This is an optimization exercise on Yosys and OpenROAD, whose aim is small area, not a production implementation.
Where RTL was checked, it was by simulation tests only, not by an equivalence proof against the original.
The series may have gaps, and a smaller design here may also do less where the tests do not look.
For runs 3, 4 and 6, only the layout was checked, not whether the RTL still works.

==> flow/design.v <==
module uy(counter1,counter2,counter3,counter4,counter5,counter6,counter7,counter8,control,control2,control3,control4,display,display2,display3,display4,clk,reset,s1,s2,s3,s4,s5,s6,s7,s8,s9);
input clk,reset,s1,s2,s3,s4,s5,s6,s7,s8,s9;
output reg [3:0]control;
output reg [3:0]control2;
output reg [3:0]control3;
output reg [3:0]control4;
output reg [7:0]display;
output reg [7:0]display2;
output reg [7:0]display3;
output reg [7:0]display4;
output reg [3:0]counter1;
output reg [3:0]counter2;
output reg [3:0]counter3;
output reg [3:0]counter4;
output reg [3:0]counter5;
output reg [4:0]counter6;
output reg [4:0]counter7;
output reg [4:0]counter8;
localparam integer DIV = 10;
reg clkms,flag1,flag2,flag3,flag4;
integer temp1;
wire tick;
assign tick = (temp1 == DIV-1) && (clkms == 1'b0);
always@(posedge clk)
begin
if(reset==1'b1)
begin
temp1<=0;
clkms<=1'b0;
end
else if(temp1 == DIV-1)
begin
clkms<=~clkms;
temp1<=0;
end
else
temp1<=temp1+1;
end
always@(posedge clk)
begin
if(reset==1'b1)
begin
counter1=4'd0;
counter2=4'd0;
counter3=4'd0;
counter4=4'd0;
counter5=4'd0;
counter6=5'd0;
counter7=5'd0;
counter8=5'd0;
flag1=1'b0;
flag2=1'b0;
flag3=1'b0;
flag4=1'b0;
control=4'b1111;
control2=4'b1111;
control3=4'b1111;
control4=4'b1111;
display=8'b00000000;
display2=8'b00000000;
display3=8'b00000000;
display4=8'b00000000;
end
else if(tick)
begin
if(s1==1'b1)
begin
begin
counter1=counter1+1;
counter2=counter2+1;
counter3=counter3+1;
counter4=counter4+1;
counter5=counter5+1;
counter6=counter6+1;
counter7=counter7+1;
counter8=counter8+1;
end
if(counter1==4'b0001 && s2==1'b1)
begin
flag1=1'b1;
flag2=1'b0;
flag3=1'b0;
flag4=1'b0;
counter2=4'b0000;
counter3=4'b0000;
counter4=4'b0000;
end
else if(counter2==4'b0001 && s3==1'b1)
begin
flag1=1'b0;
flag2=1'b1;
flag3=1'b0;
flag4=1'b0;
counter3=4'b0000;
counter1=4'b0000;
counter4=4'b0000;
end
else if(counter3==4'b0001 && s4==1'b1)
begin
counter1=4'b0000;
counter4=4'b0000;
counter2=4'b0000;
flag1=1'b0;
flag2=1'b0;
flag3=1'b1;
flag4=1'b0;
end
else if(counter4==4'b0001 && s5==1'b1)
begin
counter1=4'b0000;
counter2=4'b0000;
counter3=4'b0000;
flag1=1'b0;
flag2=1'b0;
flag3=1'b0;
flag4=1'b1;
end
else if(counter1 > 4'b0100)
begin
flag1=1'b0;
flag2=1'b0;
flag3=1'b0;
flag4=1'b0;
counter1=4'b0000;
counter2=4'b0000;
counter3=4'b0000;
counter4=4'b0000;
end
else if(s6==1'b1 && counter5 < 4'b1010)
begin
case(counter5)
4'd0: begin
control=4'b0111;
display=8'b11111100;
end
4'd1:begin
control=4'b0111;
display=8'b01100000;
end
4'd2:begin
control=4'b1011;
display=8'b11011010;
end
4'd3:begin
control=4'b1101;
display=8'b11110010;
end
4'd4:begin
control=4'b1110;
display=8'b01100110;
end
4'd5: begin
control=4'b1110;
display=8'b01100110;
end
4'd6:begin
control=4'b1101;
display=8'b11110010;
end
4'd7:begin
control=4'b1011;
display=8'b11011010;
end
4'd8:begin
control=4'b0111;
display=8'b01100000;
end
endcase
end
else if(s7==1'b1 && counter6 < 5'b10010)
begin
case(counter6)
5'd0:begin
control=4'b0111;
display=8'b00000010;
end
5'd1:begin
control=4'b0111;
display=8'b00000010;
end
5'd2:begin
control=4'b1011;
display=8'b00000010;
end
5'd3:begin
control=4'b1101;
display=8'b00000010;
end
5'd4:begin
control=4'b1110;
display=8'b00000010;
end
5'd5:begin
control=4'b1111;
control2=4'b0111;
display2=8'b00000010;
end
5'd6:begin
control=4'b1111;
control2=4'b1011;
display2=8'b00000010;
end
5'd7:begin
control=4'b1111;
control2=4'b1101;
display2=8'b00000010;
end
5'd8:begin
control=4'b1111;
control2=4'b1110;
display2=8'b00000010;
end
5'd9:begin
control=4'b1111;
control2=4'b1111;
control3=4'b0111;
display3=8'b00000010;
end
5'd10:begin
control=4'b1111;
control2=4'b1111;
control3=4'b1011;
display3=8'b00000010;
end
5'd11:begin
control=4'b1111;
control2=4'b1111;
control3=4'b1101;
display3=8'b00000010;
end
5'd12:begin
control=4'b1111;
control2=4'b1111;
control3=4'b1110;
display3=8'b00000010;
end
5'd13:begin
control=4'b1111;
control2=4'b1111;
control3=4'b1111;
control4=4'b0111;
display4=8'b00000010;
end
5'd14:begin
control=4'b1111;
control2=4'b1111;
control3=4'b1111;
control4=4'b1011;
display4=8'b00000010;
end
5'd15:begin
control=4'b1111;
control2=4'b1111;
control3=4'b1111;
control4=4'b1101;
display4=8'b00000010;
end
5'd16:begin
control=4'b1111;
control2=4'b1111;
control3=4'b1111;
control4=4'b1110;
display4=8'b00000010;
end
5'd17:begin
control=4'b1111;
control2=4'b1111;
control3=4'b1111;
control4=4'b1111;
display4=8'b00000010;
counter6=5'd0;
end
endcase
end
else if(s8==1'b1 && counter7 < 5'b10010)
begin
case(counter7)
5'd0:begin
control=4'b0111;
display=8'b11000110;
end
5'd1:begin
control=4'b0111;
display=8'b11000110;
end
5'd2:begin
control=4'b1011;
display=8'b00111010;
end
5'd3:begin
control=4'b1101;
display=8'b11000110;
end
5'd4:begin
control=4'b1110;
display=8'b00111010;
end
5'd5:begin
control=4'b1111;
control2=4'b0111;
display2=8'b11000110;
end
5'd6:begin
control=4'b1111;
control2=4'b1011;
display2=8'b00111010;
end
5'd7:begin
control=4'b1111;
control2=4'b1101;
display2=8'b11000110;
end
5'd8:begin
control=4'b1111;
control2=4'b1110;
display2=8'b00111010;
end
5'd9:begin
control=4'b1111;
control2=4'b1111;
control3=4'b0111;
display3=8'b11000110;
end
5'd10:begin
control=4'b1111;
control2=4'b1111;
control3=4'b1011;
display3=8'b00111010;
end
5'd11:begin
control=4'b1111;
control2=4'b1111;
control3=4'b1101;
display3=8'b11000110;
end
5'd12:begin
control=4'b1111;
control2=4'b1111;
control3=4'b1110;
display3=8'b00111010;
end
5'd13:begin
control=4'b1111;
control2=4'b1111;
control3=4'b1111;
control4=4'b0111;
display4=8'b11000110;
end
5'd14:begin
control=4'b1111;
control2=4'b1111;
control3=4'b1111;
control4=4'b1011;
display4=8'b00111010;
end
5'd15:begin
control=4'b1111;
control2=4'b1111;
control3=4'b1111;
control4=4'b1101;
display4=8'b11000110;
end
5'd16:begin
control=4'b1111;
control2=4'b1111;
control3=4'b1111;
control4=4'b1110;
display4=8'b00111010;
end
5'd17:begin
control=4'b1111;
control2=4'b1111;
control3=4'b1111;
control4=4'b1111;
display4=8'b00000010;
counter6=5'd0;
end
endcase
end
else if(s9==1'b1 && counter8 < 5'b10011)
begin
case(counter7)
5'd0:begin
control=4'b0111;
display=8'b00001000;
end
5'd1:begin
control=4'b0111;
display=8'b00001000;
end
5'd2:begin
control=4'b0111;
display=8'b00000100;
end
5'd3:begin
control=4'b0111;
display=8'b10000000;
end
5'd4:begin
control=4'b0111;
display=8'b01000000;
end
5'd5:begin
control=4'b0111;
display=8'b00100000;
end
5'd6:begin
control=4'b1011;
display=8'b00000100;
end
5'd7:begin
control=4'b1011;
display=8'b10000000;
end
5'd8:begin
control=4'b1011;
display=8'b01000000;
end
5'd9:begin
control=4'b1101;
display=8'b00100000;
end
5'd10:begin
control=4'b1101;
display=8'b00000100;
end
5'd11:begin
control=4'b1101;
display=8'b10000000;
end
5'd12:begin
control=4'b1101;
display=8'b01000000;
end
5'd13:begin
control=4'b1101;
display=8'b00100000;
end
5'd14:begin
control=4'b1110;
display=8'b00100000;
end
5'd15:begin
control=4'b1110;
display=8'b00000100;
end
5'd16:begin
control=4'b1110;
display=8'b10000000;
end
5'd17:begin
control=4'b1110;
display=8'b01000000;
end
5'd18:begin
control=4'b1110;
display=8'b00100000;
counter8=4'd0;
end
endcase
end
if(flag1==1'b1 && s1==1'b1 && flag2==1'b0)
begin
control=4'b0111;
case(counter1)
4'd0:display=8'b11101110;
4'd1:display=8'b11111110;
4'd2:display=8'b10011100;
4'd3:display=8'b10011100;
4'd4:display=8'b11111100;
4'd5:display=8'b10011100;
4'd6:display=8'b10001110;
4'd7:display=8'b01101110;
4'd8:display=8'b01100000;
4'd9:display=8'b11111010;
endcase
end
else if(flag2==1'b1 && s1==1'b1 && flag1==1'b0)
begin
control=4'b1011;
case(counter2)
4'd0:display=8'b11101110;
4'd1:display=8'b11111110;
4'd2:display=8'b10011100;
4'd3:display=8'b10011100;
4'd4:display=8'b11111100;
4'd5:display=8'b10011100;
4'd6:display=8'b10001110;
4'd7:display=8'b01101110;
4'd8:display=8'b01100000;
4'd9:display=8'b11111010;
endcase
end
else if(flag3==1'b1 && s1==1'b1 && flag2==1'b0 )
begin
control=4'b1101;
case(counter3)
4'd0:display=8'b11101110;
4'd1:display=8'b11111110;
4'd2:display=8'b10011100;
4'd3:display=8'b10011100;
4'd4:display=8'b11111100;
4'd5:display=8'b10011100;
4'd6:display=8'b10001110;
4'd7:display=8'b01101110;
4'd8:display=8'b01100000;
4'd9:display=8'b11111010;
endcase
end
else if(flag4==1'b1 && s1==1'b1 && flag3==1'b0 )
begin
control=4'b1110;
case(counter4)
4'd0:display=8'b11101110;
4'd1:display=8'b11111110;
4'd2:display=8'b10011100;
4'd3:display=8'b10011100;
4'd4:display=8'b11111100;
4'd5:display=8'b10011100;
4'd6:display=8'b10001110;
4'd7:display=8'b01101110;
4'd8:display=8'b01100000;
4'd9:display=8'b11111010;
endcase
end
end
end
end
endmodule
==> flow/run.sh <==
#!/bin/bash
# synth_recipe.tcl (not shown) runs the flow's synth.tcl, then flattens the netlist and writes it again
# the make line also repeats each setting of config.mk as NAME=value (left out here)
make -C /OpenROAD-flow-scripts/flow DESIGN_CONFIG=/design/flow/config.mk WORK_HOME=/design/flow/orfs CLKGATE_MAP_FILE= SYNTH_SCRIPT=/design/flow/synth_recipe.tcl finish
==> flow/config.mk <==
export PLATFORM = sky130hd
export DESIGN_NAME = uy
export DESIGN_NICKNAME = uy
export VERILOG_FILES = /design/flow/design.v
export SDC_FILE = /design/flow/constraint.sdc
export NUM_CORES = 4
export LEC_CHECK = 0
export CAP_MARGIN = 20
export CORE_MARGIN = 2
export CORE_UTILIZATION = 40
export SLEW_MARGIN = 20
==> flow/constraint.sdc <==
create_clock -name core_clock -period 10.0 [get_ports {clk}]
set_input_delay 2.0000 -clock core_clock [delete_from_list [all_inputs] [get_ports {clk}]]
set_output_delay 2.0000 -clock core_clock [all_outputs]
set_load 0.01 [all_outputs]
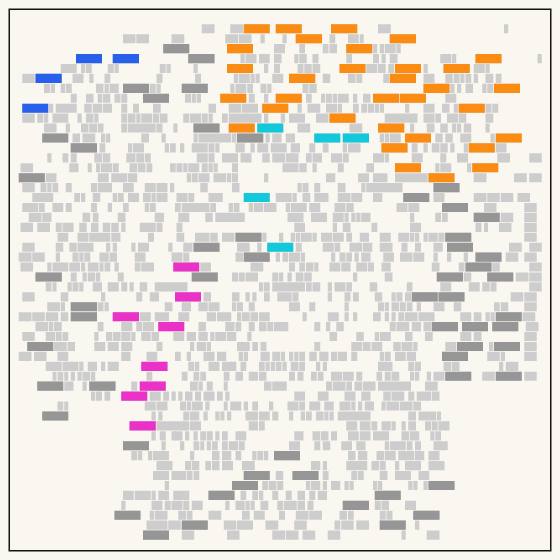
run_1/flops_by_reg.png
Other sequential cells in the stronger grey, the rest of the logic in the fainter grey.
`temp1` -> orange  # flops 32
`display` -> magenta  # flops 8
`counter6` -> cyan  # flops 5, where top middle
`counter3` -> blue  # flops 4, where top left

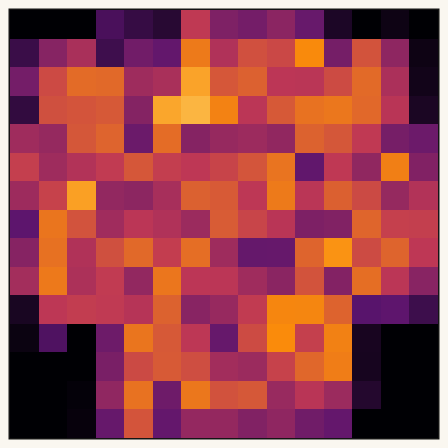
run_1/cell_density.png
The die is cut into 15 by 15 equal tiles; black is low, pale yellow is high, 0 to 100% covered.
mean over tiles = 42%
tiles over 75% full = 2.2%
fullest tile = 84%
nearly empty tiles = 11%

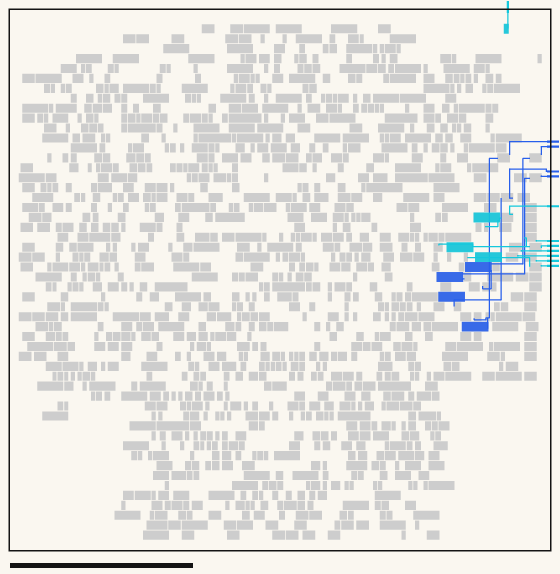
run_1/io_fan.png
Scale bar: 50 um.
`display2` -> cyan  # bits 8, direction output, edge 7 right, 1 top, end cells 4, wire 103 um
`control4` -> blue  # bits 4, direction output, edge right, end cells 4, wire 231 um
Port-buffer cells: 90
Top Ports: 94

==> results.py, run 1 <==
metrics = {
    "run_status": {
        "status": "no timing/DRC/antenna violations",
    },
    "clock_tree": {
        "clockRootBuffer": "clkbuf_16",
        "cts_tree": "yes",
        "hold_buffers": 0,
        "clockBufferDepth": 2,
        "numClockSinks": 105,
    },
    "yosys": {
        "synth-simple-area-share_pct": 29.1,
        "synth_top_cell_area_share_pct": 25.4,
        "synth_compound_area_share_pct": 27.9,
        "synth_adder_area_share_pct": 3.93,
        "synth_top_family_by_area": "simple AND/OR/NAND/NOR gates",
        "syn_inst": 1125,
        "seq_area_frac_synth_pct": 25.4,
        "synth_area_leaders": "dfxtp_1 (25%), nor2_1 (6.0%), a21oi_1 (5.8%)",
        "synthMuxAreaShare_pct": 2.20,
        "yosysWarnings": 1,
        "synthArstFlopShare_pct": 0,
        "synth_seq_cells": 105,
        "syn_avg_cell_area_um2": 7.37,
        "synth_commonest_cells": "nor2_1 (132), dfxtp_1 (105), nand2_1 (98)",
        "synth_cell_type_count": 96,
    },
    "sta": {
        "hold_viol_final": 0,
        "maxSlewHeadroom_pct": 33.9,
        "max_freq_mhz": 194,
        "rsz0062_at_grt": "no",
        "setup_violations": 0,
        "worstMarginPinSlew_ns": 0.984,
        "final.setup.tns_ns": 0,
        "fin_ws_ns": 4.83,
    },
    "layout": {
        "final_layout_size_suffix_gt1_share_pct": 6.03,
        "nClkBuffers": 9,
        "fin_cells": 1431,
        "diodes": 0,
        "syn_to_final_growth_pct": 14.7,
        "multi_input_area_um2": 5680,
        "n_all_buffers": 97,
        "final_common_cell": "nor2_1",
        "inv_count": 37,
        "multi_input_area_share_pct": 59.8,
        "largest_reg_flops": 32,
        "clock_area_share_pct": 3.11,
        "nFillCells": 2085,
        "multi_input_cells": 906,
        "seqCellArea_um2": 2100,
        "most-common-layout-cells": "nor2_1 (132), dfxtp_1 (105), nand2_1 (98)",
        "fin_area_um2": 9510,
        "fin_util_pct": 46.8,
        "nonClkBufAreaFrac_pct": 9.98,
    },
    "setup_path": {
        "critPathMaxStageDelay_ns": 0.61,
        "required_ns": 10.26,
        "critical_path_class": "in2reg",
        "r2r-end": "control4[1]$_SDFFE_PP1P_",
        "r2r_start": "counter4[0]$_SDFFE_PP0P_",
        "crit_path_end": "control4[1]$_SDFFE_PP1P_",
        "cp_data_arrival_time_ns": 5.42,
        "slowest_stage": "nand4_1",
        "reg2regPathDepth": 10,
        "r2r_slack_ns": 5.62,
        "crit_path_end_kind": "flip-flop",
    },
    "global_routing": {
        "grt_max_degree": 44,
        "grt_first_pass_wirelength_um": 41500,
        "use_met2_pct": 37.6,
        "grt.total_usage_pct": 23.2,
        "grt_antenna_before_repair": 0,
        "overflow": 0,
    },
    "place": {
        "dp_cells": 1415,
        "dp_slack_ns": 4.18,
        "dp.final_hpwl_um": 18600,
        "place.gp.congestion": 0.900,
        "place_area_um2": 9200,
    },
    "floorplanning": {
        "die_y_um": 148,
        "dieArea_um2": 21900,
        "row_count": 52,
        "n_tap_cell": 270,
        "die_w_um": 148,
        "core_um2": 20300,
    },
    "route": {
        "routed_wl_um": 25400,
        "vias": 8483,
        "top_layer": "met4",
        "drt_iter0_markers": 852,
        "drc_errors": 0,
    },
}
==> run 2: a larger rewrite; changed files in full <==
==> flow/design.v <==
module uy(counter1,counter2,counter3,counter4,counter5,counter6,counter7,counter8,control,control2,control3,control4,display,display2,display3,display4,clk,reset,s1,s2,s3,s4,s5,s6,s7,s8,s9);
input clk,reset,s1,s2,s3,s4,s5,s6,s7,s8,s9;
output [3:0] control;
output [3:0] control2;
output [3:0] control3;
output [3:0] control4;
output [7:0] display;
output [7:0] display2;
output [7:0] display3;
output [7:0] display4;
output [3:0] counter1;
output [3:0] counter2;
output [3:0] counter3;
output [3:0] counter4;
output [3:0] counter5;
output [4:0] counter6;
output [4:0] counter7;
output [4:0] counter8;
reg [4:0] t;
wire tick = (t == 5'd9);
always @(posedge clk)
  if (reset || t == 5'd19) t <= 5'd0;
  else t <= t + 5'd1;
reg [2:0] k;
reg [2:0] f;
reg [4:0] c6, c7, c8;
reg [3:0] ctl1, ctl2, ctl3, ctl4;
reg [7:0] d1;
reg [7:0] d2, d3, d4;
wire [2:0] k1 = k + 3'd1;
assign counter1 = {1'b0, (f == 3'd1) ? k1 : k};
assign counter2 = {1'b0, (f == 3'd2) ? k1 : k};
assign counter3 = {1'b0, (f == 3'd3) ? k1 : k};
assign counter4 = {1'b0, (f == 3'd4) ? k1 : k};
assign counter5 = c7[3:0];
assign counter6 = c6;
assign counter7 = c7;
assign counter8 = c8;
assign control = ctl1;
assign control2 = ctl2;
assign control3 = ctl3;
assign control4 = ctl4;
assign display = d1;
assign display2 = d2;
assign display3 = d3;
assign display4 = d4;
wire en = tick & s1;
wire [4:0] n6 = c6 + 5'd1;
wire [4:0] n7 = c7 + 5'd1;
wire [4:0] n8 = c8 + 5'd1;
wire kz = (k == 3'd0);
reg [2:0] nk, nf;
reg [4:0] m6, m8;
reg [3:0] nc1, nc2, nc3, nc4;
reg [7:0] nd1, nd2, nd3, nd4;
reg rest;
always @* begin
  nk = k1; nf = f; m6 = n6; m8 = n8;
  nc1 = ctl1; nc2 = ctl2; nc3 = ctl3; nc4 = ctl4;
  nd1 = d1; nd2 = d2; nd3 = d3; nd4 = d4;
  rest = 1'b0;
  if (kz && f != 3'd1 && s2) begin nk = 3'd0; nf = 3'd1; end
  else if (kz && f != 3'd2 && s3) begin nk = 3'd0; nf = 3'd2; end
  else if (kz && f != 3'd3 && s4) begin nk = 3'd0; nf = 3'd3; end
  else if (kz && f != 3'd4 && s5) begin nk = 3'd0; nf = 3'd4; end
  else if (k == 3'd4 || (k == 3'd3 && f == 3'd1)) begin nk = 3'd0; nf = 3'd0; end
  else if (s6 && n7[3:0] < 4'd10) begin
    case (n7[3:0])
      4'd0: begin nc1 = 4'b0111; nd1 = 8'b11111100; end
      4'd1: begin nc1 = 4'b0111; nd1 = 8'b01100000; end
      4'd2: begin nc1 = 4'b1011; nd1 = 8'b11011010; end
      4'd3: begin nc1 = 4'b1101; nd1 = 8'b11110010; end
      4'd4: begin nc1 = 4'b1110; nd1 = 8'b01100110; end
      4'd5: begin nc1 = 4'b1110; nd1 = 8'b01100110; end
      4'd6: begin nc1 = 4'b1101; nd1 = 8'b11110010; end
      4'd7: begin nc1 = 4'b1011; nd1 = 8'b11011010; end
      4'd8: begin nc1 = 4'b0111; nd1 = 8'b01100000; end
      default: ;
    endcase
  end
  else if (s7 && n6 < 5'd18) begin
    if (n6 < 5'd5) begin
      nd1 = 8'b00000010;
      case (n6[2:0])
        3'd0, 3'd1: nc1 = 4'b0111;
        3'd2: nc1 = 4'b1011;
        3'd3: nc1 = 4'b1101;
        default: nc1 = 4'b1110;
      endcase
    end else begin
      nc1 = 4'b1111;
      if (n6 < 5'd9) begin
        nd2 = 8'b00000010;
        case (n6)
          5'd5: nc2 = 4'b0111;
          5'd6: nc2 = 4'b1011;
          5'd7: nc2 = 4'b1101;
          default: nc2 = 4'b1110;
        endcase
      end else begin
        nc2 = 4'b1111;
        if (n6 < 5'd13) begin
          nd3 = 8'b00000010;
          case (n6)
            5'd9: nc3 = 4'b0111;
            5'd10: nc3 = 4'b1011;
            5'd11: nc3 = 4'b1101;
            default: nc3 = 4'b1110;
          endcase
        end else begin
          nc3 = 4'b1111;
          nd4 = 8'b00000010;
          case (n6)
            5'd13: nc4 = 4'b0111;
            5'd14: nc4 = 4'b1011;
            5'd15: nc4 = 4'b1101;
            5'd16: nc4 = 4'b1110;
            default: begin nc4 = 4'b1111; m6 = 5'd0; end
          endcase
        end
      end
    end
  end
  else if (s8 && n7 < 5'd18) begin
    if (n7 < 5'd5) begin
      nd1 = (n7 == 5'd2 || n7 == 5'd4) ? 8'b00111010 : 8'b11000110;
      case (n7[2:0])
        3'd0, 3'd1: nc1 = 4'b0111;
        3'd2: nc1 = 4'b1011;
        3'd3: nc1 = 4'b1101;
        default: nc1 = 4'b1110;
      endcase
    end else begin
      nc1 = 4'b1111;
      if (n7 < 5'd9) begin
        nd2 = n7[0] ? 8'b11000110 : 8'b00111010;
        case (n7)
          5'd5: nc2 = 4'b0111;
          5'd6: nc2 = 4'b1011;
          5'd7: nc2 = 4'b1101;
          default: nc2 = 4'b1110;
        endcase
      end else begin
        nc2 = 4'b1111;
        if (n7 < 5'd13) begin
          nd3 = n7[0] ? 8'b11000110 : 8'b00111010;
          case (n7)
            5'd9: nc3 = 4'b0111;
            5'd10: nc3 = 4'b1011;
            5'd11: nc3 = 4'b1101;
            default: nc3 = 4'b1110;
          endcase
        end else begin
          nc3 = 4'b1111;
          case (n7)
            5'd13: begin nc4 = 4'b0111; nd4 = 8'b11000110; end
            5'd14: begin nc4 = 4'b1011; nd4 = 8'b00111010; end
            5'd15: begin nc4 = 4'b1101; nd4 = 8'b11000110; end
            5'd16: begin nc4 = 4'b1110; nd4 = 8'b00111010; end
            default: begin nc4 = 4'b1111; nd4 = 8'b00000010; m6 = 5'd0; end
          endcase
        end
      end
    end
  end
  else if (s9 && n8 < 5'd19) begin
    case (n7)
      5'd0: begin nc1 = 4'b0111; nd1 = 8'b00001000; end
      5'd1: begin nc1 = 4'b0111; nd1 = 8'b00001000; end
      5'd2: begin nc1 = 4'b0111; nd1 = 8'b00000100; end
      5'd3: begin nc1 = 4'b0111; nd1 = 8'b10000000; end
      5'd4: begin nc1 = 4'b0111; nd1 = 8'b01000000; end
      5'd5: begin nc1 = 4'b0111; nd1 = 8'b00100000; end
      5'd6: begin nc1 = 4'b1011; nd1 = 8'b00000100; end
      5'd7: begin nc1 = 4'b1011; nd1 = 8'b10000000; end
      5'd8: begin nc1 = 4'b1011; nd1 = 8'b01000000; end
      5'd9: begin nc1 = 4'b1101; nd1 = 8'b00100000; end
      5'd10: begin nc1 = 4'b1101; nd1 = 8'b00000100; end
      5'd11: begin nc1 = 4'b1101; nd1 = 8'b10000000; end
      5'd12: begin nc1 = 4'b1101; nd1 = 8'b01000000; end
      5'd13: begin nc1 = 4'b1101; nd1 = 8'b00100000; end
      5'd14: begin nc1 = 4'b1110; nd1 = 8'b00100000; end
      5'd15: begin nc1 = 4'b1110; nd1 = 8'b00000100; end
      5'd16: begin nc1 = 4'b1110; nd1 = 8'b10000000; end
      5'd17: begin nc1 = 4'b1110; nd1 = 8'b01000000; end
      5'd18: begin nc1 = 4'b1110; nd1 = 8'b00100000; m8 = 5'd0; end
      default: ;
    endcase
  end
  case (nf)
    3'd1: nc1 = 4'b0111;
    3'd2: nc1 = 4'b1011;
    3'd3: nc1 = 4'b1101;
    3'd4: nc1 = 4'b1110;
    default: ;
  endcase
  if (nf != 3'd0)
    case (nk)
      3'd0: nd1 = 8'b11111110;
      3'd1, 3'd2, 3'd4: nd1 = 8'b10011100;
      default: nd1 = 8'b11111100;
    endcase
end
always @(posedge clk) begin
  if (reset) begin
    k <= 3'd0; f <= 3'd0; c6 <= 5'd0; c7 <= 5'd0; c8 <= 5'd0;
    ctl1 <= 4'b1111; ctl2 <= 4'b1111; ctl3 <= 4'b1111; ctl4 <= 4'b1111;
    d1 <= 8'd0; d2 <= 8'd0; d3 <= 8'd0; d4 <= 8'd0;
  end else if (en) begin
    k <= nk; f <= nf; c6 <= m6; c7 <= n7; c8 <= m8;
    ctl1 <= nc1; ctl2 <= nc2; ctl3 <= nc3; ctl4 <= nc4;
    d1 <= nd1; d2 <= nd2; d3 <= nd3; d4 <= nd4;
  end
end
endmodule
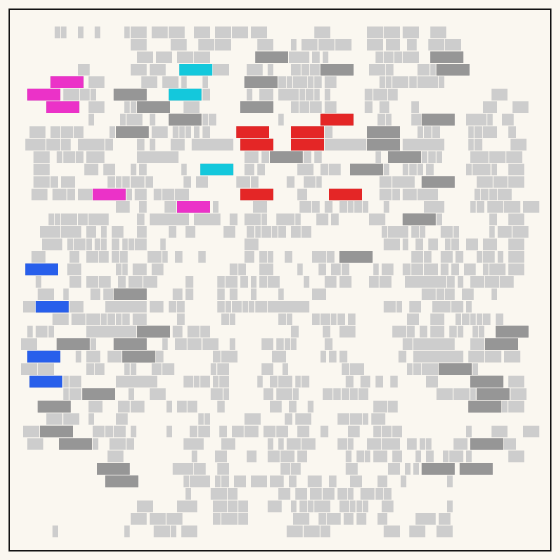
run_2/flops_by_reg.png
Other sequential cells in the stronger grey, the rest of the logic in the fainter grey.
`d1` -> red  # flops 7, where top middle
`c6` -> magenta  # flops 5, where top left
`d2` -> cyan  # flops 3
`ctl2` -> blue  # flops 4, where left middle
not coloured = 39

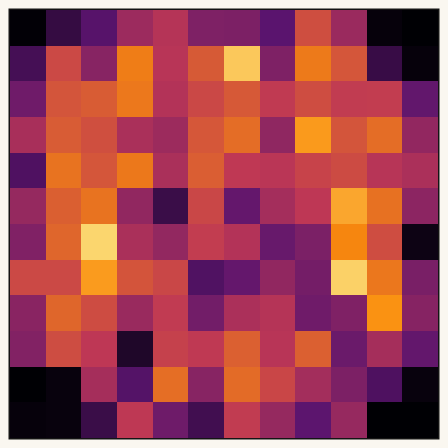
run_2/cell_density.png
The die is cut into 12 by 12 equal tiles; black is low, pale yellow is high, 0 to 100% covered.
fullest tile = 91%
nearly empty tiles = 5.6%
mean over tiles = 44%
densest ninth of the die = left middle
tiles over 75% full = 4.9%
Final Util: 49.7%
Core Area: 12600 um2
starting density of the core: 41.0%

==> run 2 against run 1 <==
Net effect:
- count of clock-buffer cells in the layout is 2 higher
- non-clock buffer count is 1 lower
- fmax is 12% higher
- die area is 37% lower
- sequential share of layout area is 3.6 points lower
- largest cell class unchanged
- first-iteration DRC count is 28% lower
- still clean
- clock skew is 0.0094 ns lower
- worst setup slack better by 0.56 ns
- highest routed layer is now met5
- critical endpoint is now ctl4[0]$_SDFFE_PP1P_
==> results.py, run 2 <==
metrics = {
    "run_status": {
        "status": "no timing/DRC/antenna violations",
    },
    "sta": {
        "worstMarginPinSlew_ns": 0.989,
        "max_freq_mhz": 217,
        "final.setup.tns_ns": 0,
        "fin_ws_ns": 5.39,
        "setup_violations": 0,
        "rsz0062_at_grt": "no",
        "maxSlewHeadroom_pct": 33.8,
        "hold_viol_final": 0,
    },
    "floorplanning": {
        "die_y_um": 118,
        "dieArea_um2": 13900,
        "n_tap_cell": 172,
        "row_count": 41,
        "io_pins": 94,
        "die_w_um": 118,
    },
    "global_routing": {
        "grt_max_degree": 49,
        "overflow": 0,
        "grt_antenna_before_repair": 0,
        "grt_first_pass_wirelength_um": 28500,
        "use_met2_pct": 41.8,
        "grt.total_usage_pct": 25.4,
    },
    "layout": {
        "nClkBuffers": 11,
        "multi_input_area_share_pct": 56.7,
        "fin_area_um2": 6270,
        "largest_reg_flops": 7,
        "seqCellArea_um2": 1160,
        "clock_area_share_pct": 5.11,
        "diodes": 0,
        "final_layout_size_suffix_gt1_share_pct": 6.31,
        "final_common_cell": "clkdlybuf4s50_1",
        "multi_input_cells": 568,
        "largest_class": "multi-input combinational cells",
        "fin_cells": 933,
        "n_all_buffers": 96,
        "seq_cells": 58,
        "nFillCells": 1289,
        "top_register": "d1",
        "inv_count": 23,
        "multi_input_area_um2": 3560,
        "syn_to_final_growth_pct": 21.1,
        "nonClkBufAreaFrac_pct": 14.8,
        "most-common-layout-cells": "clkdlybuf4s50_1 (84), nand2_1 (73), nor2_1 (72)",
    },
    "clock_tree": {
        "clock_latency_ns": 0.33,
        "hold_buffers": 0,
        "post_cts_buffers": 0,
        "clockBufferDepth": 2,
        "numClockSinks": 58,
        "cts_tree": "yes",
        "clockRootBuffer": "clkbuf_16",
    },
    "yosys": {
        "synth_adder_area_share_pct": 3.87,
        "synth_compound_area_share_pct": 29.6,
        "synth_top_family_by_area": "compound AO/OA/AOI/OAI gates",
        "synth_commonest_cells": "nand2_1 (73), nor2_1 (72), dfxtp_1 (58)",
        "synth_area_leaders": "dfxtp_1 (22%), nand2_1 (5.3%), nor2_1 (5.2%)",
        "synth-simple-area-share_pct": 27.9,
        "yosysWarnings": 1,
        "synth_cell_type_count": 79,
        "synthArstFlopShare_pct": 0,
        "syn_avg_cell_area_um2": 7.21,
        "synth_top_cell_area_share_pct": 22.4,
        "syn_inst": 718,
        "synthMuxAreaShare_pct": 3.55,
        "yosysMostFrequentCell": "nand2_1",
        "synth_seq_cells": 58,
        "seq_area_frac_synth_pct": 22.4,
        "synth_area_um2": 5170,
    },
    "setup_path": {
        "crit_path_end_kind": "flip-flop",
        "cp-start-kind": "input port",
        "critical_path_class": "in2reg",
        "r2r_slack_ns": 5.98,
        "required_ns": 10.28,
        "cp_data_arrival_time_ns": 4.89,
        "crit_path_end": "ctl4[0]$_SDFFE_PP1P_",
        "r2r-end": "ctl1[2]$_SDFFE_PP1P_",
        "critPathMaxStageDelay_ns": 0.76,
        "timing.critical_path.from": "s4",
        "slowest_stage": "a222oi_1",
        "reg2regPathDepth": 10,
        "r2r_start": "c7[1]$_SDFFE_PP0P_",
    },
    "route": {
        "post_drt_wl_per_cell_um": 19.0,
        "drt_iter0_markers": 611,
        "drc_errors": 0,
        "top_layer": "met5",
    },
    "place": {
        "dp_cells": 917,
        "dp.final_hpwl_um": 12900,
        "place.gp.congestion": 0.989,
        "io_buffers": 85,
        "place_area_um2": 5950,
        "dp_slack_ns": 5.11,
    },
}
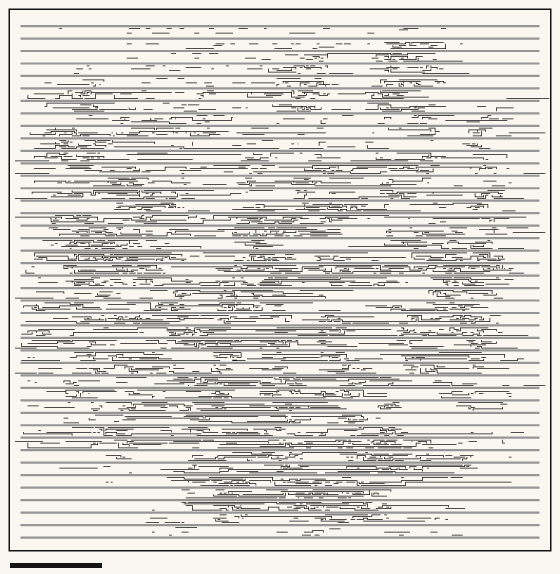
run_2/layer_met1.png
Scale bar: 20 um. Supply wires on this layer in grey.
main direction = horizontal
longest straight run = 38.2 um
share of all routed wire = 43%
wire length on this layer = 7680 um
drt total wl: 17700 um
Vias: 5637
GR Util met1: 32.3%

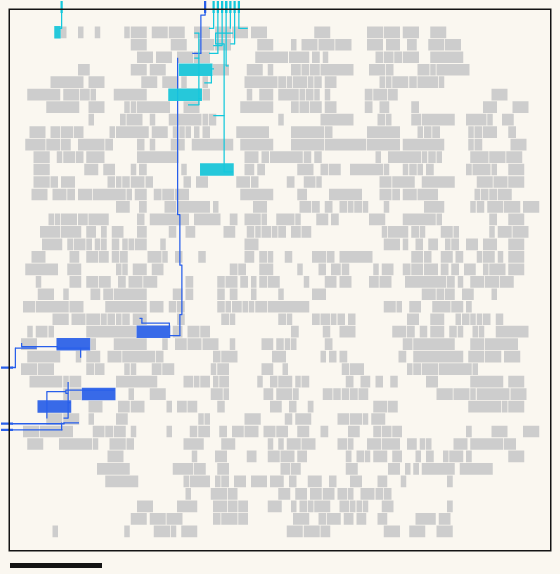
run_2/io_fan.png
Scale bar: 20 um.
`control4` -> blue  # bits 4, direction output, edge 3 left, 1 top, end cells 4, wire 170 um
`display2` -> cyan  # bits 8, direction output, edge top, end cells 4, wire 123 um

==> run 3: a larger rewrite; changed files in full <==
removed: flow/run.sh
==> flow/design.v <==
module uy(counter1,counter2,counter3,counter4,counter5,counter6,counter7,counter8,control,control2,control3,control4,display,display2,display3,display4,clk,reset,s1,s2,s3,s4,s5,s6,s7,s8,s9);
input clk,reset,s1,s2,s3,s4,s5,s6,s7,s8,s9;
output [3:0] control;
output [3:0] control2;
output [3:0] control3;
output [3:0] control4;
output [7:0] display;
output [7:0] display2;
output [7:0] display3;
output [7:0] display4;
output [3:0] counter1;
output [3:0] counter2;
output [3:0] counter3;
output [3:0] counter4;
output [3:0] counter5;
output [4:0] counter6;
output [4:0] counter7;
output [4:0] counter8;
function [4:0] inc5(input [4:0] x);
  inc5 = x ^ {&x[3:0], &x[2:0], &x[1:0], x[0], 1'b1};
endfunction
reg [4:0] t;
wire tick = (t == 5'd9);
always @(posedge clk)
  if (reset || t == 5'd19) t <= 5'd0;
  else t <= inc5(t);
reg [2:0] k, f;
reg [4:0] c6, c7, c8;
wire [2:0] k1 = {k[2]^(k[1]&k[0]), k[1]^k[0], ~k[0]};
assign counter1 = {1'b0, (f == 3'd1) ? k1 : k};
assign counter2 = {1'b0, (f == 3'd2) ? k1 : k};
assign counter3 = {1'b0, (f == 3'd3) ? k1 : k};
assign counter4 = {1'b0, (f == 3'd4) ? k1 : k};
assign counter5 = c7[3:0];
assign counter6 = c6;
assign counter7 = c7;
assign counter8 = c8;
reg [2:0] ctl1, nc1;
reg [2:0] ctl2, ctl3, ctl4, nc2, nc3, nc4;
reg [3:0] d1, nd1;
reg [1:0] d2, d3, d4, nd2, nd3, nd4;
assign control[0] = (ctl1 == 3'd0) | (ctl1 == 3'd1) | (ctl1 == 3'd2) | (ctl1 == 3'd3);
assign control[1] = (ctl1 == 3'd0) | (ctl1 == 3'd1) | (ctl1 == 3'd2) | (ctl1 == 3'd4);
assign control[2] = (ctl1 == 3'd0) | (ctl1 == 3'd1) | (ctl1 == 3'd3) | (ctl1 == 3'd4);
assign control[3] = (ctl1 == 3'd0) | (ctl1 == 3'd2) | (ctl1 == 3'd3) | (ctl1 == 3'd4);
assign display[0] = 1'b0;
assign display[1] = (d1 == 4'd3) | (d1 == 4'd4) | (d1 == 4'd5) | (d1 == 4'd6) | (d1 == 4'd7) | (d1 == 4'd8) | (d1 == 4'd14);
assign display[2] = (d1 == 4'd1) | (d1 == 4'd5) | (d1 == 4'd7) | (d1 == 4'd10) | (d1 == 4'd14) | (d1 == 4'd15);
assign display[3] = (d1 == 4'd1) | (d1 == 4'd3) | (d1 == 4'd8) | (d1 == 4'd9) | (d1 == 4'd14) | (d1 == 4'd15);
assign display[4] = (d1 == 4'd1) | (d1 == 4'd3) | (d1 == 4'd4) | (d1 == 4'd8) | (d1 == 4'd14) | (d1 == 4'd15);
assign display[5] = (d1 == 4'd1) | (d1 == 4'd2) | (d1 == 4'd4) | (d1 == 4'd5) | (d1 == 4'd8) | (d1 == 4'd13) | (d1 == 4'd14);
assign display[6] = (d1 == 4'd1) | (d1 == 4'd2) | (d1 == 4'd3) | (d1 == 4'd4) | (d1 == 4'd5) | (d1 == 4'd7) | (d1 == 4'd12) | (d1 == 4'd14);
assign display[7] = (d1 == 4'd1) | (d1 == 4'd3) | (d1 == 4'd4) | (d1 == 4'd7) | (d1 == 4'd11) | (d1 == 4'd14) | (d1 == 4'd15);
assign control2[0] = (ctl2 == 3'd0) | (ctl2 == 3'd1) | (ctl2 == 3'd2) | (ctl2 == 3'd3);
assign control2[1] = (ctl2 == 3'd0) | (ctl2 == 3'd1) | (ctl2 == 3'd2) | (ctl2 == 3'd4);
assign control2[2] = (ctl2 == 3'd0) | (ctl2 == 3'd1) | (ctl2 == 3'd3) | (ctl2 == 3'd4);
assign control2[3] = (ctl2 == 3'd0) | (ctl2 == 3'd2) | (ctl2 == 3'd3) | (ctl2 == 3'd4);
assign display2[0] = 1'b0;
assign display2[1] = (d2 == 2'd1) | (d2 == 2'd2) | (d2 == 2'd3);
assign display2[2] = (d2 == 2'd2);
assign display2[3] = (d2 == 2'd3);
assign display2[4] = (d2 == 2'd3);
assign display2[5] = (d2 == 2'd3);
assign display2[6] = (d2 == 2'd2);
assign display2[7] = (d2 == 2'd2);
assign control3[0] = (ctl3 == 3'd0) | (ctl3 == 3'd1) | (ctl3 == 3'd2) | (ctl3 == 3'd3);
assign control3[1] = (ctl3 == 3'd0) | (ctl3 == 3'd1) | (ctl3 == 3'd2) | (ctl3 == 3'd4);
assign control3[2] = (ctl3 == 3'd0) | (ctl3 == 3'd1) | (ctl3 == 3'd3) | (ctl3 == 3'd4);
assign control3[3] = (ctl3 == 3'd0) | (ctl3 == 3'd2) | (ctl3 == 3'd3) | (ctl3 == 3'd4);
assign display3[0] = 1'b0;
assign display3[1] = (d3 == 2'd1) | (d3 == 2'd2) | (d3 == 2'd3);
assign display3[2] = (d3 == 2'd2);
assign display3[3] = (d3 == 2'd3);
assign display3[4] = (d3 == 2'd3);
assign display3[5] = (d3 == 2'd3);
assign display3[6] = (d3 == 2'd2);
assign display3[7] = (d3 == 2'd2);
assign control4[0] = (ctl4 == 3'd0) | (ctl4 == 3'd1) | (ctl4 == 3'd2) | (ctl4 == 3'd3);
assign control4[1] = (ctl4 == 3'd0) | (ctl4 == 3'd1) | (ctl4 == 3'd2) | (ctl4 == 3'd4);
assign control4[2] = (ctl4 == 3'd0) | (ctl4 == 3'd1) | (ctl4 == 3'd3) | (ctl4 == 3'd4);
assign control4[3] = (ctl4 == 3'd0) | (ctl4 == 3'd2) | (ctl4 == 3'd3) | (ctl4 == 3'd4);
assign display4[0] = 1'b0;
assign display4[1] = (d4 == 2'd1) | (d4 == 2'd2) | (d4 == 2'd3);
assign display4[2] = (d4 == 2'd2);
assign display4[3] = (d4 == 2'd3);
assign display4[4] = (d4 == 2'd3);
assign display4[5] = (d4 == 2'd3);
assign display4[6] = (d4 == 2'd2);
assign display4[7] = (d4 == 2'd2);
wire en = tick & s1;
wire kz = (k == 3'd0);
reg [2:0] nk, nf;
reg [4:0] m6, m8;
always @* begin
  nk = k1; nf = f; m6 = inc5(c6); m8 = inc5(c8);
  nc1 = ctl1; nc2 = ctl2; nc3 = ctl3; nc4 = ctl4;
  nd1 = d1; nd2 = d2; nd3 = d3; nd4 = d4;
  if (kz && f != 3'd1 && s2) begin nk = 3'd0; nf = 3'd1; end
  else if (kz && f != 3'd2 && s3) begin nk = 3'd0; nf = 3'd2; end
  else if (kz && f != 3'd3 && s4) begin nk = 3'd0; nf = 3'd3; end
  else if (kz && f != 3'd4 && s5) begin nk = 3'd0; nf = 3'd4; end
  else if (k == 3'd4 || (k == 3'd3 && f == 3'd1)) begin nk = 3'd0; nf = 3'd0; end
  else if (s6 && (c7[3:0] <= 4'd8 || c7[3:0] == 4'd15)) begin
    case (c7[3:0])
      4'd15: begin nc1 = 3'd1; nd1 = 4'd1; end
      4'd0: begin nc1 = 3'd1; nd1 = 4'd2; end
      4'd1: begin nc1 = 3'd2; nd1 = 4'd3; end
      4'd2: begin nc1 = 3'd3; nd1 = 4'd4; end
      4'd3: begin nc1 = 3'd4; nd1 = 4'd5; end
      4'd4: begin nc1 = 3'd4; nd1 = 4'd5; end
      4'd5: begin nc1 = 3'd3; nd1 = 4'd4; end
      4'd6: begin nc1 = 3'd2; nd1 = 4'd3; end
      4'd7: begin nc1 = 3'd1; nd1 = 4'd2; end
      default: ;
    endcase
  end
  else if (s7 && (c6 <= 5'd16 || c6 == 5'd31)) begin
    if (c6 <= 5'd3 || c6 == 5'd31) begin
      nd1 = 4'd6;
      case (c6[1:0])
        2'd3, 2'd0: nc1 = 3'd1;
        2'd1: nc1 = 3'd2;
        2'd2: nc1 = 3'd3;
        default: nc1 = 3'd4;
      endcase
      if (c6 == 5'd3) nc1 = 3'd4;
    end else begin
      nc1 = 3'd0;
      if (c6 <= 5'd7) begin
        nd2 = 2'd1;
        case (c6[1:0])
          2'd0: nc2 = 3'd1;
          2'd1: nc2 = 3'd2;
          2'd2: nc2 = 3'd3;
          default: nc2 = 3'd4;
        endcase
      end else begin
        nc2 = 3'd0;
        if (c6 <= 5'd11) begin
          nd3 = 2'd1;
          case (c6[1:0])
            2'd0: nc3 = 3'd1;
            2'd1: nc3 = 3'd2;
            2'd2: nc3 = 3'd3;
            default: nc3 = 3'd4;
          endcase
        end else begin
          nc3 = 3'd0;
          nd4 = 2'd1;
          if (c6 == 5'd16) begin nc4 = 3'd0; m6 = 5'd0; end
          else case (c6[1:0])
            2'd0: nc4 = 3'd1;
            2'd1: nc4 = 3'd2;
            2'd2: nc4 = 3'd3;
            default: nc4 = 3'd4;
          endcase
        end
      end
    end
  end
  else if (s8 && (c7 <= 5'd16 || c7 == 5'd31)) begin
    if (c7 <= 5'd3 || c7 == 5'd31) begin
      nd1 = (c7 == 5'd1 || c7 == 5'd3) ? 4'd8 : 4'd7;
      case (c7[1:0])
        2'd3, 2'd0: nc1 = 3'd1;
        2'd1: nc1 = 3'd2;
        2'd2: nc1 = 3'd3;
        default: nc1 = 3'd4;
      endcase
      if (c7 == 5'd3) nc1 = 3'd4;
    end else begin
      nc1 = 3'd0;
      if (c7 <= 5'd7) begin
        nd2 = c7[0] ? 2'd3 : 2'd2;
        case (c7[1:0])
          2'd0: nc2 = 3'd1;
          2'd1: nc2 = 3'd2;
          2'd2: nc2 = 3'd3;
          default: nc2 = 3'd4;
        endcase
      end else begin
        nc2 = 3'd0;
        if (c7 <= 5'd11) begin
          nd3 = c7[0] ? 2'd3 : 2'd2;
          case (c7[1:0])
            2'd0: nc3 = 3'd1;
            2'd1: nc3 = 3'd2;
            2'd2: nc3 = 3'd3;
            default: nc3 = 3'd4;
          endcase
        end else begin
          nc3 = 3'd0;
          if (c7 == 5'd16) begin nc4 = 3'd0; nd4 = 2'd1; m6 = 5'd0; end
          else begin
            nd4 = c7[0] ? 2'd3 : 2'd2;
            case (c7[1:0])
              2'd0: nc4 = 3'd1;
              2'd1: nc4 = 3'd2;
              2'd2: nc4 = 3'd3;
              default: nc4 = 3'd4;
            endcase
          end
        end
      end
    end
  end
  else if (s9 && (c8 <= 5'd17 || c8 == 5'd31)) begin
    case (c7)
      5'd31: begin nc1 = 3'd1; nd1 = 4'd9; end
      5'd0: begin nc1 = 3'd1; nd1 = 4'd9; end
      5'd1: begin nc1 = 3'd1; nd1 = 4'd10; end
      5'd2: begin nc1 = 3'd1; nd1 = 4'd11; end
      5'd3: begin nc1 = 3'd1; nd1 = 4'd12; end
      5'd4: begin nc1 = 3'd1; nd1 = 4'd13; end
      5'd5: begin nc1 = 3'd2; nd1 = 4'd10; end
      5'd6: begin nc1 = 3'd2; nd1 = 4'd11; end
      5'd7: begin nc1 = 3'd2; nd1 = 4'd12; end
      5'd8: begin nc1 = 3'd3; nd1 = 4'd13; end
      5'd9: begin nc1 = 3'd3; nd1 = 4'd10; end
      5'd10: begin nc1 = 3'd3; nd1 = 4'd11; end
      5'd11: begin nc1 = 3'd3; nd1 = 4'd12; end
      5'd12: begin nc1 = 3'd3; nd1 = 4'd13; end
      5'd13: begin nc1 = 3'd4; nd1 = 4'd13; end
      5'd14: begin nc1 = 3'd4; nd1 = 4'd10; end
      5'd15: begin nc1 = 3'd4; nd1 = 4'd11; end
      5'd16: begin nc1 = 3'd4; nd1 = 4'd12; end
      5'd17: begin nc1 = 3'd4; nd1 = 4'd13; m8 = 5'd0; end
      default: ;
    endcase
  end
  case (nf)
    3'd1: nc1 = 3'd1;
    3'd2: nc1 = 3'd2;
    3'd3: nc1 = 3'd3;
    3'd4: nc1 = 3'd4;
    default: ;
  endcase
  if (nf != 3'd0)
    case (nk)
      3'd0: nd1 = 4'd14;
      3'd1, 3'd2, 3'd4: nd1 = 4'd15;
      default: nd1 = 4'd1;
    endcase
end
always @(posedge clk) begin
  if (reset) begin
    k <= 3'd0; f <= 3'd0; c6 <= 5'd0; c7 <= 5'd0; c8 <= 5'd0;
    ctl1 <= 3'd0; ctl2 <= 3'd0; ctl3 <= 3'd0; ctl4 <= 3'd0;
    d1 <= 4'd0; d2 <= 2'd0; d3 <= 2'd0; d4 <= 2'd0;
  end else if (en) begin
    k <= nk; f <= nf; c6 <= m6; c7 <= inc5(c7); c8 <= m8;
    ctl1 <= nc1; ctl2 <= nc2; ctl3 <= nc3; ctl4 <= nc4;
    d1 <= nd1; d2 <= nd2; d3 <= nd3; d4 <= nd4;
  end
end
endmodule
==> flow/flow/run.sh <==
#!/bin/bash
# Standard ORFS layout, with small port buffers and a small clock tree.
set -euo pipefail
export BUFFER_PORTS_ARGS="-buffer_cell sky130_fd_sc_hd__buf_1"
export CTS_ARGS="-sink_clustering_enable -repair_clock_nets -dont_use_dummy_load -sink_clustering_size 8 -buf_list sky130_fd_sc_hd__clkbuf_4 -root_buf sky130_fd_sc_hd__clkbuf_8"
bash standard.sh > make_flow.log 2>&1
==> flow/standard.sh <==
#!/bin/bash
# synth_recipe.tcl (not shown) runs the flow's synth.tcl, then flattens the netlist and writes it again
# the make line also repeats each setting of config.mk as NAME=value (left out here)
make -C /OpenROAD-flow-scripts/flow DESIGN_CONFIG=/design/flow/config.mk WORK_HOME=/design/flow/orfs CLKGATE_MAP_FILE= SYNTH_SCRIPT=/design/flow/synth_recipe.tcl "${@:-finish}"
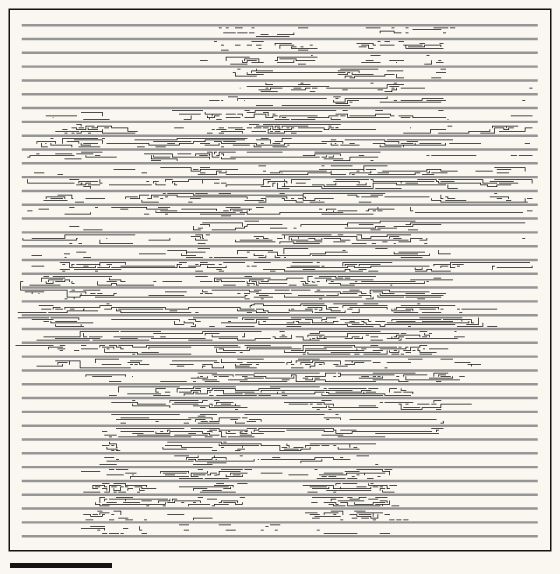
run_3/layer_met1.png
Scale bar: 20 um. Supply wires on this layer in grey.
wire length on this layer = 5250 um
share of all routed wire = 49%

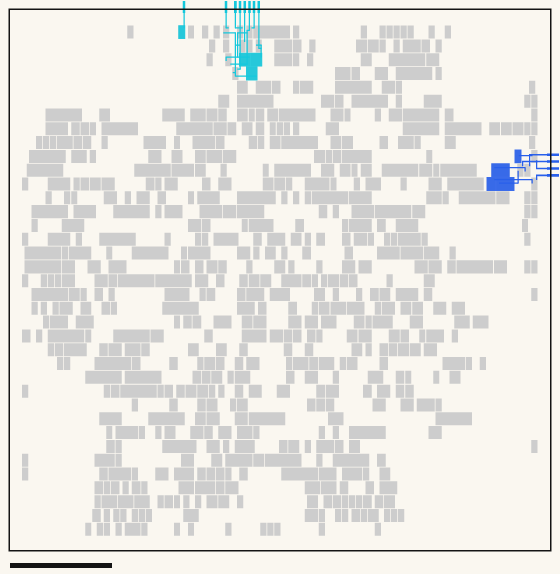
run_3/io_fan.png
Scale bar: 20 um.
`display2` -> cyan  # bits 8, direction output, edge top, end cells 4, wire 86.5 um
`control4` -> blue  # bits 4, direction output, edge right, end cells 4, wire 41.8 um
Port-buffer cells: 85

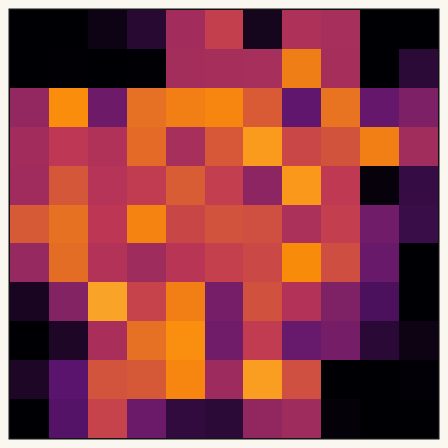
run_3/cell_density.png
The die is cut into 11 by 11 equal tiles; black is low, pale yellow is high, 0 to 100% covered.
nearly empty tiles = 17%
tiles over 75% full = 5.0%
fullest tile = 80%
mean over tiles = 38%
Final Util: 44.0%
starting density of the core: 41.0%
Core Area: 10200 um2

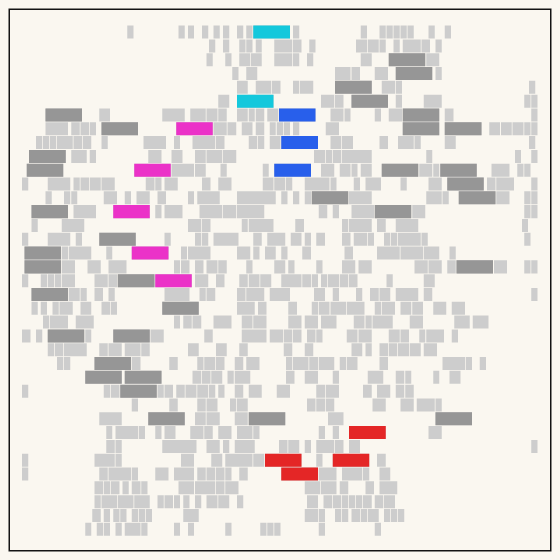
run_3/flops_by_reg.png
Other sequential cells in the stronger grey, the rest of the logic in the fainter grey.
`ctl2` -> blue  # flops 3
`d1` -> red  # flops 4, where bottom middle
`c6` -> magenta  # flops 5
`d2` -> cyan  # flops 2
fraction of area in registers: 21.4%

==> run 3 against run 2 <==
Net effect:
- still clean
- cell area is 28% lower
- routed wire length fell by 39%
- fmax rose by 17%
- critical path depth decreased by 1
- area after synthesis decreased by 19%
- utilization is 5.7 points lower
- largest cell class unchanged
- highest routed layer is now met4
==> results.py, run 3 <==
metrics = {
    "sta": {
        "fin_ws_ns": 6.05,
        "worstMarginPinSlew_ns": 0.978,
        "hold_viol_final": 0,
        "setup_violations": 0,
        "final.setup.tns_ns": 0,
        "rsz0062_at_grt": "no",
        "maxSlewHeadroom_pct": 34.8,
        "max_freq_mhz": 253,
        "hold_slack_ns": 0.458,
    },
    "layout": {
        "fin_area_um2": 4500,
        "inv_count": 25,
        "n_all_buffers": 90,
        "final_layout_size_suffix_gt1_share_pct": 5.22,
        "syn_to_final_growth_pct": 7.35,
        "multi_input_cells": 445,
        "nFillCells": 1069,
        "final_common_cell": "buf_1",
        "largest_class": "multi-input combinational cells",
        "nClkBuffers": 5,
        "nonClkBufAreaFrac_pct": 7.96,
        "clock_area_share_pct": 1.53,
        "most-common-layout-cells": "buf_1 (84), nor2_1 (57), a21oi_1 (48), dfxtp_1 (48), nand2_1 (47)",
        "diodes": 0,
        "fin_cells": 749,
        "seq_cells": 48,
        "multi_input_area_share_pct": 63.3,
        "seqCellArea_um2": 961,
        "multi_input_area_um2": 2850,
    },
    "setup_path": {
        "critical_path_class": "in2reg",
        "r2r_slack_ns": 6.36,
        "path_cells": "buf_1 > and3b_1 > a32o_2 > or3_1 > a2111o_4 > nor3_4 > nor2_1 > a311oi_1",
        "crit_path_end_kind": "flip-flop",
        "worst-path-buf-inv": 1,
        "r2r-end": "c6[4]$_SDFFE_PP0P_",
        "r2r_start": "c7[0]$_SDFFE_PP0P_",
        "critPathMaxStageDelay_ns": 0.50,
        "cp_data_arrival_time_ns": 4.16,
        "slowest_stage": "or3_1",
        "required_ns": 10.21,
        "crit_path_end": "ctl4[2]$_SDFFE_PP0P_",
        "reg2regPathDepth": 10,
        "cp-start-kind": "input port",
    },
    "route": {
        "drt_iter0_markers": 284,
        "post_drt_wl_per_cell_um": 14.4,
        "top_layer": "met4",
        "routed_wl_um": 10800,
        "vias": 4150,
        "drc_errors": 0,
    },
    "run_status": {
        "status": "no timing/DRC/antenna violations",
    },
    "yosys": {
        "yosys_most_used_dff": "dfxtp_1",
        "seq_area_frac_synth_pct": 22.9,
        "synth_cell_type_count": 62,
        "syn_avg_cell_area_um2": 7.38,
        "synth_adder_area_share_pct": 7.76,
        "synth_area_leaders": "dfxtp_1 (23%), ha_1 (7.8%), a21oi_1 (5.7%)",
        "synth-simple-area-share_pct": 27.0,
        "synth_compound_area_share_pct": 26.1,
        "synthMuxAreaShare_pct": 4.66,
        "synth_area_um2": 4190,
        "synth_top_cell_area_share_pct": 22.9,
        "synth_commonest_cells": "nor2_1 (57), a21oi_1 (48), dfxtp_1 (48)",
        "synth_seq_cells": 48,
        "synthArstFlopShare_pct": 0,
        "synth_top_family_by_area": "simple AND/OR/NAND/NOR gates",
        "syn_inst": 568,
        "yosysMostFrequentCell": "nor2_1",
    },
    "clock_tree": {
        "clockBufferDepth": 2,
        "cts_tree": "yes",
        "hold_buffers": 0,
        "clockRootBuffer": "clkbuf_8",
        "numClockSinks": 48,
        "post_cts_buffers": 0,
        "clock_latency_ns": 0.31,
    },
    "global_routing": {
        "grt_first_pass_wirelength_um": 17400,
        "grt_max_degree": 47,
        "grt.total_usage_pct": 18.3,
        "overflow": 0,
        "use_met2_pct": 29.6,
        "grt_use_met1_pct": 26.1,
        "grt_antenna_before_repair": 0,
    },
    "place": {
        "place_area_um2": 4430,
        "dp.final_hpwl_um": 7970,
        "place.gp.congestion": 0.869,
        "dp_slack_ns": 5.74,
        "dp_cells": 744,
    },
    "floorplanning": {
        "n_tap_cell": 136,
        "io_pins": 94,
        "die_w_um": 106,
        "dieArea_um2": 11300,
        "die_y_um": 106,
    },
    "hold_path": {
        "min-delay-start": "t[0]$_SDFF_PP0_",
    },
}
==> run 3 -> run 4 <==
==> flow/flow/run.sh (replaced) <==
#!/bin/bash
# Standard ORFS layout, with small port buffers and a small clock tree.
set -euo pipefail
export BUFFER_PORTS_ARGS="-buffer_cell sky130_fd_sc_hd__buf_1"
export CTS_ARGS="-sink_clustering_enable -repair_clock_nets -dont_use_dummy_load -buf_list sky130_fd_sc_hd__clkbuf_8 -root_buf sky130_fd_sc_hd__clkbuf_8"
bash standard.sh > make_flow.log 2>&1
==> run 4 against run 3 <==
Net effect:
- utilization unchanged
- count of clock-buffer cells in the layout unchanged
- flip-flop and latch count unchanged
- first-iteration DRC count did not move
==> results.py, run 4 <==
metrics = {
    "layout": {
        "largest_class": "multi-input combinational cells",
        "nFillCells": 1069,
        "seq_cells": 48,
        "seq-cell-share_pct": 21.4,
        "clock_area_share_pct": 1.53,
        "layout.nets": 652,
        "n_all_buffers": 90,
        "multi_input_cells": 445,
        "diodes": 0,
        "seqCellArea_um2": 961,
        "syn_to_final_growth_pct": 7.35,
        "fin_util_pct": 44.0,
        "nonClkBufAreaFrac_pct": 7.96,
        "inv_count": 25,
        "most-common-layout-cells": "buf_1 (84), nor2_1 (57), a21oi_1 (48), dfxtp_1 (48), nand2_1 (47)",
        "multi_input_area_share_pct": 63.3,
        "final_common_cell": "buf_1",
        "fin_area_um2": 4500,
        "multi_input_area_um2": 2850,
        "fin_cells": 749,
        "final_layout_size_suffix_gt1_share_pct": 5.22,
        "nClkBuffers": 5,
    },
    "sta": {
        "max_freq_mhz": 253,
        "hold_viol_final": 0,
        "maxSlewHeadroom_pct": 34.8,
        "fin_ws_ns": 6.05,
        "skew_ns": 0.0248,
        "hold_slack_ns": 0.458,
        "post-route-min-period_ns": 3.95,
        "final.setup.tns_ns": 0,
        "drv_slew": 0,
        "setup_violations": 0,
        "worstMarginPinSlew_ns": 0.978,
        "rsz0062_at_grt": "no",
        "finalCritPeriodShare_pct": 39.5,
    },
    "yosys": {
        "synthMuxAreaShare_pct": 4.66,
        "synth-simple-area-share_pct": 27.0,
        "yosys_most_used_dff": "dfxtp_1",
        "synth_top_family_by_area": "simple AND/OR/NAND/NOR gates",
        "synth_compound_area_share_pct": 26.1,
        "syn_inst": 568,
        "synth_area_um2": 4190,
        "seq_area_frac_synth_pct": 22.9,
        "synth_cell_type_count": 62,
        "synth_adder_area_share_pct": 7.76,
        "synth_commonest_cells": "nor2_1 (57), a21oi_1 (48), dfxtp_1 (48)",
        "synth-edff-count": 0,
        "synth_seq_cells": 48,
        "yosysMostFrequentCell": "nor2_1",
        "yosysWarnings": 1,
        "synth.largest_area_cell": "dfxtp_1",
        "synth_top_cell_area_share_pct": 22.9,
        "synthArstFlopShare_pct": 0,
        "syn_avg_cell_area_um2": 7.38,
        "synth_area_leaders": "dfxtp_1 (23%), ha_1 (7.8%), a21oi_1 (5.7%)",
        "synth-xor-area-share_pct": 1.67,
    },
    "floorplanning": {
        "dieArea_um2": 11300,
        "row_count": 37,
        "die_y_um": 106,
        "initial_core_util_pct": 41.0,
        "n_tap_cell": 136,
        "die_w_um": 106,
        "core_um2": 10200,
        "io_pins": 94,
    },
    "global_routing": {
        "met3_usage_pct": 2.33,
        "grt_pass1_vias": 3549,
        "grt_first_pass_wirelength_um": 17400,
        "grt.total_usage_pct": 18.3,
        "grt_use_met1_pct": 26.1,
        "grt_antenna_before_repair": 0,
        "overflow": 0,
        "grt.busiest_layer": "met2",
        "grt_max_degree": 47,
        "use_met2_pct": 29.6,
    },
    "route": {
        "drt-met1-wl_um": 5250,
        "drc_errors": 0,
        "drt_pass1_iterations": 4,
        "routed_wl_um": 10800,
        "ant_nets": 0,
        "drt_iter0_markers": 284,
        "wl_met3_um": 497,
        "top_layer": "met4",
        "drt-vias-per-instance": 5.54,
        "routed-wl-met2_um": 4960,
        "vias": 4150,
        "post_drt_wl_per_cell_um": 14.4,
    },
    "setup_path": {
        "required_ns": 10.21,
        "timing.critical_path.from": "s3",
        "critPathMaxStageDelay_ns": 0.50,
        "crit_path_end_kind": "flip-flop",
        "r2r_start": "c7[0]$_SDFFE_PP0P_",
        "slowest_stage": "or3_1",
        "cp.depth": 8,
        "r2r-end": "c6[4]$_SDFFE_PP0P_",
        "cp_data_arrival_time_ns": 4.16,
        "reg2regPathDepth": 10,
        "path_cells": "buf_1 > and3b_1 > a32o_2 > or3_1 > a2111o_4 > nor3_4 > nor2_1 > a311oi_1",
        "critical_path_class": "in2reg",
        "path_delay_family": "simple AND/OR/NAND/NOR gates",
        "critPathMaxFanout": 10,
        "worst-path-buf-inv": 1,
        "cp-start-kind": "input port",
        "r2r_slack_ns": 6.36,
        "crit_path_end": "ctl4[2]$_SDFFE_PP0P_",
    },
    "place": {
        "io_buffers": 85,
        "dp_cells": 744,
        "dp.final_hpwl_um": 7970,
        "place_area_um2": 4430,
        "place.gp.congestion": 0.869,
        "dp_slack_ns": 5.74,
    },
    "hold_path": {
        "worstHoldPathType": "reg2reg",
        "hold_end": "t[0]$_SDFF_PP0_",
        "hold_depth": 1,
        "min-delay-start": "t[0]$_SDFF_PP0_",
    },
    "job": {
        "max_cap_viol_count": 0,
    },
    "clock_tree": {
        "h-tree-depth": 2,
        "clockRootBuffer": "clkbuf_8",
        "path_clk_slew_ns": 0.10,
        "numClockSinks": 48,
        "hold_buffers": 0,
        "clockBufferDepth": 2,
        "ctsResizeCount": 0,
        "clock_latency_ns": 0.31,
        "post_cts_buffers": 0,
        "cts_tree": "yes",
        "numCtsBuffers": 5,
    },
    "run_status": {
        "status": "no timing/DRC/antenna violations",
    },
}
## Run 5: files that changed since run 4, shown whole
==> flow/design.v <==
module uy(counter1,counter2,counter3,counter4,counter5,counter6,counter7,counter8,control,control2,control3,control4,display,display2,display3,display4,clk,reset,s1,s2,s3,s4,s5,s6,s7,s8,s9);
input clk,reset,s1,s2,s3,s4,s5,s6,s7,s8,s9;
output [3:0] control;
output [3:0] control2;
output [3:0] control3;
output [3:0] control4;
output [7:0] display;
output [7:0] display2;
output [7:0] display3;
output [7:0] display4;
output [3:0] counter1;
output [3:0] counter2;
output [3:0] counter3;
output [3:0] counter4;
output [3:0] counter5;
output [4:0] counter6;
output [4:0] counter7;
output [4:0] counter8;
reg [4:0] t;
wire tick = (t == 5'd9);
always @(posedge clk)
  if (reset || t == 5'd19) t <= 5'd0;
  else t <= t + 5'd1;
wire en = tick & s1;
reg [2:0] k, f;
reg [4:0] c6, c7, c8;
wire f1 = (f == 3'd1), f2 = (f == 3'd2), f3 = (f == 3'd3), f4 = (f == 3'd4);
wire k01 = k[0] & k[1];
assign counter1 = {1'b0, k[2] ^ (f1 & k01), k[1] ^ (f1 & k[0]), k[0] ^ f1};
assign counter2 = {1'b0, k[2] ^ (f2 & k01), k[1] ^ (f2 & k[0]), k[0] ^ f2};
assign counter3 = {1'b0, k[2] ^ (f3 & k01), k[1] ^ (f3 & k[0]), k[0] ^ f3};
assign counter4 = {1'b0, k[2] ^ (f4 & k01), k[1] ^ (f4 & k[0]), k[0] ^ f4};
assign counter5 = c7[3:0];
assign counter6 = c6;
assign counter7 = c7;
assign counter8 = c8;
reg [2:0] ctl1, nc1;
reg [2:0] ctl2, ctl3, ctl4, nc2, nc3, nc4;
reg [3:0] d1, nd1;
reg [1:0] d2, d3, d4, nd2, nd3, nd4;
assign control[0] = (ctl1 == 3'd4) | (ctl1 == 3'd0) | (ctl1 == 3'd1) | (ctl1 == 3'd2);
assign control[1] = (ctl1 == 3'd4) | (ctl1 == 3'd0) | (ctl1 == 3'd1) | (ctl1 == 3'd3);
assign control[2] = (ctl1 == 3'd4) | (ctl1 == 3'd0) | (ctl1 == 3'd2) | (ctl1 == 3'd3);
assign control[3] = (ctl1 == 3'd4) | (ctl1 == 3'd1) | (ctl1 == 3'd2) | (ctl1 == 3'd3);
assign display[0] = 1'b0;
assign display[1] = (d1 == 4'd3) | (d1 == 4'd4) | (d1 == 4'd5) | (d1 == 4'd6) | (d1 == 4'd7) | (d1 == 4'd8) | (d1 == 4'd14);
assign display[2] = (d1 == 4'd1) | (d1 == 4'd5) | (d1 == 4'd7) | (d1 == 4'd10) | (d1 == 4'd14) | (d1 == 4'd15);
assign display[3] = (d1 == 4'd1) | (d1 == 4'd3) | (d1 == 4'd8) | (d1 == 4'd9) | (d1 == 4'd14) | (d1 == 4'd15);
assign display[4] = (d1 == 4'd1) | (d1 == 4'd3) | (d1 == 4'd4) | (d1 == 4'd8) | (d1 == 4'd14) | (d1 == 4'd15);
assign display[5] = (d1 == 4'd1) | (d1 == 4'd2) | (d1 == 4'd4) | (d1 == 4'd5) | (d1 == 4'd8) | (d1 == 4'd13) | (d1 == 4'd14);
assign display[6] = (d1 == 4'd1) | (d1 == 4'd2) | (d1 == 4'd3) | (d1 == 4'd4) | (d1 == 4'd5) | (d1 == 4'd7) | (d1 == 4'd12) | (d1 == 4'd14);
assign display[7] = (d1 == 4'd1) | (d1 == 4'd3) | (d1 == 4'd4) | (d1 == 4'd7) | (d1 == 4'd11) | (d1 == 4'd14) | (d1 == 4'd15);
assign control2[0] = (ctl2 == 3'd4) | (ctl2 == 3'd0) | (ctl2 == 3'd1) | (ctl2 == 3'd2);
assign control2[1] = (ctl2 == 3'd4) | (ctl2 == 3'd0) | (ctl2 == 3'd1) | (ctl2 == 3'd3);
assign control2[2] = (ctl2 == 3'd4) | (ctl2 == 3'd0) | (ctl2 == 3'd2) | (ctl2 == 3'd3);
assign control2[3] = (ctl2 == 3'd4) | (ctl2 == 3'd1) | (ctl2 == 3'd2) | (ctl2 == 3'd3);
assign display2[0] = 1'b0;
assign display2[1] = (d2 == 2'd1) | (d2 == 2'd2) | (d2 == 2'd3);
assign display2[2] = (d2 == 2'd2);
assign display2[3] = (d2 == 2'd3);
assign display2[4] = (d2 == 2'd3);
assign display2[5] = (d2 == 2'd3);
assign display2[6] = (d2 == 2'd2);
assign display2[7] = (d2 == 2'd2);
assign control3[0] = (ctl3 == 3'd4) | (ctl3 == 3'd0) | (ctl3 == 3'd1) | (ctl3 == 3'd2);
assign control3[1] = (ctl3 == 3'd4) | (ctl3 == 3'd0) | (ctl3 == 3'd1) | (ctl3 == 3'd3);
assign control3[2] = (ctl3 == 3'd4) | (ctl3 == 3'd0) | (ctl3 == 3'd2) | (ctl3 == 3'd3);
assign control3[3] = (ctl3 == 3'd4) | (ctl3 == 3'd1) | (ctl3 == 3'd2) | (ctl3 == 3'd3);
assign display3[0] = 1'b0;
assign display3[1] = (d3 == 2'd1) | (d3 == 2'd2) | (d3 == 2'd3);
assign display3[2] = (d3 == 2'd2);
assign display3[3] = (d3 == 2'd3);
assign display3[4] = (d3 == 2'd3);
assign display3[5] = (d3 == 2'd3);
assign display3[6] = (d3 == 2'd2);
assign display3[7] = (d3 == 2'd2);
assign control4[0] = (ctl4 == 3'd4) | (ctl4 == 3'd0) | (ctl4 == 3'd1) | (ctl4 == 3'd2);
assign control4[1] = (ctl4 == 3'd4) | (ctl4 == 3'd0) | (ctl4 == 3'd1) | (ctl4 == 3'd3);
assign control4[2] = (ctl4 == 3'd4) | (ctl4 == 3'd0) | (ctl4 == 3'd2) | (ctl4 == 3'd3);
assign control4[3] = (ctl4 == 3'd4) | (ctl4 == 3'd1) | (ctl4 == 3'd2) | (ctl4 == 3'd3);
assign display4[0] = 1'b0;
assign display4[1] = (d4 == 2'd1) | (d4 == 2'd2) | (d4 == 2'd3);
assign display4[2] = (d4 == 2'd2);
assign display4[3] = (d4 == 2'd3);
assign display4[4] = (d4 == 2'd3);
assign display4[5] = (d4 == 2'd3);
assign display4[6] = (d4 == 2'd2);
assign display4[7] = (d4 == 2'd2);
wire kz = (k == 3'd0);
wire fa = kz & s2 & !f1;
wire fb = kz & s3 & !f2 & !fa;
wire fc = kz & s4 & !f3 & !fa & !fb;
wire fd = kz & s5 & !f4 & !fa & !fb & !fc;
wire fe = k[2] | (k01 & f1);
wire fl = fa | fb | fc | fd | fe;
function [4:0] carry5(input [4:0] q, input e);
  carry5 = {e & q[3] & q[2] & q[1] & q[0], e & q[2] & q[1] & q[0], e & q[1] & q[0], e & q[0], e};
endfunction
wire [4:0] ca7 = carry5(c7, en);
wire [4:0] ca6 = carry5(c6, en);
wire [4:0] ca8 = carry5(c8, en);
wire [2:0] cak = {en & k[1] & k[0], en & k[0], en};
reg clr6, clr8;
always @(posedge clk) begin
  if (reset) c7 <= 5'd0; else c7 <= c7 ^ ca7[4:0];
  if (reset || clr6) c6 <= 5'd0; else c6 <= c6 ^ ca6[4:0];
  if (reset || clr8) c8 <= 5'd0; else c8 <= c8 ^ ca8[4:0];
  if (reset || (en && fl)) k <= 3'd0; else k <= k ^ cak[2:0];
  if (reset) f <= 3'd0;
  else if (en && fl) f <= fa ? 3'd1 : fb ? 3'd2 : fc ? 3'd3 : fd ? 3'd4 : 3'd0;
end
wire [2:0] nk = fl ? 3'd0 : k + 3'd1;
wire [2:0] nf = fa ? 3'd1 : fb ? 3'd2 : fc ? 3'd3 : fd ? 3'd4 : fe ? 3'd0 : f;
always @* begin
  clr6 = 1'b0; clr8 = 1'b0;
  nc1 = ctl1; nc2 = ctl2; nc3 = ctl3; nc4 = ctl4;
  nd1 = d1; nd2 = d2; nd3 = d3; nd4 = d4;
  if (fl) ;
  else if (s6 && (c7[3:0] <= 4'd8 || c7[3:0] == 4'd15)) begin
    case (c7[3:0])
      4'd15: begin nc1 = 3'd0; nd1 = 4'd1; end
      4'd0: begin nc1 = 3'd0; nd1 = 4'd2; end
      4'd1: begin nc1 = 3'd1; nd1 = 4'd3; end
      4'd2: begin nc1 = 3'd2; nd1 = 4'd4; end
      4'd3: begin nc1 = 3'd3; nd1 = 4'd5; end
      4'd4: begin nc1 = 3'd3; nd1 = 4'd5; end
      4'd5: begin nc1 = 3'd2; nd1 = 4'd4; end
      4'd6: begin nc1 = 3'd1; nd1 = 4'd3; end
      4'd7: begin nc1 = 3'd0; nd1 = 4'd2; end
      default: ;
    endcase
  end
  else if (s7 && (c6 <= 5'd16 || c6 == 5'd31)) begin
    if (c6 <= 5'd3 || c6 == 5'd31) begin
      nd1 = 4'd6;
      case (c6[1:0])
        2'd3, 2'd0: nc1 = 3'd0;
        2'd1: nc1 = 3'd1;
        2'd2: nc1 = 3'd2;
        default: nc1 = 3'd3;
      endcase
      if (c6 == 5'd3) nc1 = 3'd3;
    end else begin
      nc1 = 3'd4;
      if (c6 <= 5'd7) begin
        nd2 = 2'd1;
        case (c6[1:0])
          2'd0: nc2 = 3'd0;
          2'd1: nc2 = 3'd1;
          2'd2: nc2 = 3'd2;
          default: nc2 = 3'd3;
        endcase
      end else begin
        nc2 = 3'd4;
        if (c6 <= 5'd11) begin
          nd3 = 2'd1;
          case (c6[1:0])
            2'd0: nc3 = 3'd0;
            2'd1: nc3 = 3'd1;
            2'd2: nc3 = 3'd2;
            default: nc3 = 3'd3;
          endcase
        end else begin
          nc3 = 3'd4;
          nd4 = 2'd1;
          if (c6 == 5'd16) begin nc4 = 3'd4; clr6 = en; end
          else case (c6[1:0])
            2'd0: nc4 = 3'd0;
            2'd1: nc4 = 3'd1;
            2'd2: nc4 = 3'd2;
            default: nc4 = 3'd3;
          endcase
        end
      end
    end
  end
  else if (s8 && (c7 <= 5'd16 || c7 == 5'd31)) begin
    if (c7 <= 5'd3 || c7 == 5'd31) begin
      nd1 = (c7 == 5'd1 || c7 == 5'd3) ? 4'd8 : 4'd7;
      case (c7[1:0])
        2'd3, 2'd0: nc1 = 3'd0;
        2'd1: nc1 = 3'd1;
        2'd2: nc1 = 3'd2;
        default: nc1 = 3'd3;
      endcase
      if (c7 == 5'd3) nc1 = 3'd3;
    end else begin
      nc1 = 3'd4;
      if (c7 <= 5'd7) begin
        nd2 = c7[0] ? 2'd3 : 2'd2;
        case (c7[1:0])
          2'd0: nc2 = 3'd0;
          2'd1: nc2 = 3'd1;
          2'd2: nc2 = 3'd2;
          default: nc2 = 3'd3;
        endcase
      end else begin
        nc2 = 3'd4;
        if (c7 <= 5'd11) begin
          nd3 = c7[0] ? 2'd3 : 2'd2;
          case (c7[1:0])
            2'd0: nc3 = 3'd0;
            2'd1: nc3 = 3'd1;
            2'd2: nc3 = 3'd2;
            default: nc3 = 3'd3;
          endcase
        end else begin
          nc3 = 3'd4;
          if (c7 == 5'd16) begin nc4 = 3'd4; nd4 = 2'd1; clr6 = en; end
          else begin
            nd4 = c7[0] ? 2'd3 : 2'd2;
            case (c7[1:0])
              2'd0: nc4 = 3'd0;
              2'd1: nc4 = 3'd1;
              2'd2: nc4 = 3'd2;
              default: nc4 = 3'd3;
            endcase
          end
        end
      end
    end
  end
  else if (s9 && (c8 <= 5'd17 || c8 == 5'd31)) begin
    case (c7)
      5'd31: begin nc1 = 3'd0; nd1 = 4'd9; end
      5'd0: begin nc1 = 3'd0; nd1 = 4'd9; end
      5'd1: begin nc1 = 3'd0; nd1 = 4'd10; end
      5'd2: begin nc1 = 3'd0; nd1 = 4'd11; end
      5'd3: begin nc1 = 3'd0; nd1 = 4'd12; end
      5'd4: begin nc1 = 3'd0; nd1 = 4'd13; end
      5'd5: begin nc1 = 3'd1; nd1 = 4'd10; end
      5'd6: begin nc1 = 3'd1; nd1 = 4'd11; end
      5'd7: begin nc1 = 3'd1; nd1 = 4'd12; end
      5'd8: begin nc1 = 3'd2; nd1 = 4'd13; end
      5'd9: begin nc1 = 3'd2; nd1 = 4'd10; end
      5'd10: begin nc1 = 3'd2; nd1 = 4'd11; end
      5'd11: begin nc1 = 3'd2; nd1 = 4'd12; end
      5'd12: begin nc1 = 3'd2; nd1 = 4'd13; end
      5'd13: begin nc1 = 3'd3; nd1 = 4'd13; end
      5'd14: begin nc1 = 3'd3; nd1 = 4'd10; end
      5'd15: begin nc1 = 3'd3; nd1 = 4'd11; end
      5'd16: begin nc1 = 3'd3; nd1 = 4'd12; end
      5'd17: begin nc1 = 3'd3; nd1 = 4'd13; clr8 = en; end
      default: ;
    endcase
  end
  case (nf)
    3'd1: nc1 = 3'd0;
    3'd2: nc1 = 3'd1;
    3'd3: nc1 = 3'd2;
    3'd4: nc1 = 3'd3;
    default: ;
  endcase
  if (nf != 3'd0)
    case (nk)
      3'd0: nd1 = 4'd14;
      3'd1, 3'd2, 3'd4: nd1 = 4'd15;
      default: nd1 = 4'd1;
    endcase
end
always @(posedge clk) begin
  if (reset) begin
    ctl1 <= 3'd4; ctl2 <= 3'd4; ctl3 <= 3'd4; ctl4 <= 3'd4;
    d1 <= 4'd0; d2 <= 2'd0; d3 <= 2'd0; d4 <= 2'd0;
  end else if (en) begin
    ctl1 <= nc1; ctl2 <= nc2; ctl3 <= nc3; ctl4 <= nc4;
    d1 <= nd1; d2 <= nd2; d3 <= nd3; d4 <= nd4;
  end
end
endmodule
==> flow/flow/run.sh <==
#!/bin/bash
# The standard ORFS layout (standard.sh) with:
#  - synthesis mapped by an area-oriented ABC script (flow/synth.tcl, flow/area.abc),
#  - port buffers of the smallest buffer cell,
#  - a clock tree of small buffers and no dummy loads.
set -euo pipefail
W=$PWD
export FLOW_ABC_SCRIPT=$W/flow/area.abc
export FLOW_SYNTH_TCL=$W/synth_recipe.tcl
export BUFFER_PORTS_ARGS="-buffer_cell sky130_fd_sc_hd__buf_1"
export CTS_ARGS="-sink_clustering_enable -repair_clock_nets -dont_use_dummy_load -buf_list sky130_fd_sc_hd__clkbuf_8 -root_buf sky130_fd_sc_hd__clkbuf_8"
sed "s#SYNTH_SCRIPT=[^ ]*#SYNTH_SCRIPT=$W/flow/synth.tcl#" standard.sh > standard_own.sh
bash standard_own.sh > make_flow.log 2>&1
==> flow/flow/area.abc <==
strash
&get -n
&deepsyn -T 20
&put
amap
topo
==> flow/flow/synth.tcl <==
# The standard synthesis (synth_recipe.tcl), with two changes to the technology mapping:
# no half/full adder extraction, and an area-oriented ABC script (area.abc).
proc extract_fa {args} { puts "extract_fa skipped" }
proc abc {args} {
  set i [lsearch -exact $args -script]
  if {$i >= 0} { lset args [expr {$i + 1}] $::env(FLOW_ABC_SCRIPT) }
  yosys abc {*}$args
}
source $::env(FLOW_SYNTH_TCL)
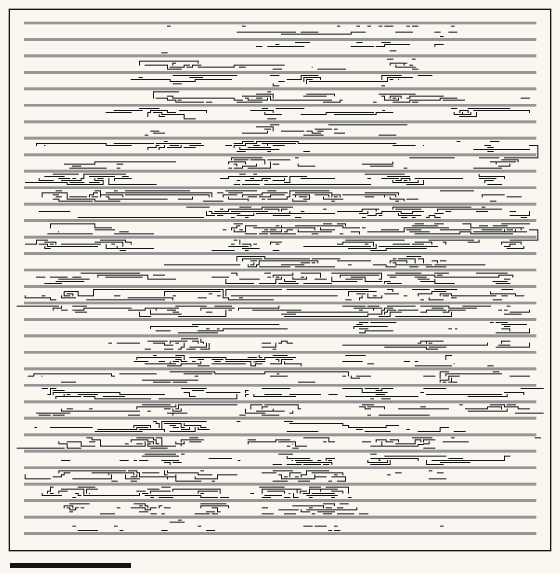
run_5/layer_met1.png
Scale bar: 20 um. Supply wires on this layer in grey.
longest straight run = 23.9 um
main direction = horizontal
share of all routed wire = 46%
nets with wire on the layer = 447
Vias: 3088
GR Util met1: 23.4%
drt total wl: 7530 um

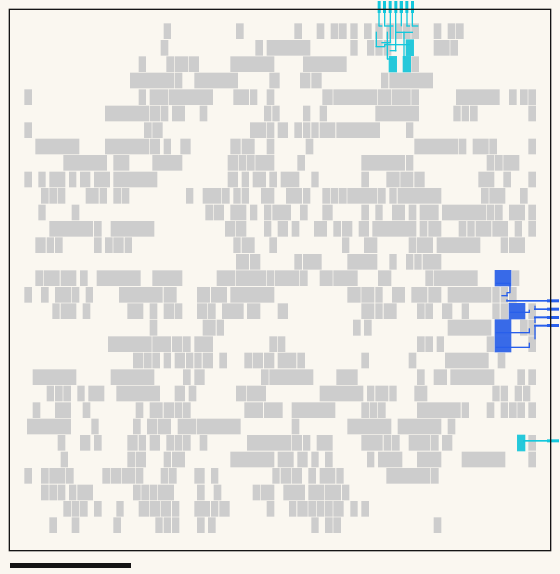
run_5/io_fan.png
Scale bar: 20 um.
`control4` -> blue  # bits 4, direction output, edge right, end cells 4, wire 38.3 um
`display2` -> cyan  # bits 8, direction output, edge 7 top, 1 right, end cells 4, wire 52.6 um

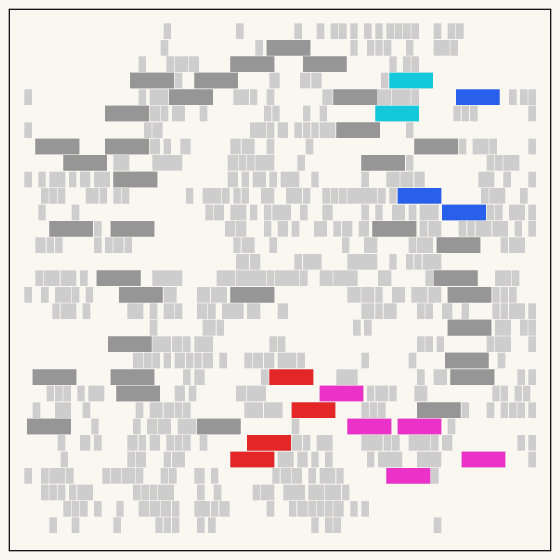
run_5/flops_by_reg.png
Other sequential cells in the stronger grey, the rest of the logic in the fainter grey.
`d1` -> red  # flops 4, where bottom middle
`c6` -> magenta  # flops 5, where bottom right
`d2` -> cyan  # flops 2
`ctl2` -> blue  # flops 3
not coloured = 34

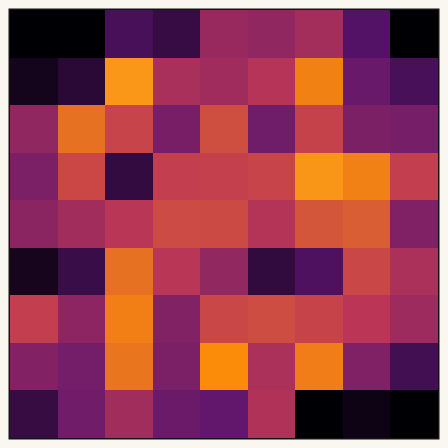
run_5/cell_density.png
The die is cut into 9 by 9 equal tiles; black is low, pale yellow is high, 0 to 100% covered.
nearly empty tiles = 6.2%
densest ninth of the die = right middle
fullest tile = 77%
mean over tiles = 40%
tiles over 75% full = 3.7%

==> run 5 against run 4 <==
Net effect:
- flip-flop and latch count unchanged
- worst hold slack better by 0.0024 ns
- global-route usage up 0.25 points
- count of clock-buffer cells in the layout unchanged
- register-to-register slack worse by 0.36 ns
- routed wire length down 30%
- cell count down 21%
- critical path type unchanged
- non-clock buffer count down 4
- via count down 26%
- highest routed layer unchanged
- critical path depth up 8
- area after synthesis down 31%
==> results.py, run 5 <==
metrics = {
    "run_status": {
        "status": "no timing/DRC/antenna violations",
    },
    "yosys": {
        "synth-xor-area-share_pct": 0,
        "synth_area_leaders": "dfxtp_1 (33%), nor2_1 (9.6%), clkinv_1 (9.3%)",
        "syn_avg_cell_area_um2": 6.89,
        "synth-simple-area-share_pct": 22.3,
        "synth_commonest_cells": "nor2_1 (74), clkinv_1 (72), dfxtp_1 (48)",
        "synth_area_um2": 2900,
        "syn_inst": 421,
        "synth_seq_cells": 48,
        "seq_area_frac_synth_pct": 33.1,
        "synth_top_family_by_area": "compound AO/OA/AOI/OAI gates",
        "synth_cell_type_count": 38,
        "synth_adder_area_share_pct": 0,
        "synthMuxAreaShare_pct": 0,
        "yosysMostFrequentCell": "nor2_1",
        "yosys_most_used_dff": "dfxtp_1",
        "yosysWarnings": 1,
        "synthArstFlopShare_pct": 0,
        "synth_top_cell_area_share_pct": 33.1,
        "synth-edff-count": 0,
        "synth_compound_area_share_pct": 29.0,
        "synth.largest_area_cell": "dfxtp_1",
    },
    "floorplanning": {
        "n_tap_cell": 99,
        "initial_core_util_pct": 40.7,
        "die_w_um": 89.2,
        "dieArea_um2": 7950,
        "die_y_um": 89.2,
        "row_count": 31,
        "core_um2": 7140,
        "io_pins": 94,
    },
    "setup_path": {
        "critPathMaxFanout": 7,
        "critPathMaxStageDelay_ns": 0.59,
        "required_ns": 10.24,
        "cp-start-kind": "input port",
        "cp_data_arrival_time_ns": 5.26,
        "cpMostUsedCell": "clkinv_1",
        "reg2regPathDepth": 16,
        "crit_path_end": "ctl4[0]$_SDFFE_PP0P_",
        "worst-path-buf-inv": 7,
        "path_cells": "buf_1 > clkinv_1 > a31oi_1 > clkinv_1 > nor2_1 > o221a_1 > a31oi_1 > nor3_1 > clkinv_1 > nor2_1 > clkinv_1 > nor2_1 > clkinv_1 > nor2_1 > clkinv_1 > o22ai_1",
        "cp.depth": 16,
        "crit_path_end_kind": "flip-flop",
        "timing.critical_path.from": "s7",
        "path_delay_family": "simple AND/OR/NAND/NOR gates",
        "slowest_stage": "nor3_1",
        "r2r-end": "ctl4[0]$_SDFFE_PP0P_",
        "r2r_slack_ns": 6.00,
        "r2r_start": "c7[2]$_SDFF_PP0_",
        "critical_path_class": "in2reg",
    },
    "route": {
        "wl_met3_um": 478,
        "ant_nets": 0,
        "routed-wl-met2_um": 3520,
        "drt_pass1_iterations": 5,
        "drt-vias-per-instance": 5.20,
        "drt_iter0_markers": 139,
        "post_drt_wl_per_cell_um": 12.7,
        "drt-met1-wl_um": 3450,
        "drc_errors": 0,
        "top_layer": "met4",
    },
    "global_routing": {
        "use_met2_pct": 32.5,
        "grt.busiest_layer": "met2",
        "grt.total_usage_pct": 18.6,
        "grt_first_pass_wirelength_um": 11700,
        "grt_antenna_before_repair": 0,
        "overflow": 0,
        "grt_max_degree": 18,
        "met3_usage_pct": 3.60,
        "grt_pass1_vias": 2589,
    },
    "clock_tree": {
        "hold_buffers": 0,
        "numCtsBuffers": 5,
        "path_clk_slew_ns": 0.10,
        "clockBufferDepth": 2,
        "clockRootBuffer": "clkbuf_8",
        "clock_latency_ns": 0.31,
        "cts_tree": "yes",
        "h-tree-depth": 2,
        "ctsResizeCount": 0,
        "numClockSinks": 48,
        "post_cts_buffers": 0,
    },
    "sta": {
        "setup_violations": 0,
        "finalCritPeriodShare_pct": 50.2,
        "max_freq_mhz": 199,
        "post-route-min-period_ns": 5.02,
        "hold_viol_final": 0,
        "drv_slew": 0,
        "maxSlewHeadroom_pct": 49.8,
        "hold_slack_ns": 0.461,
        "skew_ns": 0.0288,
        "rsz0062_at_grt": "no",
        "final.setup.tns_ns": 0,
        "worstMarginPinSlew_ns": 0.748,
        "fin_ws_ns": 4.98,
    },
    "layout": {
        "most-common-layout-cells": "buf_1 (85), nor2_1 (74), clkinv_1 (72)",
        "nFillCells": 765,
        "multi_input_area_um2": 1520,
        "fin_area_um2": 3270,
        "final_common_cell": "buf_1",
        "fin_util_pct": 45.8,
        "fin_cells": 594,
        "multi_input_area_share_pct": 46.4,
        "seqCellArea_um2": 961,
        "layout.nets": 508,
        "clock_area_share_pct": 2.11,
        "nonClkBufAreaFrac_pct": 9.99,
        "diodes": 0,
        "nClkBuffers": 5,
        "multi_input_cells": 284,
        "final_layout_size_suffix_gt1_share_pct": 1.21,
        "syn_to_final_growth_pct": 12.6,
        "largest_class": "multi-input combinational cells",
        "seq_cells": 48,
        "n_all_buffers": 86,
        "inv_count": 72,
        "seq-cell-share_pct": 29.4,
    },
    "hold_path": {
        "hold_depth": 2,
        "worstHoldPathType": "reg2reg",
        "hold_end": "t[4]$_SDFF_PP0_",
        "min-delay-start": "t[4]$_SDFF_PP0_",
    },
    "place": {
        "dp_cells": 589,
        "dp.final_hpwl_um": 5890,
        "place_area_um2": 3200,
        "place.gp.congestion": 0.890,
        "dp_slack_ns": 4.74,
        "io_buffers": 85,
    },
    "job": {
        "max_cap_viol_count": 0,
    },
}
==> run 6: a larger rewrite; changed files in full <==
==> flow/design.v <==
module uy(counter1,counter2,counter3,counter4,counter5,counter6,counter7,counter8,control,control2,control3,control4,display,display2,display3,display4,clk,reset,s1,s2,s3,s4,s5,s6,s7,s8,s9);
input clk,reset,s1,s2,s3,s4,s5,s6,s7,s8,s9;
output [3:0] control;
output [3:0] control2;
output [3:0] control3;
output [3:0] control4;
output [7:0] display;
output [7:0] display2;
output [7:0] display3;
output [7:0] display4;
output [3:0] counter1;
output [3:0] counter2;
output [3:0] counter3;
output [3:0] counter4;
output [3:0] counter5;
output [4:0] counter6;
output [4:0] counter7;
output [4:0] counter8;
reg [4:0] t;
wire tick = (t == 5'd9);
always @(posedge clk)
  if (reset || t == 5'd19) t <= 5'd0;
  else t <= t + 5'd1;
wire en = tick & s1;
reg [2:0] k;
reg [3:0] g;
reg [4:0] c6, c7, c8;
wire k01 = k[0] & k[1];
assign counter1 = {1'b0, k[2] ^ (g[0] & k01), k[1] ^ (g[0] & k[0]), k[0] ^ g[0]};
assign counter2 = {1'b0, k[2] ^ (g[1] & k01), k[1] ^ (g[1] & k[0]), k[0] ^ g[1]};
assign counter3 = {1'b0, k[2] ^ (g[2] & k01), k[1] ^ (g[2] & k[0]), k[0] ^ g[2]};
assign counter4 = {1'b0, k[2] ^ (g[3] & k01), k[1] ^ (g[3] & k[0]), k[0] ^ g[3]};
assign counter5 = c7[3:0];
assign counter6 = c6;
assign counter7 = c7;
assign counter8 = c8;
reg [2:0] ctl1, ctl2, ctl3, ctl4;
assign control  = ctl1[2] ? 4'b1111 : ~(4'b1000 >> ctl1[1:0]);
assign control2 = ctl2[2] ? 4'b1111 : ~(4'b1000 >> ctl2[1:0]);
assign control3 = ctl3[2] ? 4'b1111 : ~(4'b1000 >> ctl3[1:0]);
assign control4 = ctl4[2] ? 4'b1111 : ~(4'b1000 >> ctl4[1:0]);
reg [1:0] d2, d3, d4;
assign display2 = {{2{d2 == 2'd2}}, {3{d2 == 2'd3}}, d2 == 2'd2, d2 != 2'd0, 1'b0};
assign display3 = {{2{d3 == 2'd2}}, {3{d3 == 2'd3}}, d3 == 2'd2, d3 != 2'd0, 1'b0};
assign display4 = {{2{d4 == 2'd2}}, {3{d4 == 2'd3}}, d4 == 2'd2, d4 != 2'd0, 1'b0};
reg [3:0] d1;
assign display[0] = 1'b0;
assign display[1] = (d1 == 4'd1) | (d1 == 4'd2) | (d1 == 4'd3) | (d1 == 4'd9) | (d1 == 4'd10) | (d1 == 4'd11) | (d1 == 4'd12);
assign display[2] = (d1 == 4'd2) | (d1 == 4'd4) | (d1 == 4'd11) | (d1 == 4'd12) | (d1 == 4'd13) | (d1 == 4'd14);
assign display[3] = (d1 == 4'd3) | (d1 == 4'd9) | (d1 == 4'd12) | (d1 == 4'd13) | (d1 == 4'd14) | (d1 == 4'd15);
assign display[4] = (d1 == 4'd3) | (d1 == 4'd9) | (d1 == 4'd10) | (d1 == 4'd12) | (d1 == 4'd13) | (d1 == 4'd14);
assign display[5] = (d1 == 4'd3) | (d1 == 4'd7) | (d1 == 4'd8) | (d1 == 4'd10) | (d1 == 4'd11) | (d1 == 4'd12) | (d1 == 4'd14);
assign display[6] = (d1 == 4'd2) | (d1 == 4'd6) | (d1 == 4'd8) | (d1 == 4'd9) | (d1 == 4'd10) | (d1 == 4'd11) | (d1 == 4'd12) | (d1 == 4'd14);
assign display[7] = (d1 == 4'd2) | (d1 == 4'd5) | (d1 == 4'd9) | (d1 == 4'd10) | (d1 == 4'd12) | (d1 == 4'd13) | (d1 == 4'd14);
wire kz = (k == 3'd0);
wire fa = kz & s2 & !g[0];
wire fb = kz & s3 & !g[1] & !fa;
wire fc = kz & s4 & !g[2] & !fa & !fb;
wire fd = kz & s5 & !g[3] & !fa & !fb & !fc;
wire fe = k[2] | (k01 & g[0]);
wire fl = fa | fb | fc | fd | fe;
wire fsel = !fl & s6 & (c7[3:0] <= 4'd8 || c7[3:0] == 4'd15);
wire gsel = !fl & !fsel & s7 & (c6 <= 5'd16 || c6 == 5'd31);
wire hsel = !fl & !fsel & !gsel & s8 & (c7 <= 5'd16 || c7 == 5'd31);
wire isel = !fl & !fsel & !gsel & !hsel & s9 & (c8 <= 5'd17 || c8 == 5'd31);
wire gh = gsel | hsel;
wire [4:0] cs = gsel ? c6 : c7;
wire r1 = (cs[4:2] == 3'd0) || (cs == 5'd31);
wire r2 = (cs[4:2] == 3'd1);
wire r3 = (cs[4:2] == 3'd2);
wire r4 = (cs[4:2] == 3'd3);
wire r5 = (cs == 5'd16);
wire [1:0] ghd = gsel ? 2'd1 : {1'b1, c7[0]};
wire [1:0] ghpos = cs[4] ? 2'd0 : cs[1:0];
wire [1:0] fidx = c7[1:0] ^ {2{c7[2]}};
wire fwr = fsel & (c7[3:0] != 4'd8);
wire iwr = isel & (c7 <= 5'd17 || c7 == 5'd31);
wire [1:0] ipos = (c7 <= 5'd4 || c7 == 5'd31) ? 2'd0 : (c7 <= 5'd7) ? 2'd1 : (c7 <= 5'd12) ? 2'd2 : 2'd3;
wire [1:0] iidx = (c7 >= 5'd13 && c7 != 5'd31) ? {~c7[1], c7[0]} : c7[1:0] - 2'd1;
wire i08 = (c7 == 5'd31) || (c7 == 5'd0);
wire [3:0] ng = fl ? {fd, fc, fb, fa} : g;
wire gon = |ng;
wire [1:0] gpos = {ng[3] | ng[2], ng[3] | ng[1]};
reg [2:0] nc1;
reg [3:0] nd1;
always @* begin
  nc1 = ctl1; nd1 = d1;
  if (fwr) begin
    if (c7[3:0] == 4'd15) begin nc1 = 3'd0; nd1 = 4'd14; end
    else begin nc1 = {1'b0, fidx}; nd1 = {2'b10, fidx}; end
  end
  if (gh) begin
    if (r1) begin
      nc1 = {1'b0, ghpos};
      nd1 = gsel ? 4'd1 : (c7[0] & !c7[4]) ? 4'd3 : 4'd2;
    end else nc1 = 3'b100;
  end
  if (iwr) begin
    nc1 = {1'b0, ipos};
    nd1 = i08 ? 4'd15 : {2'b01, iidx};
  end
  if (gon) begin
    nc1 = {1'b0, gpos};
    nd1 = fl ? 4'd12 : (k == 3'd2) ? 4'd14 : 4'd13;
  end
end
always @(posedge clk) begin
  if (reset) begin
    k <= 3'd0; g <= 4'd0; c6 <= 5'd0; c7 <= 5'd0; c8 <= 5'd0;
    ctl1 <= 3'b100; ctl2 <= 3'b100; ctl3 <= 3'b100; ctl4 <= 3'b100;
    d1 <= 4'd0; d2 <= 2'd0; d3 <= 2'd0; d4 <= 2'd0;
  end else if (en) begin
    if (fl) begin k <= 3'd0; g <= {fd, fc, fb, fa}; end
    else k <= k + 3'd1;
    c7 <= c7 + 5'd1;
    c6 <= (gh && r5) ? 5'd0 : c6 + 5'd1;
    c8 <= (iwr && c7 == 5'd17) ? 5'd0 : c8 + 5'd1;
    ctl1 <= nc1; d1 <= nd1;
    if (gh && r2) begin ctl2 <= {1'b0, cs[1:0]}; d2 <= ghd; end
    else if (gh && (r3 || r4 || r5)) ctl2 <= 3'b100;
    if (gh && r3) begin ctl3 <= {1'b0, cs[1:0]}; d3 <= ghd; end
    else if (gh && (r4 || r5)) ctl3 <= 3'b100;
    if (gh && r4) begin ctl4 <= {1'b0, cs[1:0]}; d4 <= ghd; end
    else if (gh && r5) begin ctl4 <= 3'b100; d4 <= 2'd1; end
  end
end
endmodule
==> flow/flow/run.sh <==
#!/bin/bash
# The standard ORFS layout (standard.sh) with:
#  - synthesis mapped by an area-oriented ABC script (flow/synth.tcl, flow/area.abc),
#  - port buffers of the smallest buffer cell,
#  - a clock tree of small buffers and no dummy loads,
#  - one tie cell for all constant outputs.
set -euo pipefail
W=$PWD
export FLOW_ABC_SCRIPT=$W/flow/area.abc
export FLOW_SYNTH_TCL=$W/synth_recipe.tcl
export BUFFER_PORTS_ARGS="-buffer_cell sky130_fd_sc_hd__buf_1"
export SKIP_REPAIR_TIE_FANOUT=1
export CTS_ARGS="-sink_clustering_enable -repair_clock_nets -dont_use_dummy_load -buf_list sky130_fd_sc_hd__clkbuf_8 -root_buf sky130_fd_sc_hd__clkbuf_8"
sed "s#SYNTH_SCRIPT=[^ ]*#SYNTH_SCRIPT=$W/flow/synth.tcl#" standard.sh > standard_own.sh
bash standard_own.sh > make_flow.log 2>&1
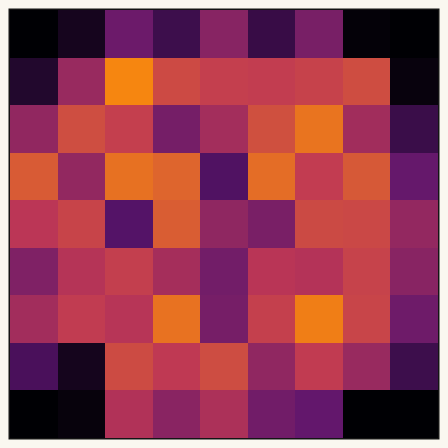
run_6/cell_density.png
The die is cut into 9 by 9 equal tiles; black is low, pale yellow is high, 0 to 100% covered.
nearly empty tiles = 8.6%
mean over tiles = 39%
fullest tile = 73%

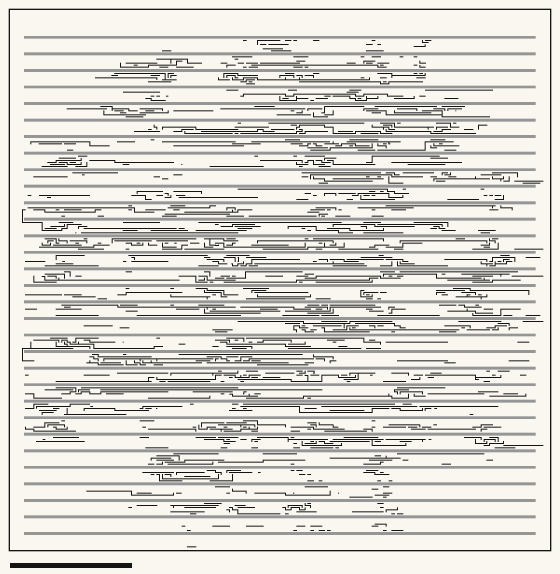
run_6/layer_met1.png
Scale bar: 20 um. Supply wires on this layer in grey.
share of all routed wire = 50%
main direction = horizontal
nets with wire on the layer = 442
wire length on this layer = 3790 um
drt total wl: 7520 um
GR Util met1: 28.0%
Vias: 3029

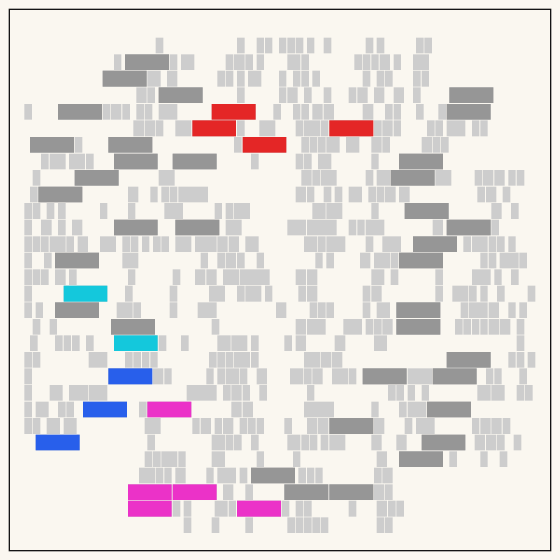
run_6/flops_by_reg.png
Other sequential cells in the stronger grey, the rest of the logic in the fainter grey.
`d2` -> cyan  # flops 2
`g` -> red  # flops 4, where top middle
`c6` -> magenta  # flops 5
`ctl2` -> blue  # flops 3

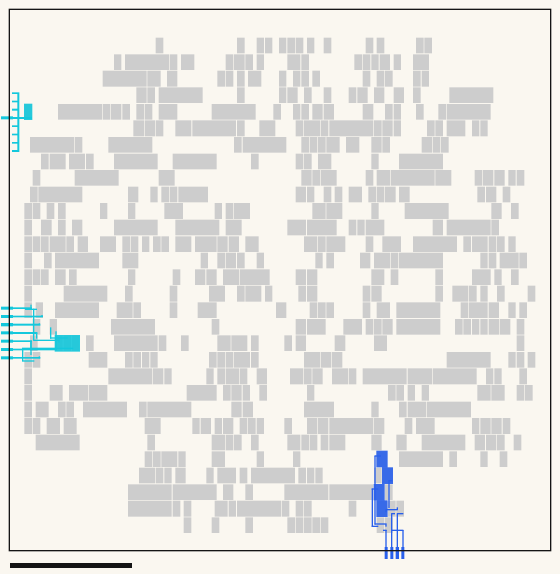
run_6/io_fan.png
Scale bar: 20 um.
`control4` -> blue  # bits 4, direction output, edge bottom, end cells 4, wire 50.4 um
`display2` -> cyan  # bits 8, direction output, edge left, end cells 4, wire 85.7 um

==> run 6 against run 5 <==
Net effect:
- cell count shrank 0.51%
- synthesized cell count up 1.7%
- critical path depth grew 4
- routed wire length fell by 0.20%
- count of clock-buffer cells in the layout unchanged
- highest routed layer unchanged
- non-clock buffer count stayed put
- global-route usage is 0.75 points higher
- die area shrank 0.82%
- cell area fell by 1.7%
- critical endpoint is now ctl3[1]$_SDFFE_PP0P_
- area after synthesis decreased by 0.86%
==> results.py, run 6 <==
metrics = {
    "setup_path": {
        "slowest_stage": "nor3_1",
        "required_ns": 10.20,
        "critPathMaxStageDelay_ns": 0.45,
        "timing.critical_path.from": "s2",
        "cp.depth": 20,
        "crit_path_end": "ctl3[1]$_SDFFE_PP0P_",
        "cp-start-kind": "input port",
        "reg2regPathDepth": 19,
        "r2r_start": "k[1]$_SDFFE_PP0P_",
        "critical_path_class": "in2reg",
        "cp_data_arrival_time_ns": 5.92,
        "r2r_slack_ns": 5.60,
        "path_cells": "buf_1 > clkinv_1 > o21ai_0 > nand3b_1 > nand2_1 > nor3_1 > nand2_1 > nor2_1 > clkinv_1 > a31oi_1 > a21oi_1 > nand3_1 > clkinv_1 > nand2_1 > nor2_1 > nor2_1 > clkinv_1 > nor2_1 > clkinv_1 > a221oi_1",
        "path_delay_family": "simple AND/OR/NAND/NOR gates",
        "worst-path-buf-inv": 6,
        "critPathMaxFanout": 8,
    },
    "sta": {
        "fin_ws_ns": 4.28,
        "skew_ns": 0.0265,
        "max_freq_mhz": 175,
        "rsz0062_at_grt": "no",
        "worstMarginPinSlew_ns": 0.889,
        "drv_slew": 0,
        "setup_violations": 0,
        "maxSlewHeadroom_pct": 40.7,
        "hold_viol_final": 0,
        "finalCritPeriodShare_pct": 57.2,
    },
    "layout": {
        "fin_area_um2": 3210,
        "nClkBuffers": 5,
        "inv_count": 72,
        "seq_cells": 49,
        "seqCellArea_um2": 981,
        "fin_cells": 591,
        "nFillCells": 751,
        "layout.nets": 508,
        "multi_input_area_um2": 1450,
        "syn_to_final_growth_pct": 11.7,
        "most-common-layout-cells": "nor2_1 (94), buf_1 (85), clkinv_1 (72)",
        "largest_class": "multi-input combinational cells",
        "n_all_buffers": 86,
        "multi_input_cells": 283,
        "final_common_cell": "nor2_1",
        "clock_area_share_pct": 2.14,
        "final_layout_size_suffix_gt1_share_pct": 1.21,
    },
    "clock_tree": {
        "cts_tree": "yes",
        "post_cts_buffers": 0,
        "numClockSinks": 49,
        "path_clk_slew_ns": 0.10,
        "hold_buffers": 0,
        "clock_latency_ns": 0.31,
        "clockRootBuffer": "clkbuf_8",
        "clockBufferDepth": 2,
    },
    "yosys": {
        "synth.largest_area_cell": "dfxtp_1",
        "synth_cell_type_count": 36,
        "synth_area_leaders": "dfxtp_1 (34%), nor2_1 (12%), clkinv_1 (9.4%)",
        "yosys_most_used_dff": "dfxtp_1",
        "yosysMostFrequentCell": "nor2_1",
        "syn_avg_cell_area_um2": 6.72,
        "synthArstFlopShare_pct": 0,
        "synth-edff-count": 0,
        "yosysWarnings": 1,
        "synth_commonest_cells": "nor2_1 (94), clkinv_1 (72), dfxtp_1 (49)",
        "synthMuxAreaShare_pct": 0,
        "synth_top_family_by_area": "simple AND/OR/NAND/NOR gates",
        "synth_adder_area_share_pct": 0,
        "synth_area_um2": 2880,
        "synth_seq_cells": 49,
        "seq_area_frac_synth_pct": 34.1,
        "synth-simple-area-share_pct": 26.3,
        "synth_compound_area_share_pct": 23.9,
        "syn_inst": 428,
        "synth_top_cell_area_share_pct": 34.1,
    },
    "floorplanning": {
        "die_w_um": 88.8,
        "n_tap_cell": 96,
        "die_y_um": 88.8,
        "initial_core_util_pct": 41.9,
        "core_um2": 6870,
        "dieArea_um2": 7890,
    },
    "global_routing": {
        "grt_max_degree": 19,
        "use_met2_pct": 29.6,
        "grt.busiest_layer": "met2",
        "grt.total_usage_pct": 19.3,
        "met3_usage_pct": 3.64,
        "grt_pass1_vias": 2510,
    },
    "route": {
        "drt_iter0_markers": 159,
        "drt_pass1_iterations": 6,
        "post_drt_wl_per_cell_um": 12.7,
        "drc_errors": 0,
        "routed-wl-met2_um": 3240,
        "ant_nets": 0,
        "drt-vias-per-instance": 5.13,
    },
    "hold_path": {
        "worstHoldPathType": "reg2reg",
        "hold_depth": 2,
    },
    "place": {
        "place_area_um2": 3140,
        "io_buffers": 85,
        "place.gp.congestion": 0.879,
        "dp_slack_ns": 4.03,
        "dp.final_hpwl_um": 6010,
    },
    "run_status": {
        "status": "no timing/DRC/antenna violations",
    },
    "job": {
        "max_cap_viol_count": 0,
    },
}
==> run 6 -> run 7 <==
--- a/flow/design.v
+++ b/flow/design.v
@@ -19,5 +19,5 @@
 reg [4:0] t;
-wire tick = (t == 5'd9);
+wire tick = t[3] & !t[2] & !t[1] & t[0];    
 always @(posedge clk)
-  if (reset || t == 5'd19) t <= 5'd0;
+  if (reset || (t[4] & t[1] & t[0])) t <= 5'd0;    
   else t <= t + 5'd1;
@@ -25,9 +25,11 @@
 reg [2:0] k;
-reg [3:0] g;
+reg fon;           
+reg [1:0] fpos;    
+wire [3:0] g = fon ? (4'b0001 << fpos) : 4'b0000;
 reg [4:0] c6, c7, c8;
 wire k01 = k[0] & k[1];
-assign counter1 = {1'b0, k[2] ^ (g[0] & k01), k[1] ^ (g[0] & k[0]), k[0] ^ g[0]};
-assign counter2 = {1'b0, k[2] ^ (g[1] & k01), k[1] ^ (g[1] & k[0]), k[0] ^ g[1]};
-assign counter3 = {1'b0, k[2] ^ (g[2] & k01), k[1] ^ (g[2] & k[0]), k[0] ^ g[2]};
-assign counter4 = {1'b0, k[2] ^ (g[3] & k01), k[1] ^ (g[3] & k[0]), k[0] ^ g[3]};
+assign counter1 = {1'b0, k[2] | (g[0] & k01), k[1] ^ (g[0] & k[0]), k[0] ^ g[0]};
+assign counter2 = {1'b0, k[2] | (g[1] & k01), k[1] ^ (g[1] & k[0]), k[0] ^ g[1]};
+assign counter3 = {1'b0, k[2] | (g[2] & k01), k[1] ^ (g[2] & k[0]), k[0] ^ g[2]};
+assign counter4 = {1'b0, k[2] | (g[3] & k01), k[1] ^ (g[3] & k[0]), k[0] ^ g[3]};
 assign counter5 = c7[3:0];
@@ -80,5 +82,5 @@
 wire i08 = (c7 == 5'd31) || (c7 == 5'd0);
-wire [3:0] ng = fl ? {fd, fc, fb, fa} : g;
-wire gon = |ng;
-wire [1:0] gpos = {ng[3] | ng[2], ng[3] | ng[1]};
+wire [1:0] npos = {fc | fd, fb | fd};
+wire gon = fl ? (fa | fb | fc | fd) : fon;
+wire [1:0] gpos = fl ? npos : fpos;
 reg [2:0] nc1;
@@ -103,3 +105,3 @@
     nc1 = {1'b0, gpos};
-    nd1 = fl ? 4'd12 : (k == 3'd2) ? 4'd14 : 4'd13;
+    nd1 = fl ? 4'd12 : (k[1] & !k[0]) ? 4'd14 : 4'd13;
   end
@@ -108,3 +110,3 @@
   if (reset) begin
-    k <= 3'd0; g <= 4'd0; c6 <= 5'd0; c7 <= 5'd0; c8 <= 5'd0;
+    k <= 3'd0; fon <= 1'b0; fpos <= 2'd0; c6 <= 5'd0; c7 <= 5'd0; c8 <= 5'd0;
     ctl1 <= 3'b100; ctl2 <= 3'b100; ctl3 <= 3'b100; ctl4 <= 3'b100;
@@ -112,4 +114,4 @@
   end else if (en) begin
-    if (fl) begin k <= 3'd0; g <= {fd, fc, fb, fa}; end
-    else k <= k + 3'd1;
+    if (fl) begin k <= 3'd0; fon <= fa | fb | fc | fd; fpos <= npos; end
+    else k <= {k01, k[1] ^ k[0], !k[0]};    
     c7 <= c7 + 5'd1;
--- a/flow/flow/run.sh
+++ b/flow/flow/run.sh
@@ -2,3 +2,4 @@
 # The standard ORFS layout (standard.sh) with:
-#  - synthesis mapped by an area-oriented ABC script (flow/synth.tcl, flow/area.abc),
+#  - synthesis mapped by an area-oriented ABC script, best of several seeds
+#    (flow/synth.tcl, flow/area.abc),
 #  - port buffers of the smallest buffer cell,
@@ -8,3 +9,6 @@
 W=$PWD
+mkdir -p $W/abc
 export FLOW_ABC_SCRIPT=$W/flow/area.abc
+export FLOW_ABC_DIR=$W/abc
+export FLOW_ABC_SEEDS="0 1 2"
 export FLOW_SYNTH_TCL=$W/synth_recipe.tcl
==> flow/flow/area.abc (replaced) <==
strash
&get -n
&deepsyn -T 20 -S @SEED@
&put
amap
topo
==> flow/flow/synth.tcl (replaced) <==
# The standard synthesis (synth_recipe.tcl), with two changes to the technology mapping:
# no half/full adder extraction, and an area-oriented ABC script (area.abc: &deepsyn, then
# amap), run with several random seeds, keeping the smallest result.
proc extract_fa {args} { puts "extract_fa skipped" }
proc abc {args} {
  set i [lsearch -exact $args -script]
  set template [read [open $::env(FLOW_ABC_SCRIPT)]]
  yosys design -save pre_abc
  set best_area 1e30
  set best_seed -1
  foreach seed $::env(FLOW_ABC_SEEDS) {
    yosys design -load pre_abc
    set script $::env(FLOW_ABC_DIR)/area_seed$seed.abc
    set f [open $script w]
    puts -nonewline $f [string map [list @SEED@ $seed] $template]
    close $f
    set a $args
    lset a [expr {$i + 1}] $script
    yosys abc {*}$a
    yosys tee -q -o $::env(FLOW_ABC_DIR)/area_seed$seed.txt stat -liberty [lindex $::env(LIB_FILES) 0]
    set f [open $::env(FLOW_ABC_DIR)/area_seed$seed.txt r]
    set txt [read $f]
    close $f
    regexp {Chip area for module[^:]*:\s*([0-9.]+)} $txt -> area
    puts "ABC seed $seed: area $area"
    if {$area < $best_area} {
      set best_area $area
      set best_seed $seed
      yosys design -save best_abc
    }
  }
  puts "ABC best seed $best_seed: area $best_area"
  yosys design -load best_abc
}
source $::env(FLOW_SYNTH_TCL)
==> run 7 against run 6 <==
Net effect:
- non-clock buffer count up 1
- synthesized cell count down 6.5%
- routed wire length down 7.2%
- first-iteration DRC count down 3.8%
- via count down 5.4%
- cell count down 7.4%
- clock skew down 0.0095 ns
- global-route usage down 0.79 points
- critical path type unchanged
- highest routed layer unchanged
==> results.py, run 7 <==
metrics = {
    "layout": {
        "most-common-layout-cells": "buf_1 (85), nor2_1 (79), clkinv_1 (62)",
        "clock_area_share_pct": 2.25,
        "final_common_cell": "buf_1",
        "inv_count": 62,
        "layout.nets": 480,
        "fin_cells": 547,
        "nonClkBufAreaFrac_pct": 10.9,
        "final_layout_size_suffix_gt1_share_pct": 1.50,
        "seqCellArea_um2": 961,
        "multi_input_cells": 265,
        "nFillCells": 725,
        "seq_cells": 48,
        "n_all_buffers": 87,
        "fin_area_um2": 3060,
        "largest_class": "multi-input combinational cells",
        "nClkBuffers": 5,
        "multi_input_area_um2": 1360,
        "syn_to_final_growth_pct": 11.5,
    },
    "yosys": {
        "synth_top_cell_area_share_pct": 35.0,
        "synth_cell_type_count": 32,
        "syn_inst": 400,
        "synth_area_leaders": "dfxtp_1 (35%), nor2_1 (11%), clkinv_1 (8.5%)",
        "synth_top_family_by_area": "simple AND/OR/NAND/NOR gates",
        "synth_compound_area_share_pct": 23.8,
        "synth_seq_cells": 48,
        "synthMuxAreaShare_pct": 0,
        "synth-edff-count": 0,
        "synth_area_um2": 2740,
        "synth-simple-area-share_pct": 25.7,
        "synthArstFlopShare_pct": 0,
        "seq_area_frac_synth_pct": 35.0,
        "yosys_most_used_dff": "dfxtp_1",
        "synth.largest_area_cell": "dfxtp_1",
        "syn_avg_cell_area_um2": 6.86,
        "synth_adder_area_share_pct": 0,
        "yosysWarnings": 1,
        "synth_commonest_cells": "nor2_1 (79), clkinv_1 (62), dfxtp_1 (48)",
        "yosysMostFrequentCell": "nor2_1",
    },
    "sta": {
        "finalCritPeriodShare_pct": 51.0,
        "drv_slew": 0,
        "max_freq_mhz": 196,
        "hold_viol_final": 0,
        "rsz0062_at_grt": "no",
        "setup_violations": 0,
        "hold_slack_ns": 0.474,
        "maxSlewHeadroom_pct": 55.3,
        "skew_ns": 0.0170,
        "fin_ws_ns": 4.90,
    },
    "route": {
        "ant_nets": 0,
        "vias": 2866,
        "post_drt_wl_per_cell_um": 12.8,
        "wl_met3_um": 409,
        "drc_errors": 0,
        "routed_wl_um": 6980,
        "routed-wl-met2_um": 3130,
        "drt_iter0_markers": 153,
        "drt-vias-per-instance": 5.24,
        "drt_pass1_iterations": 4,
    },
    "hold_path": {
        "worstHoldPathType": "reg2reg",
        "hold_depth": 1,
    },
    "global_routing": {
        "grt_pass1_vias": 2504,
        "grt_use_met1_pct": 24.8,
        "met3_usage_pct": 3.81,
        "use_met2_pct": 30.5,
        "grt.total_usage_pct": 18.6,
        "grt_max_degree": 17,
        "grt.busiest_layer": "met2",
    },
    "setup_path": {
        "critPathMaxStageDelay_ns": 0.44,
        "cp_data_arrival_time_ns": 5.33,
        "cp-start-kind": "input port",
        "cp.depth": 17,
        "path_delay_family": "simple AND/OR/NAND/NOR gates",
        "reg2regPathDepth": 17,
        "slowest_stage": "nor2_1",
        "crit_path_end": "d1[0]$_SDFFE_PP0P_",
        "critPathMaxFanout": 8,
        "timing.critical_path.from": "s5",
        "required_ns": 10.23,
        "worst-path-buf-inv": 3,
        "r2r_start": "fon$_SDFFE_PP0P_",
        "critical_path_class": "in2reg",
        "path_cells": "buf_1 > a21oi_1 > nor2_1 > o21a_1 > or2_0 > nor2_1 > o21ai_0 > nor2_1 > clkinv_1 > o22ai_1 > clkinv_1 > o22ai_1 > nor2_1 > nor2_1 > nor3_1 > or4_1 > o21ai_0",
        "r2r_slack_ns": 5.82,
    },
    "job": {
        "max_cap_viol_count": 0,
    },
    "place": {
        "io_buffers": 85,
        "dp_slack_ns": 4.67,
        "place.gp.congestion": 0.933,
        "dp.final_hpwl_um": 5500,
        "place_area_um2": 2990,
    },
    "clock_tree": {
        "clock_latency_ns": 0.31,
        "hold_buffers": 0,
        "numClockSinks": 48,
        "cts_tree": "yes",
        "clockRootBuffer": "clkbuf_8",
        "clockBufferDepth": 2,
        "path_clk_slew_ns": 0.08,
        "post_cts_buffers": 0,
    },
    "floorplanning": {
        "n_tap_cell": 80,
        "die_y_um": 86.8,
        "dieArea_um2": 7540,
        "die_w_um": 86.8,
    },
    "run_status": {
        "status": "no timing/DRC/antenna violations",
    },
}
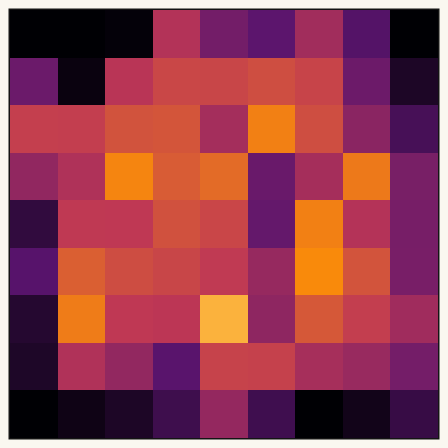
run_7/cell_density.png
The die is cut into 9 by 9 equal tiles; black is low, pale yellow is high, 0 to 100% covered.
tiles over 75% full = 1.2%
fullest tile = 83%
mean over tiles = 39%
nearly empty tiles = 7.4%
Final Util: 45.5%
Core Area: 6720 um2
starting density of the core: 40.8%

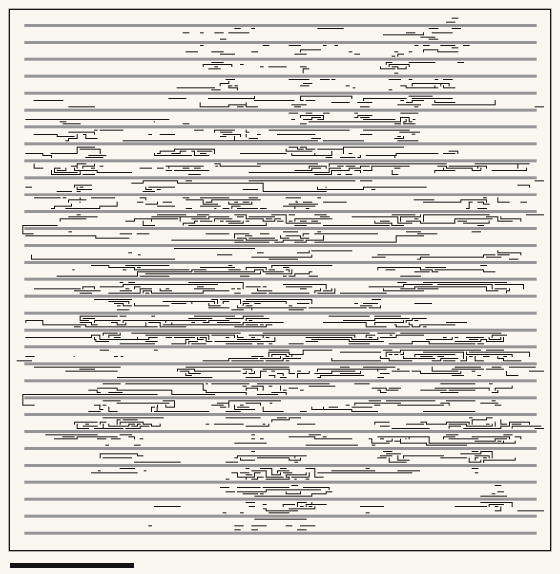
run_7/layer_met1.png
Scale bar: 20 um. Supply wires on this layer in grey.
share of all routed wire = 48%
nets with wire on the layer = 424

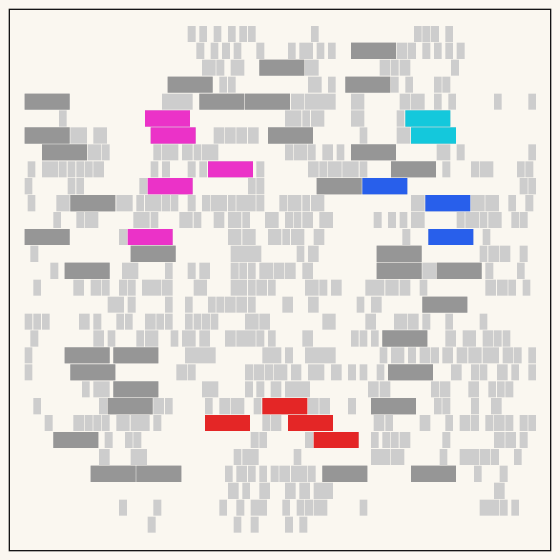
run_7/flops_by_reg.png
Other sequential cells in the stronger grey, the rest of the logic in the fainter grey.
`ctl2` -> blue  # flops 3
`d1` -> red  # flops 4, where bottom middle
`d2` -> cyan  # flops 2
`c6` -> magenta  # flops 5
not coloured = 34

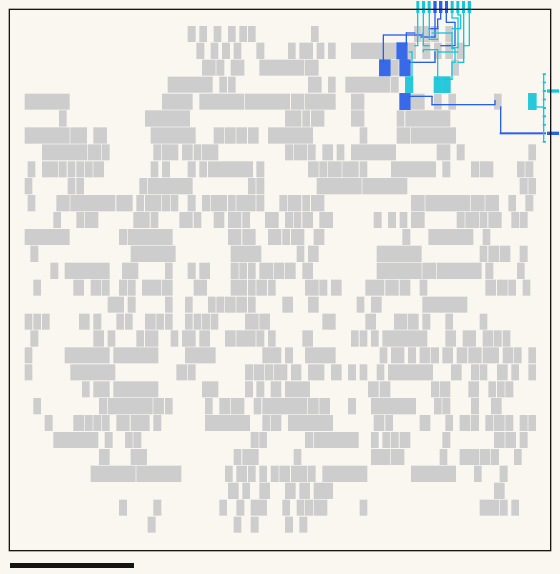
run_7/io_fan.png
Scale bar: 20 um.
`control4` -> blue  # bits 4, direction output, edge 3 top, 1 right, end cells 4, wire 67.8 um
`display2` -> cyan  # bits 8, direction output, edge 7 top, 1 right, end cells 4, wire 89.4 um

re-timing with driven ports:
The results above use ideal ports. As a check the final layouts listed here were re-extracted and re-timed, cells and wires unchanged.
Step 1 sets driving cells, clkbuf_16 on the clock port and buf_2 on the other inputs (assumed; they add their load-dependent delay and slew).
Step 2 adds t to the input delays and takes it off the output delays; t is the mean of the earliest and latest rising clock arrival at the registers after step 1. Input paths then give back, and output paths get back, about the clock's delay inside the block.
Slacks: ideal ports / drivers / drivers and shift; pairs: ideal ports / drivers.
run | shift t [ns] | setup slack, ns | worst setup path at the end
run 1 | 0.409 | 4.834 / 4.853 / 4.444 | input to register
run 2 | 0.372 | 5.394 / 5.405 / 5.033 | input to register
run 3 | 0.324 | 6.051 / 6.023 / 5.739 | input to register
run 4 | 0.324 | 6.051 / 6.023 / 5.739 | input to register
run 5 | 0.321 | 4.982 / 4.986 / 4.666 | input to register
run 6 | 0.326 | 4.285 / 4.291 / 3.966 | input to register
run 7 | 0.327 | 4.901 / 4.908 / 4.581 | input to register
After both steps setup and hold are still met in every run listed. The setup slack of run 1, which loses most, moves by +0.019 ns with the drivers and by -0.390 ns with both steps.
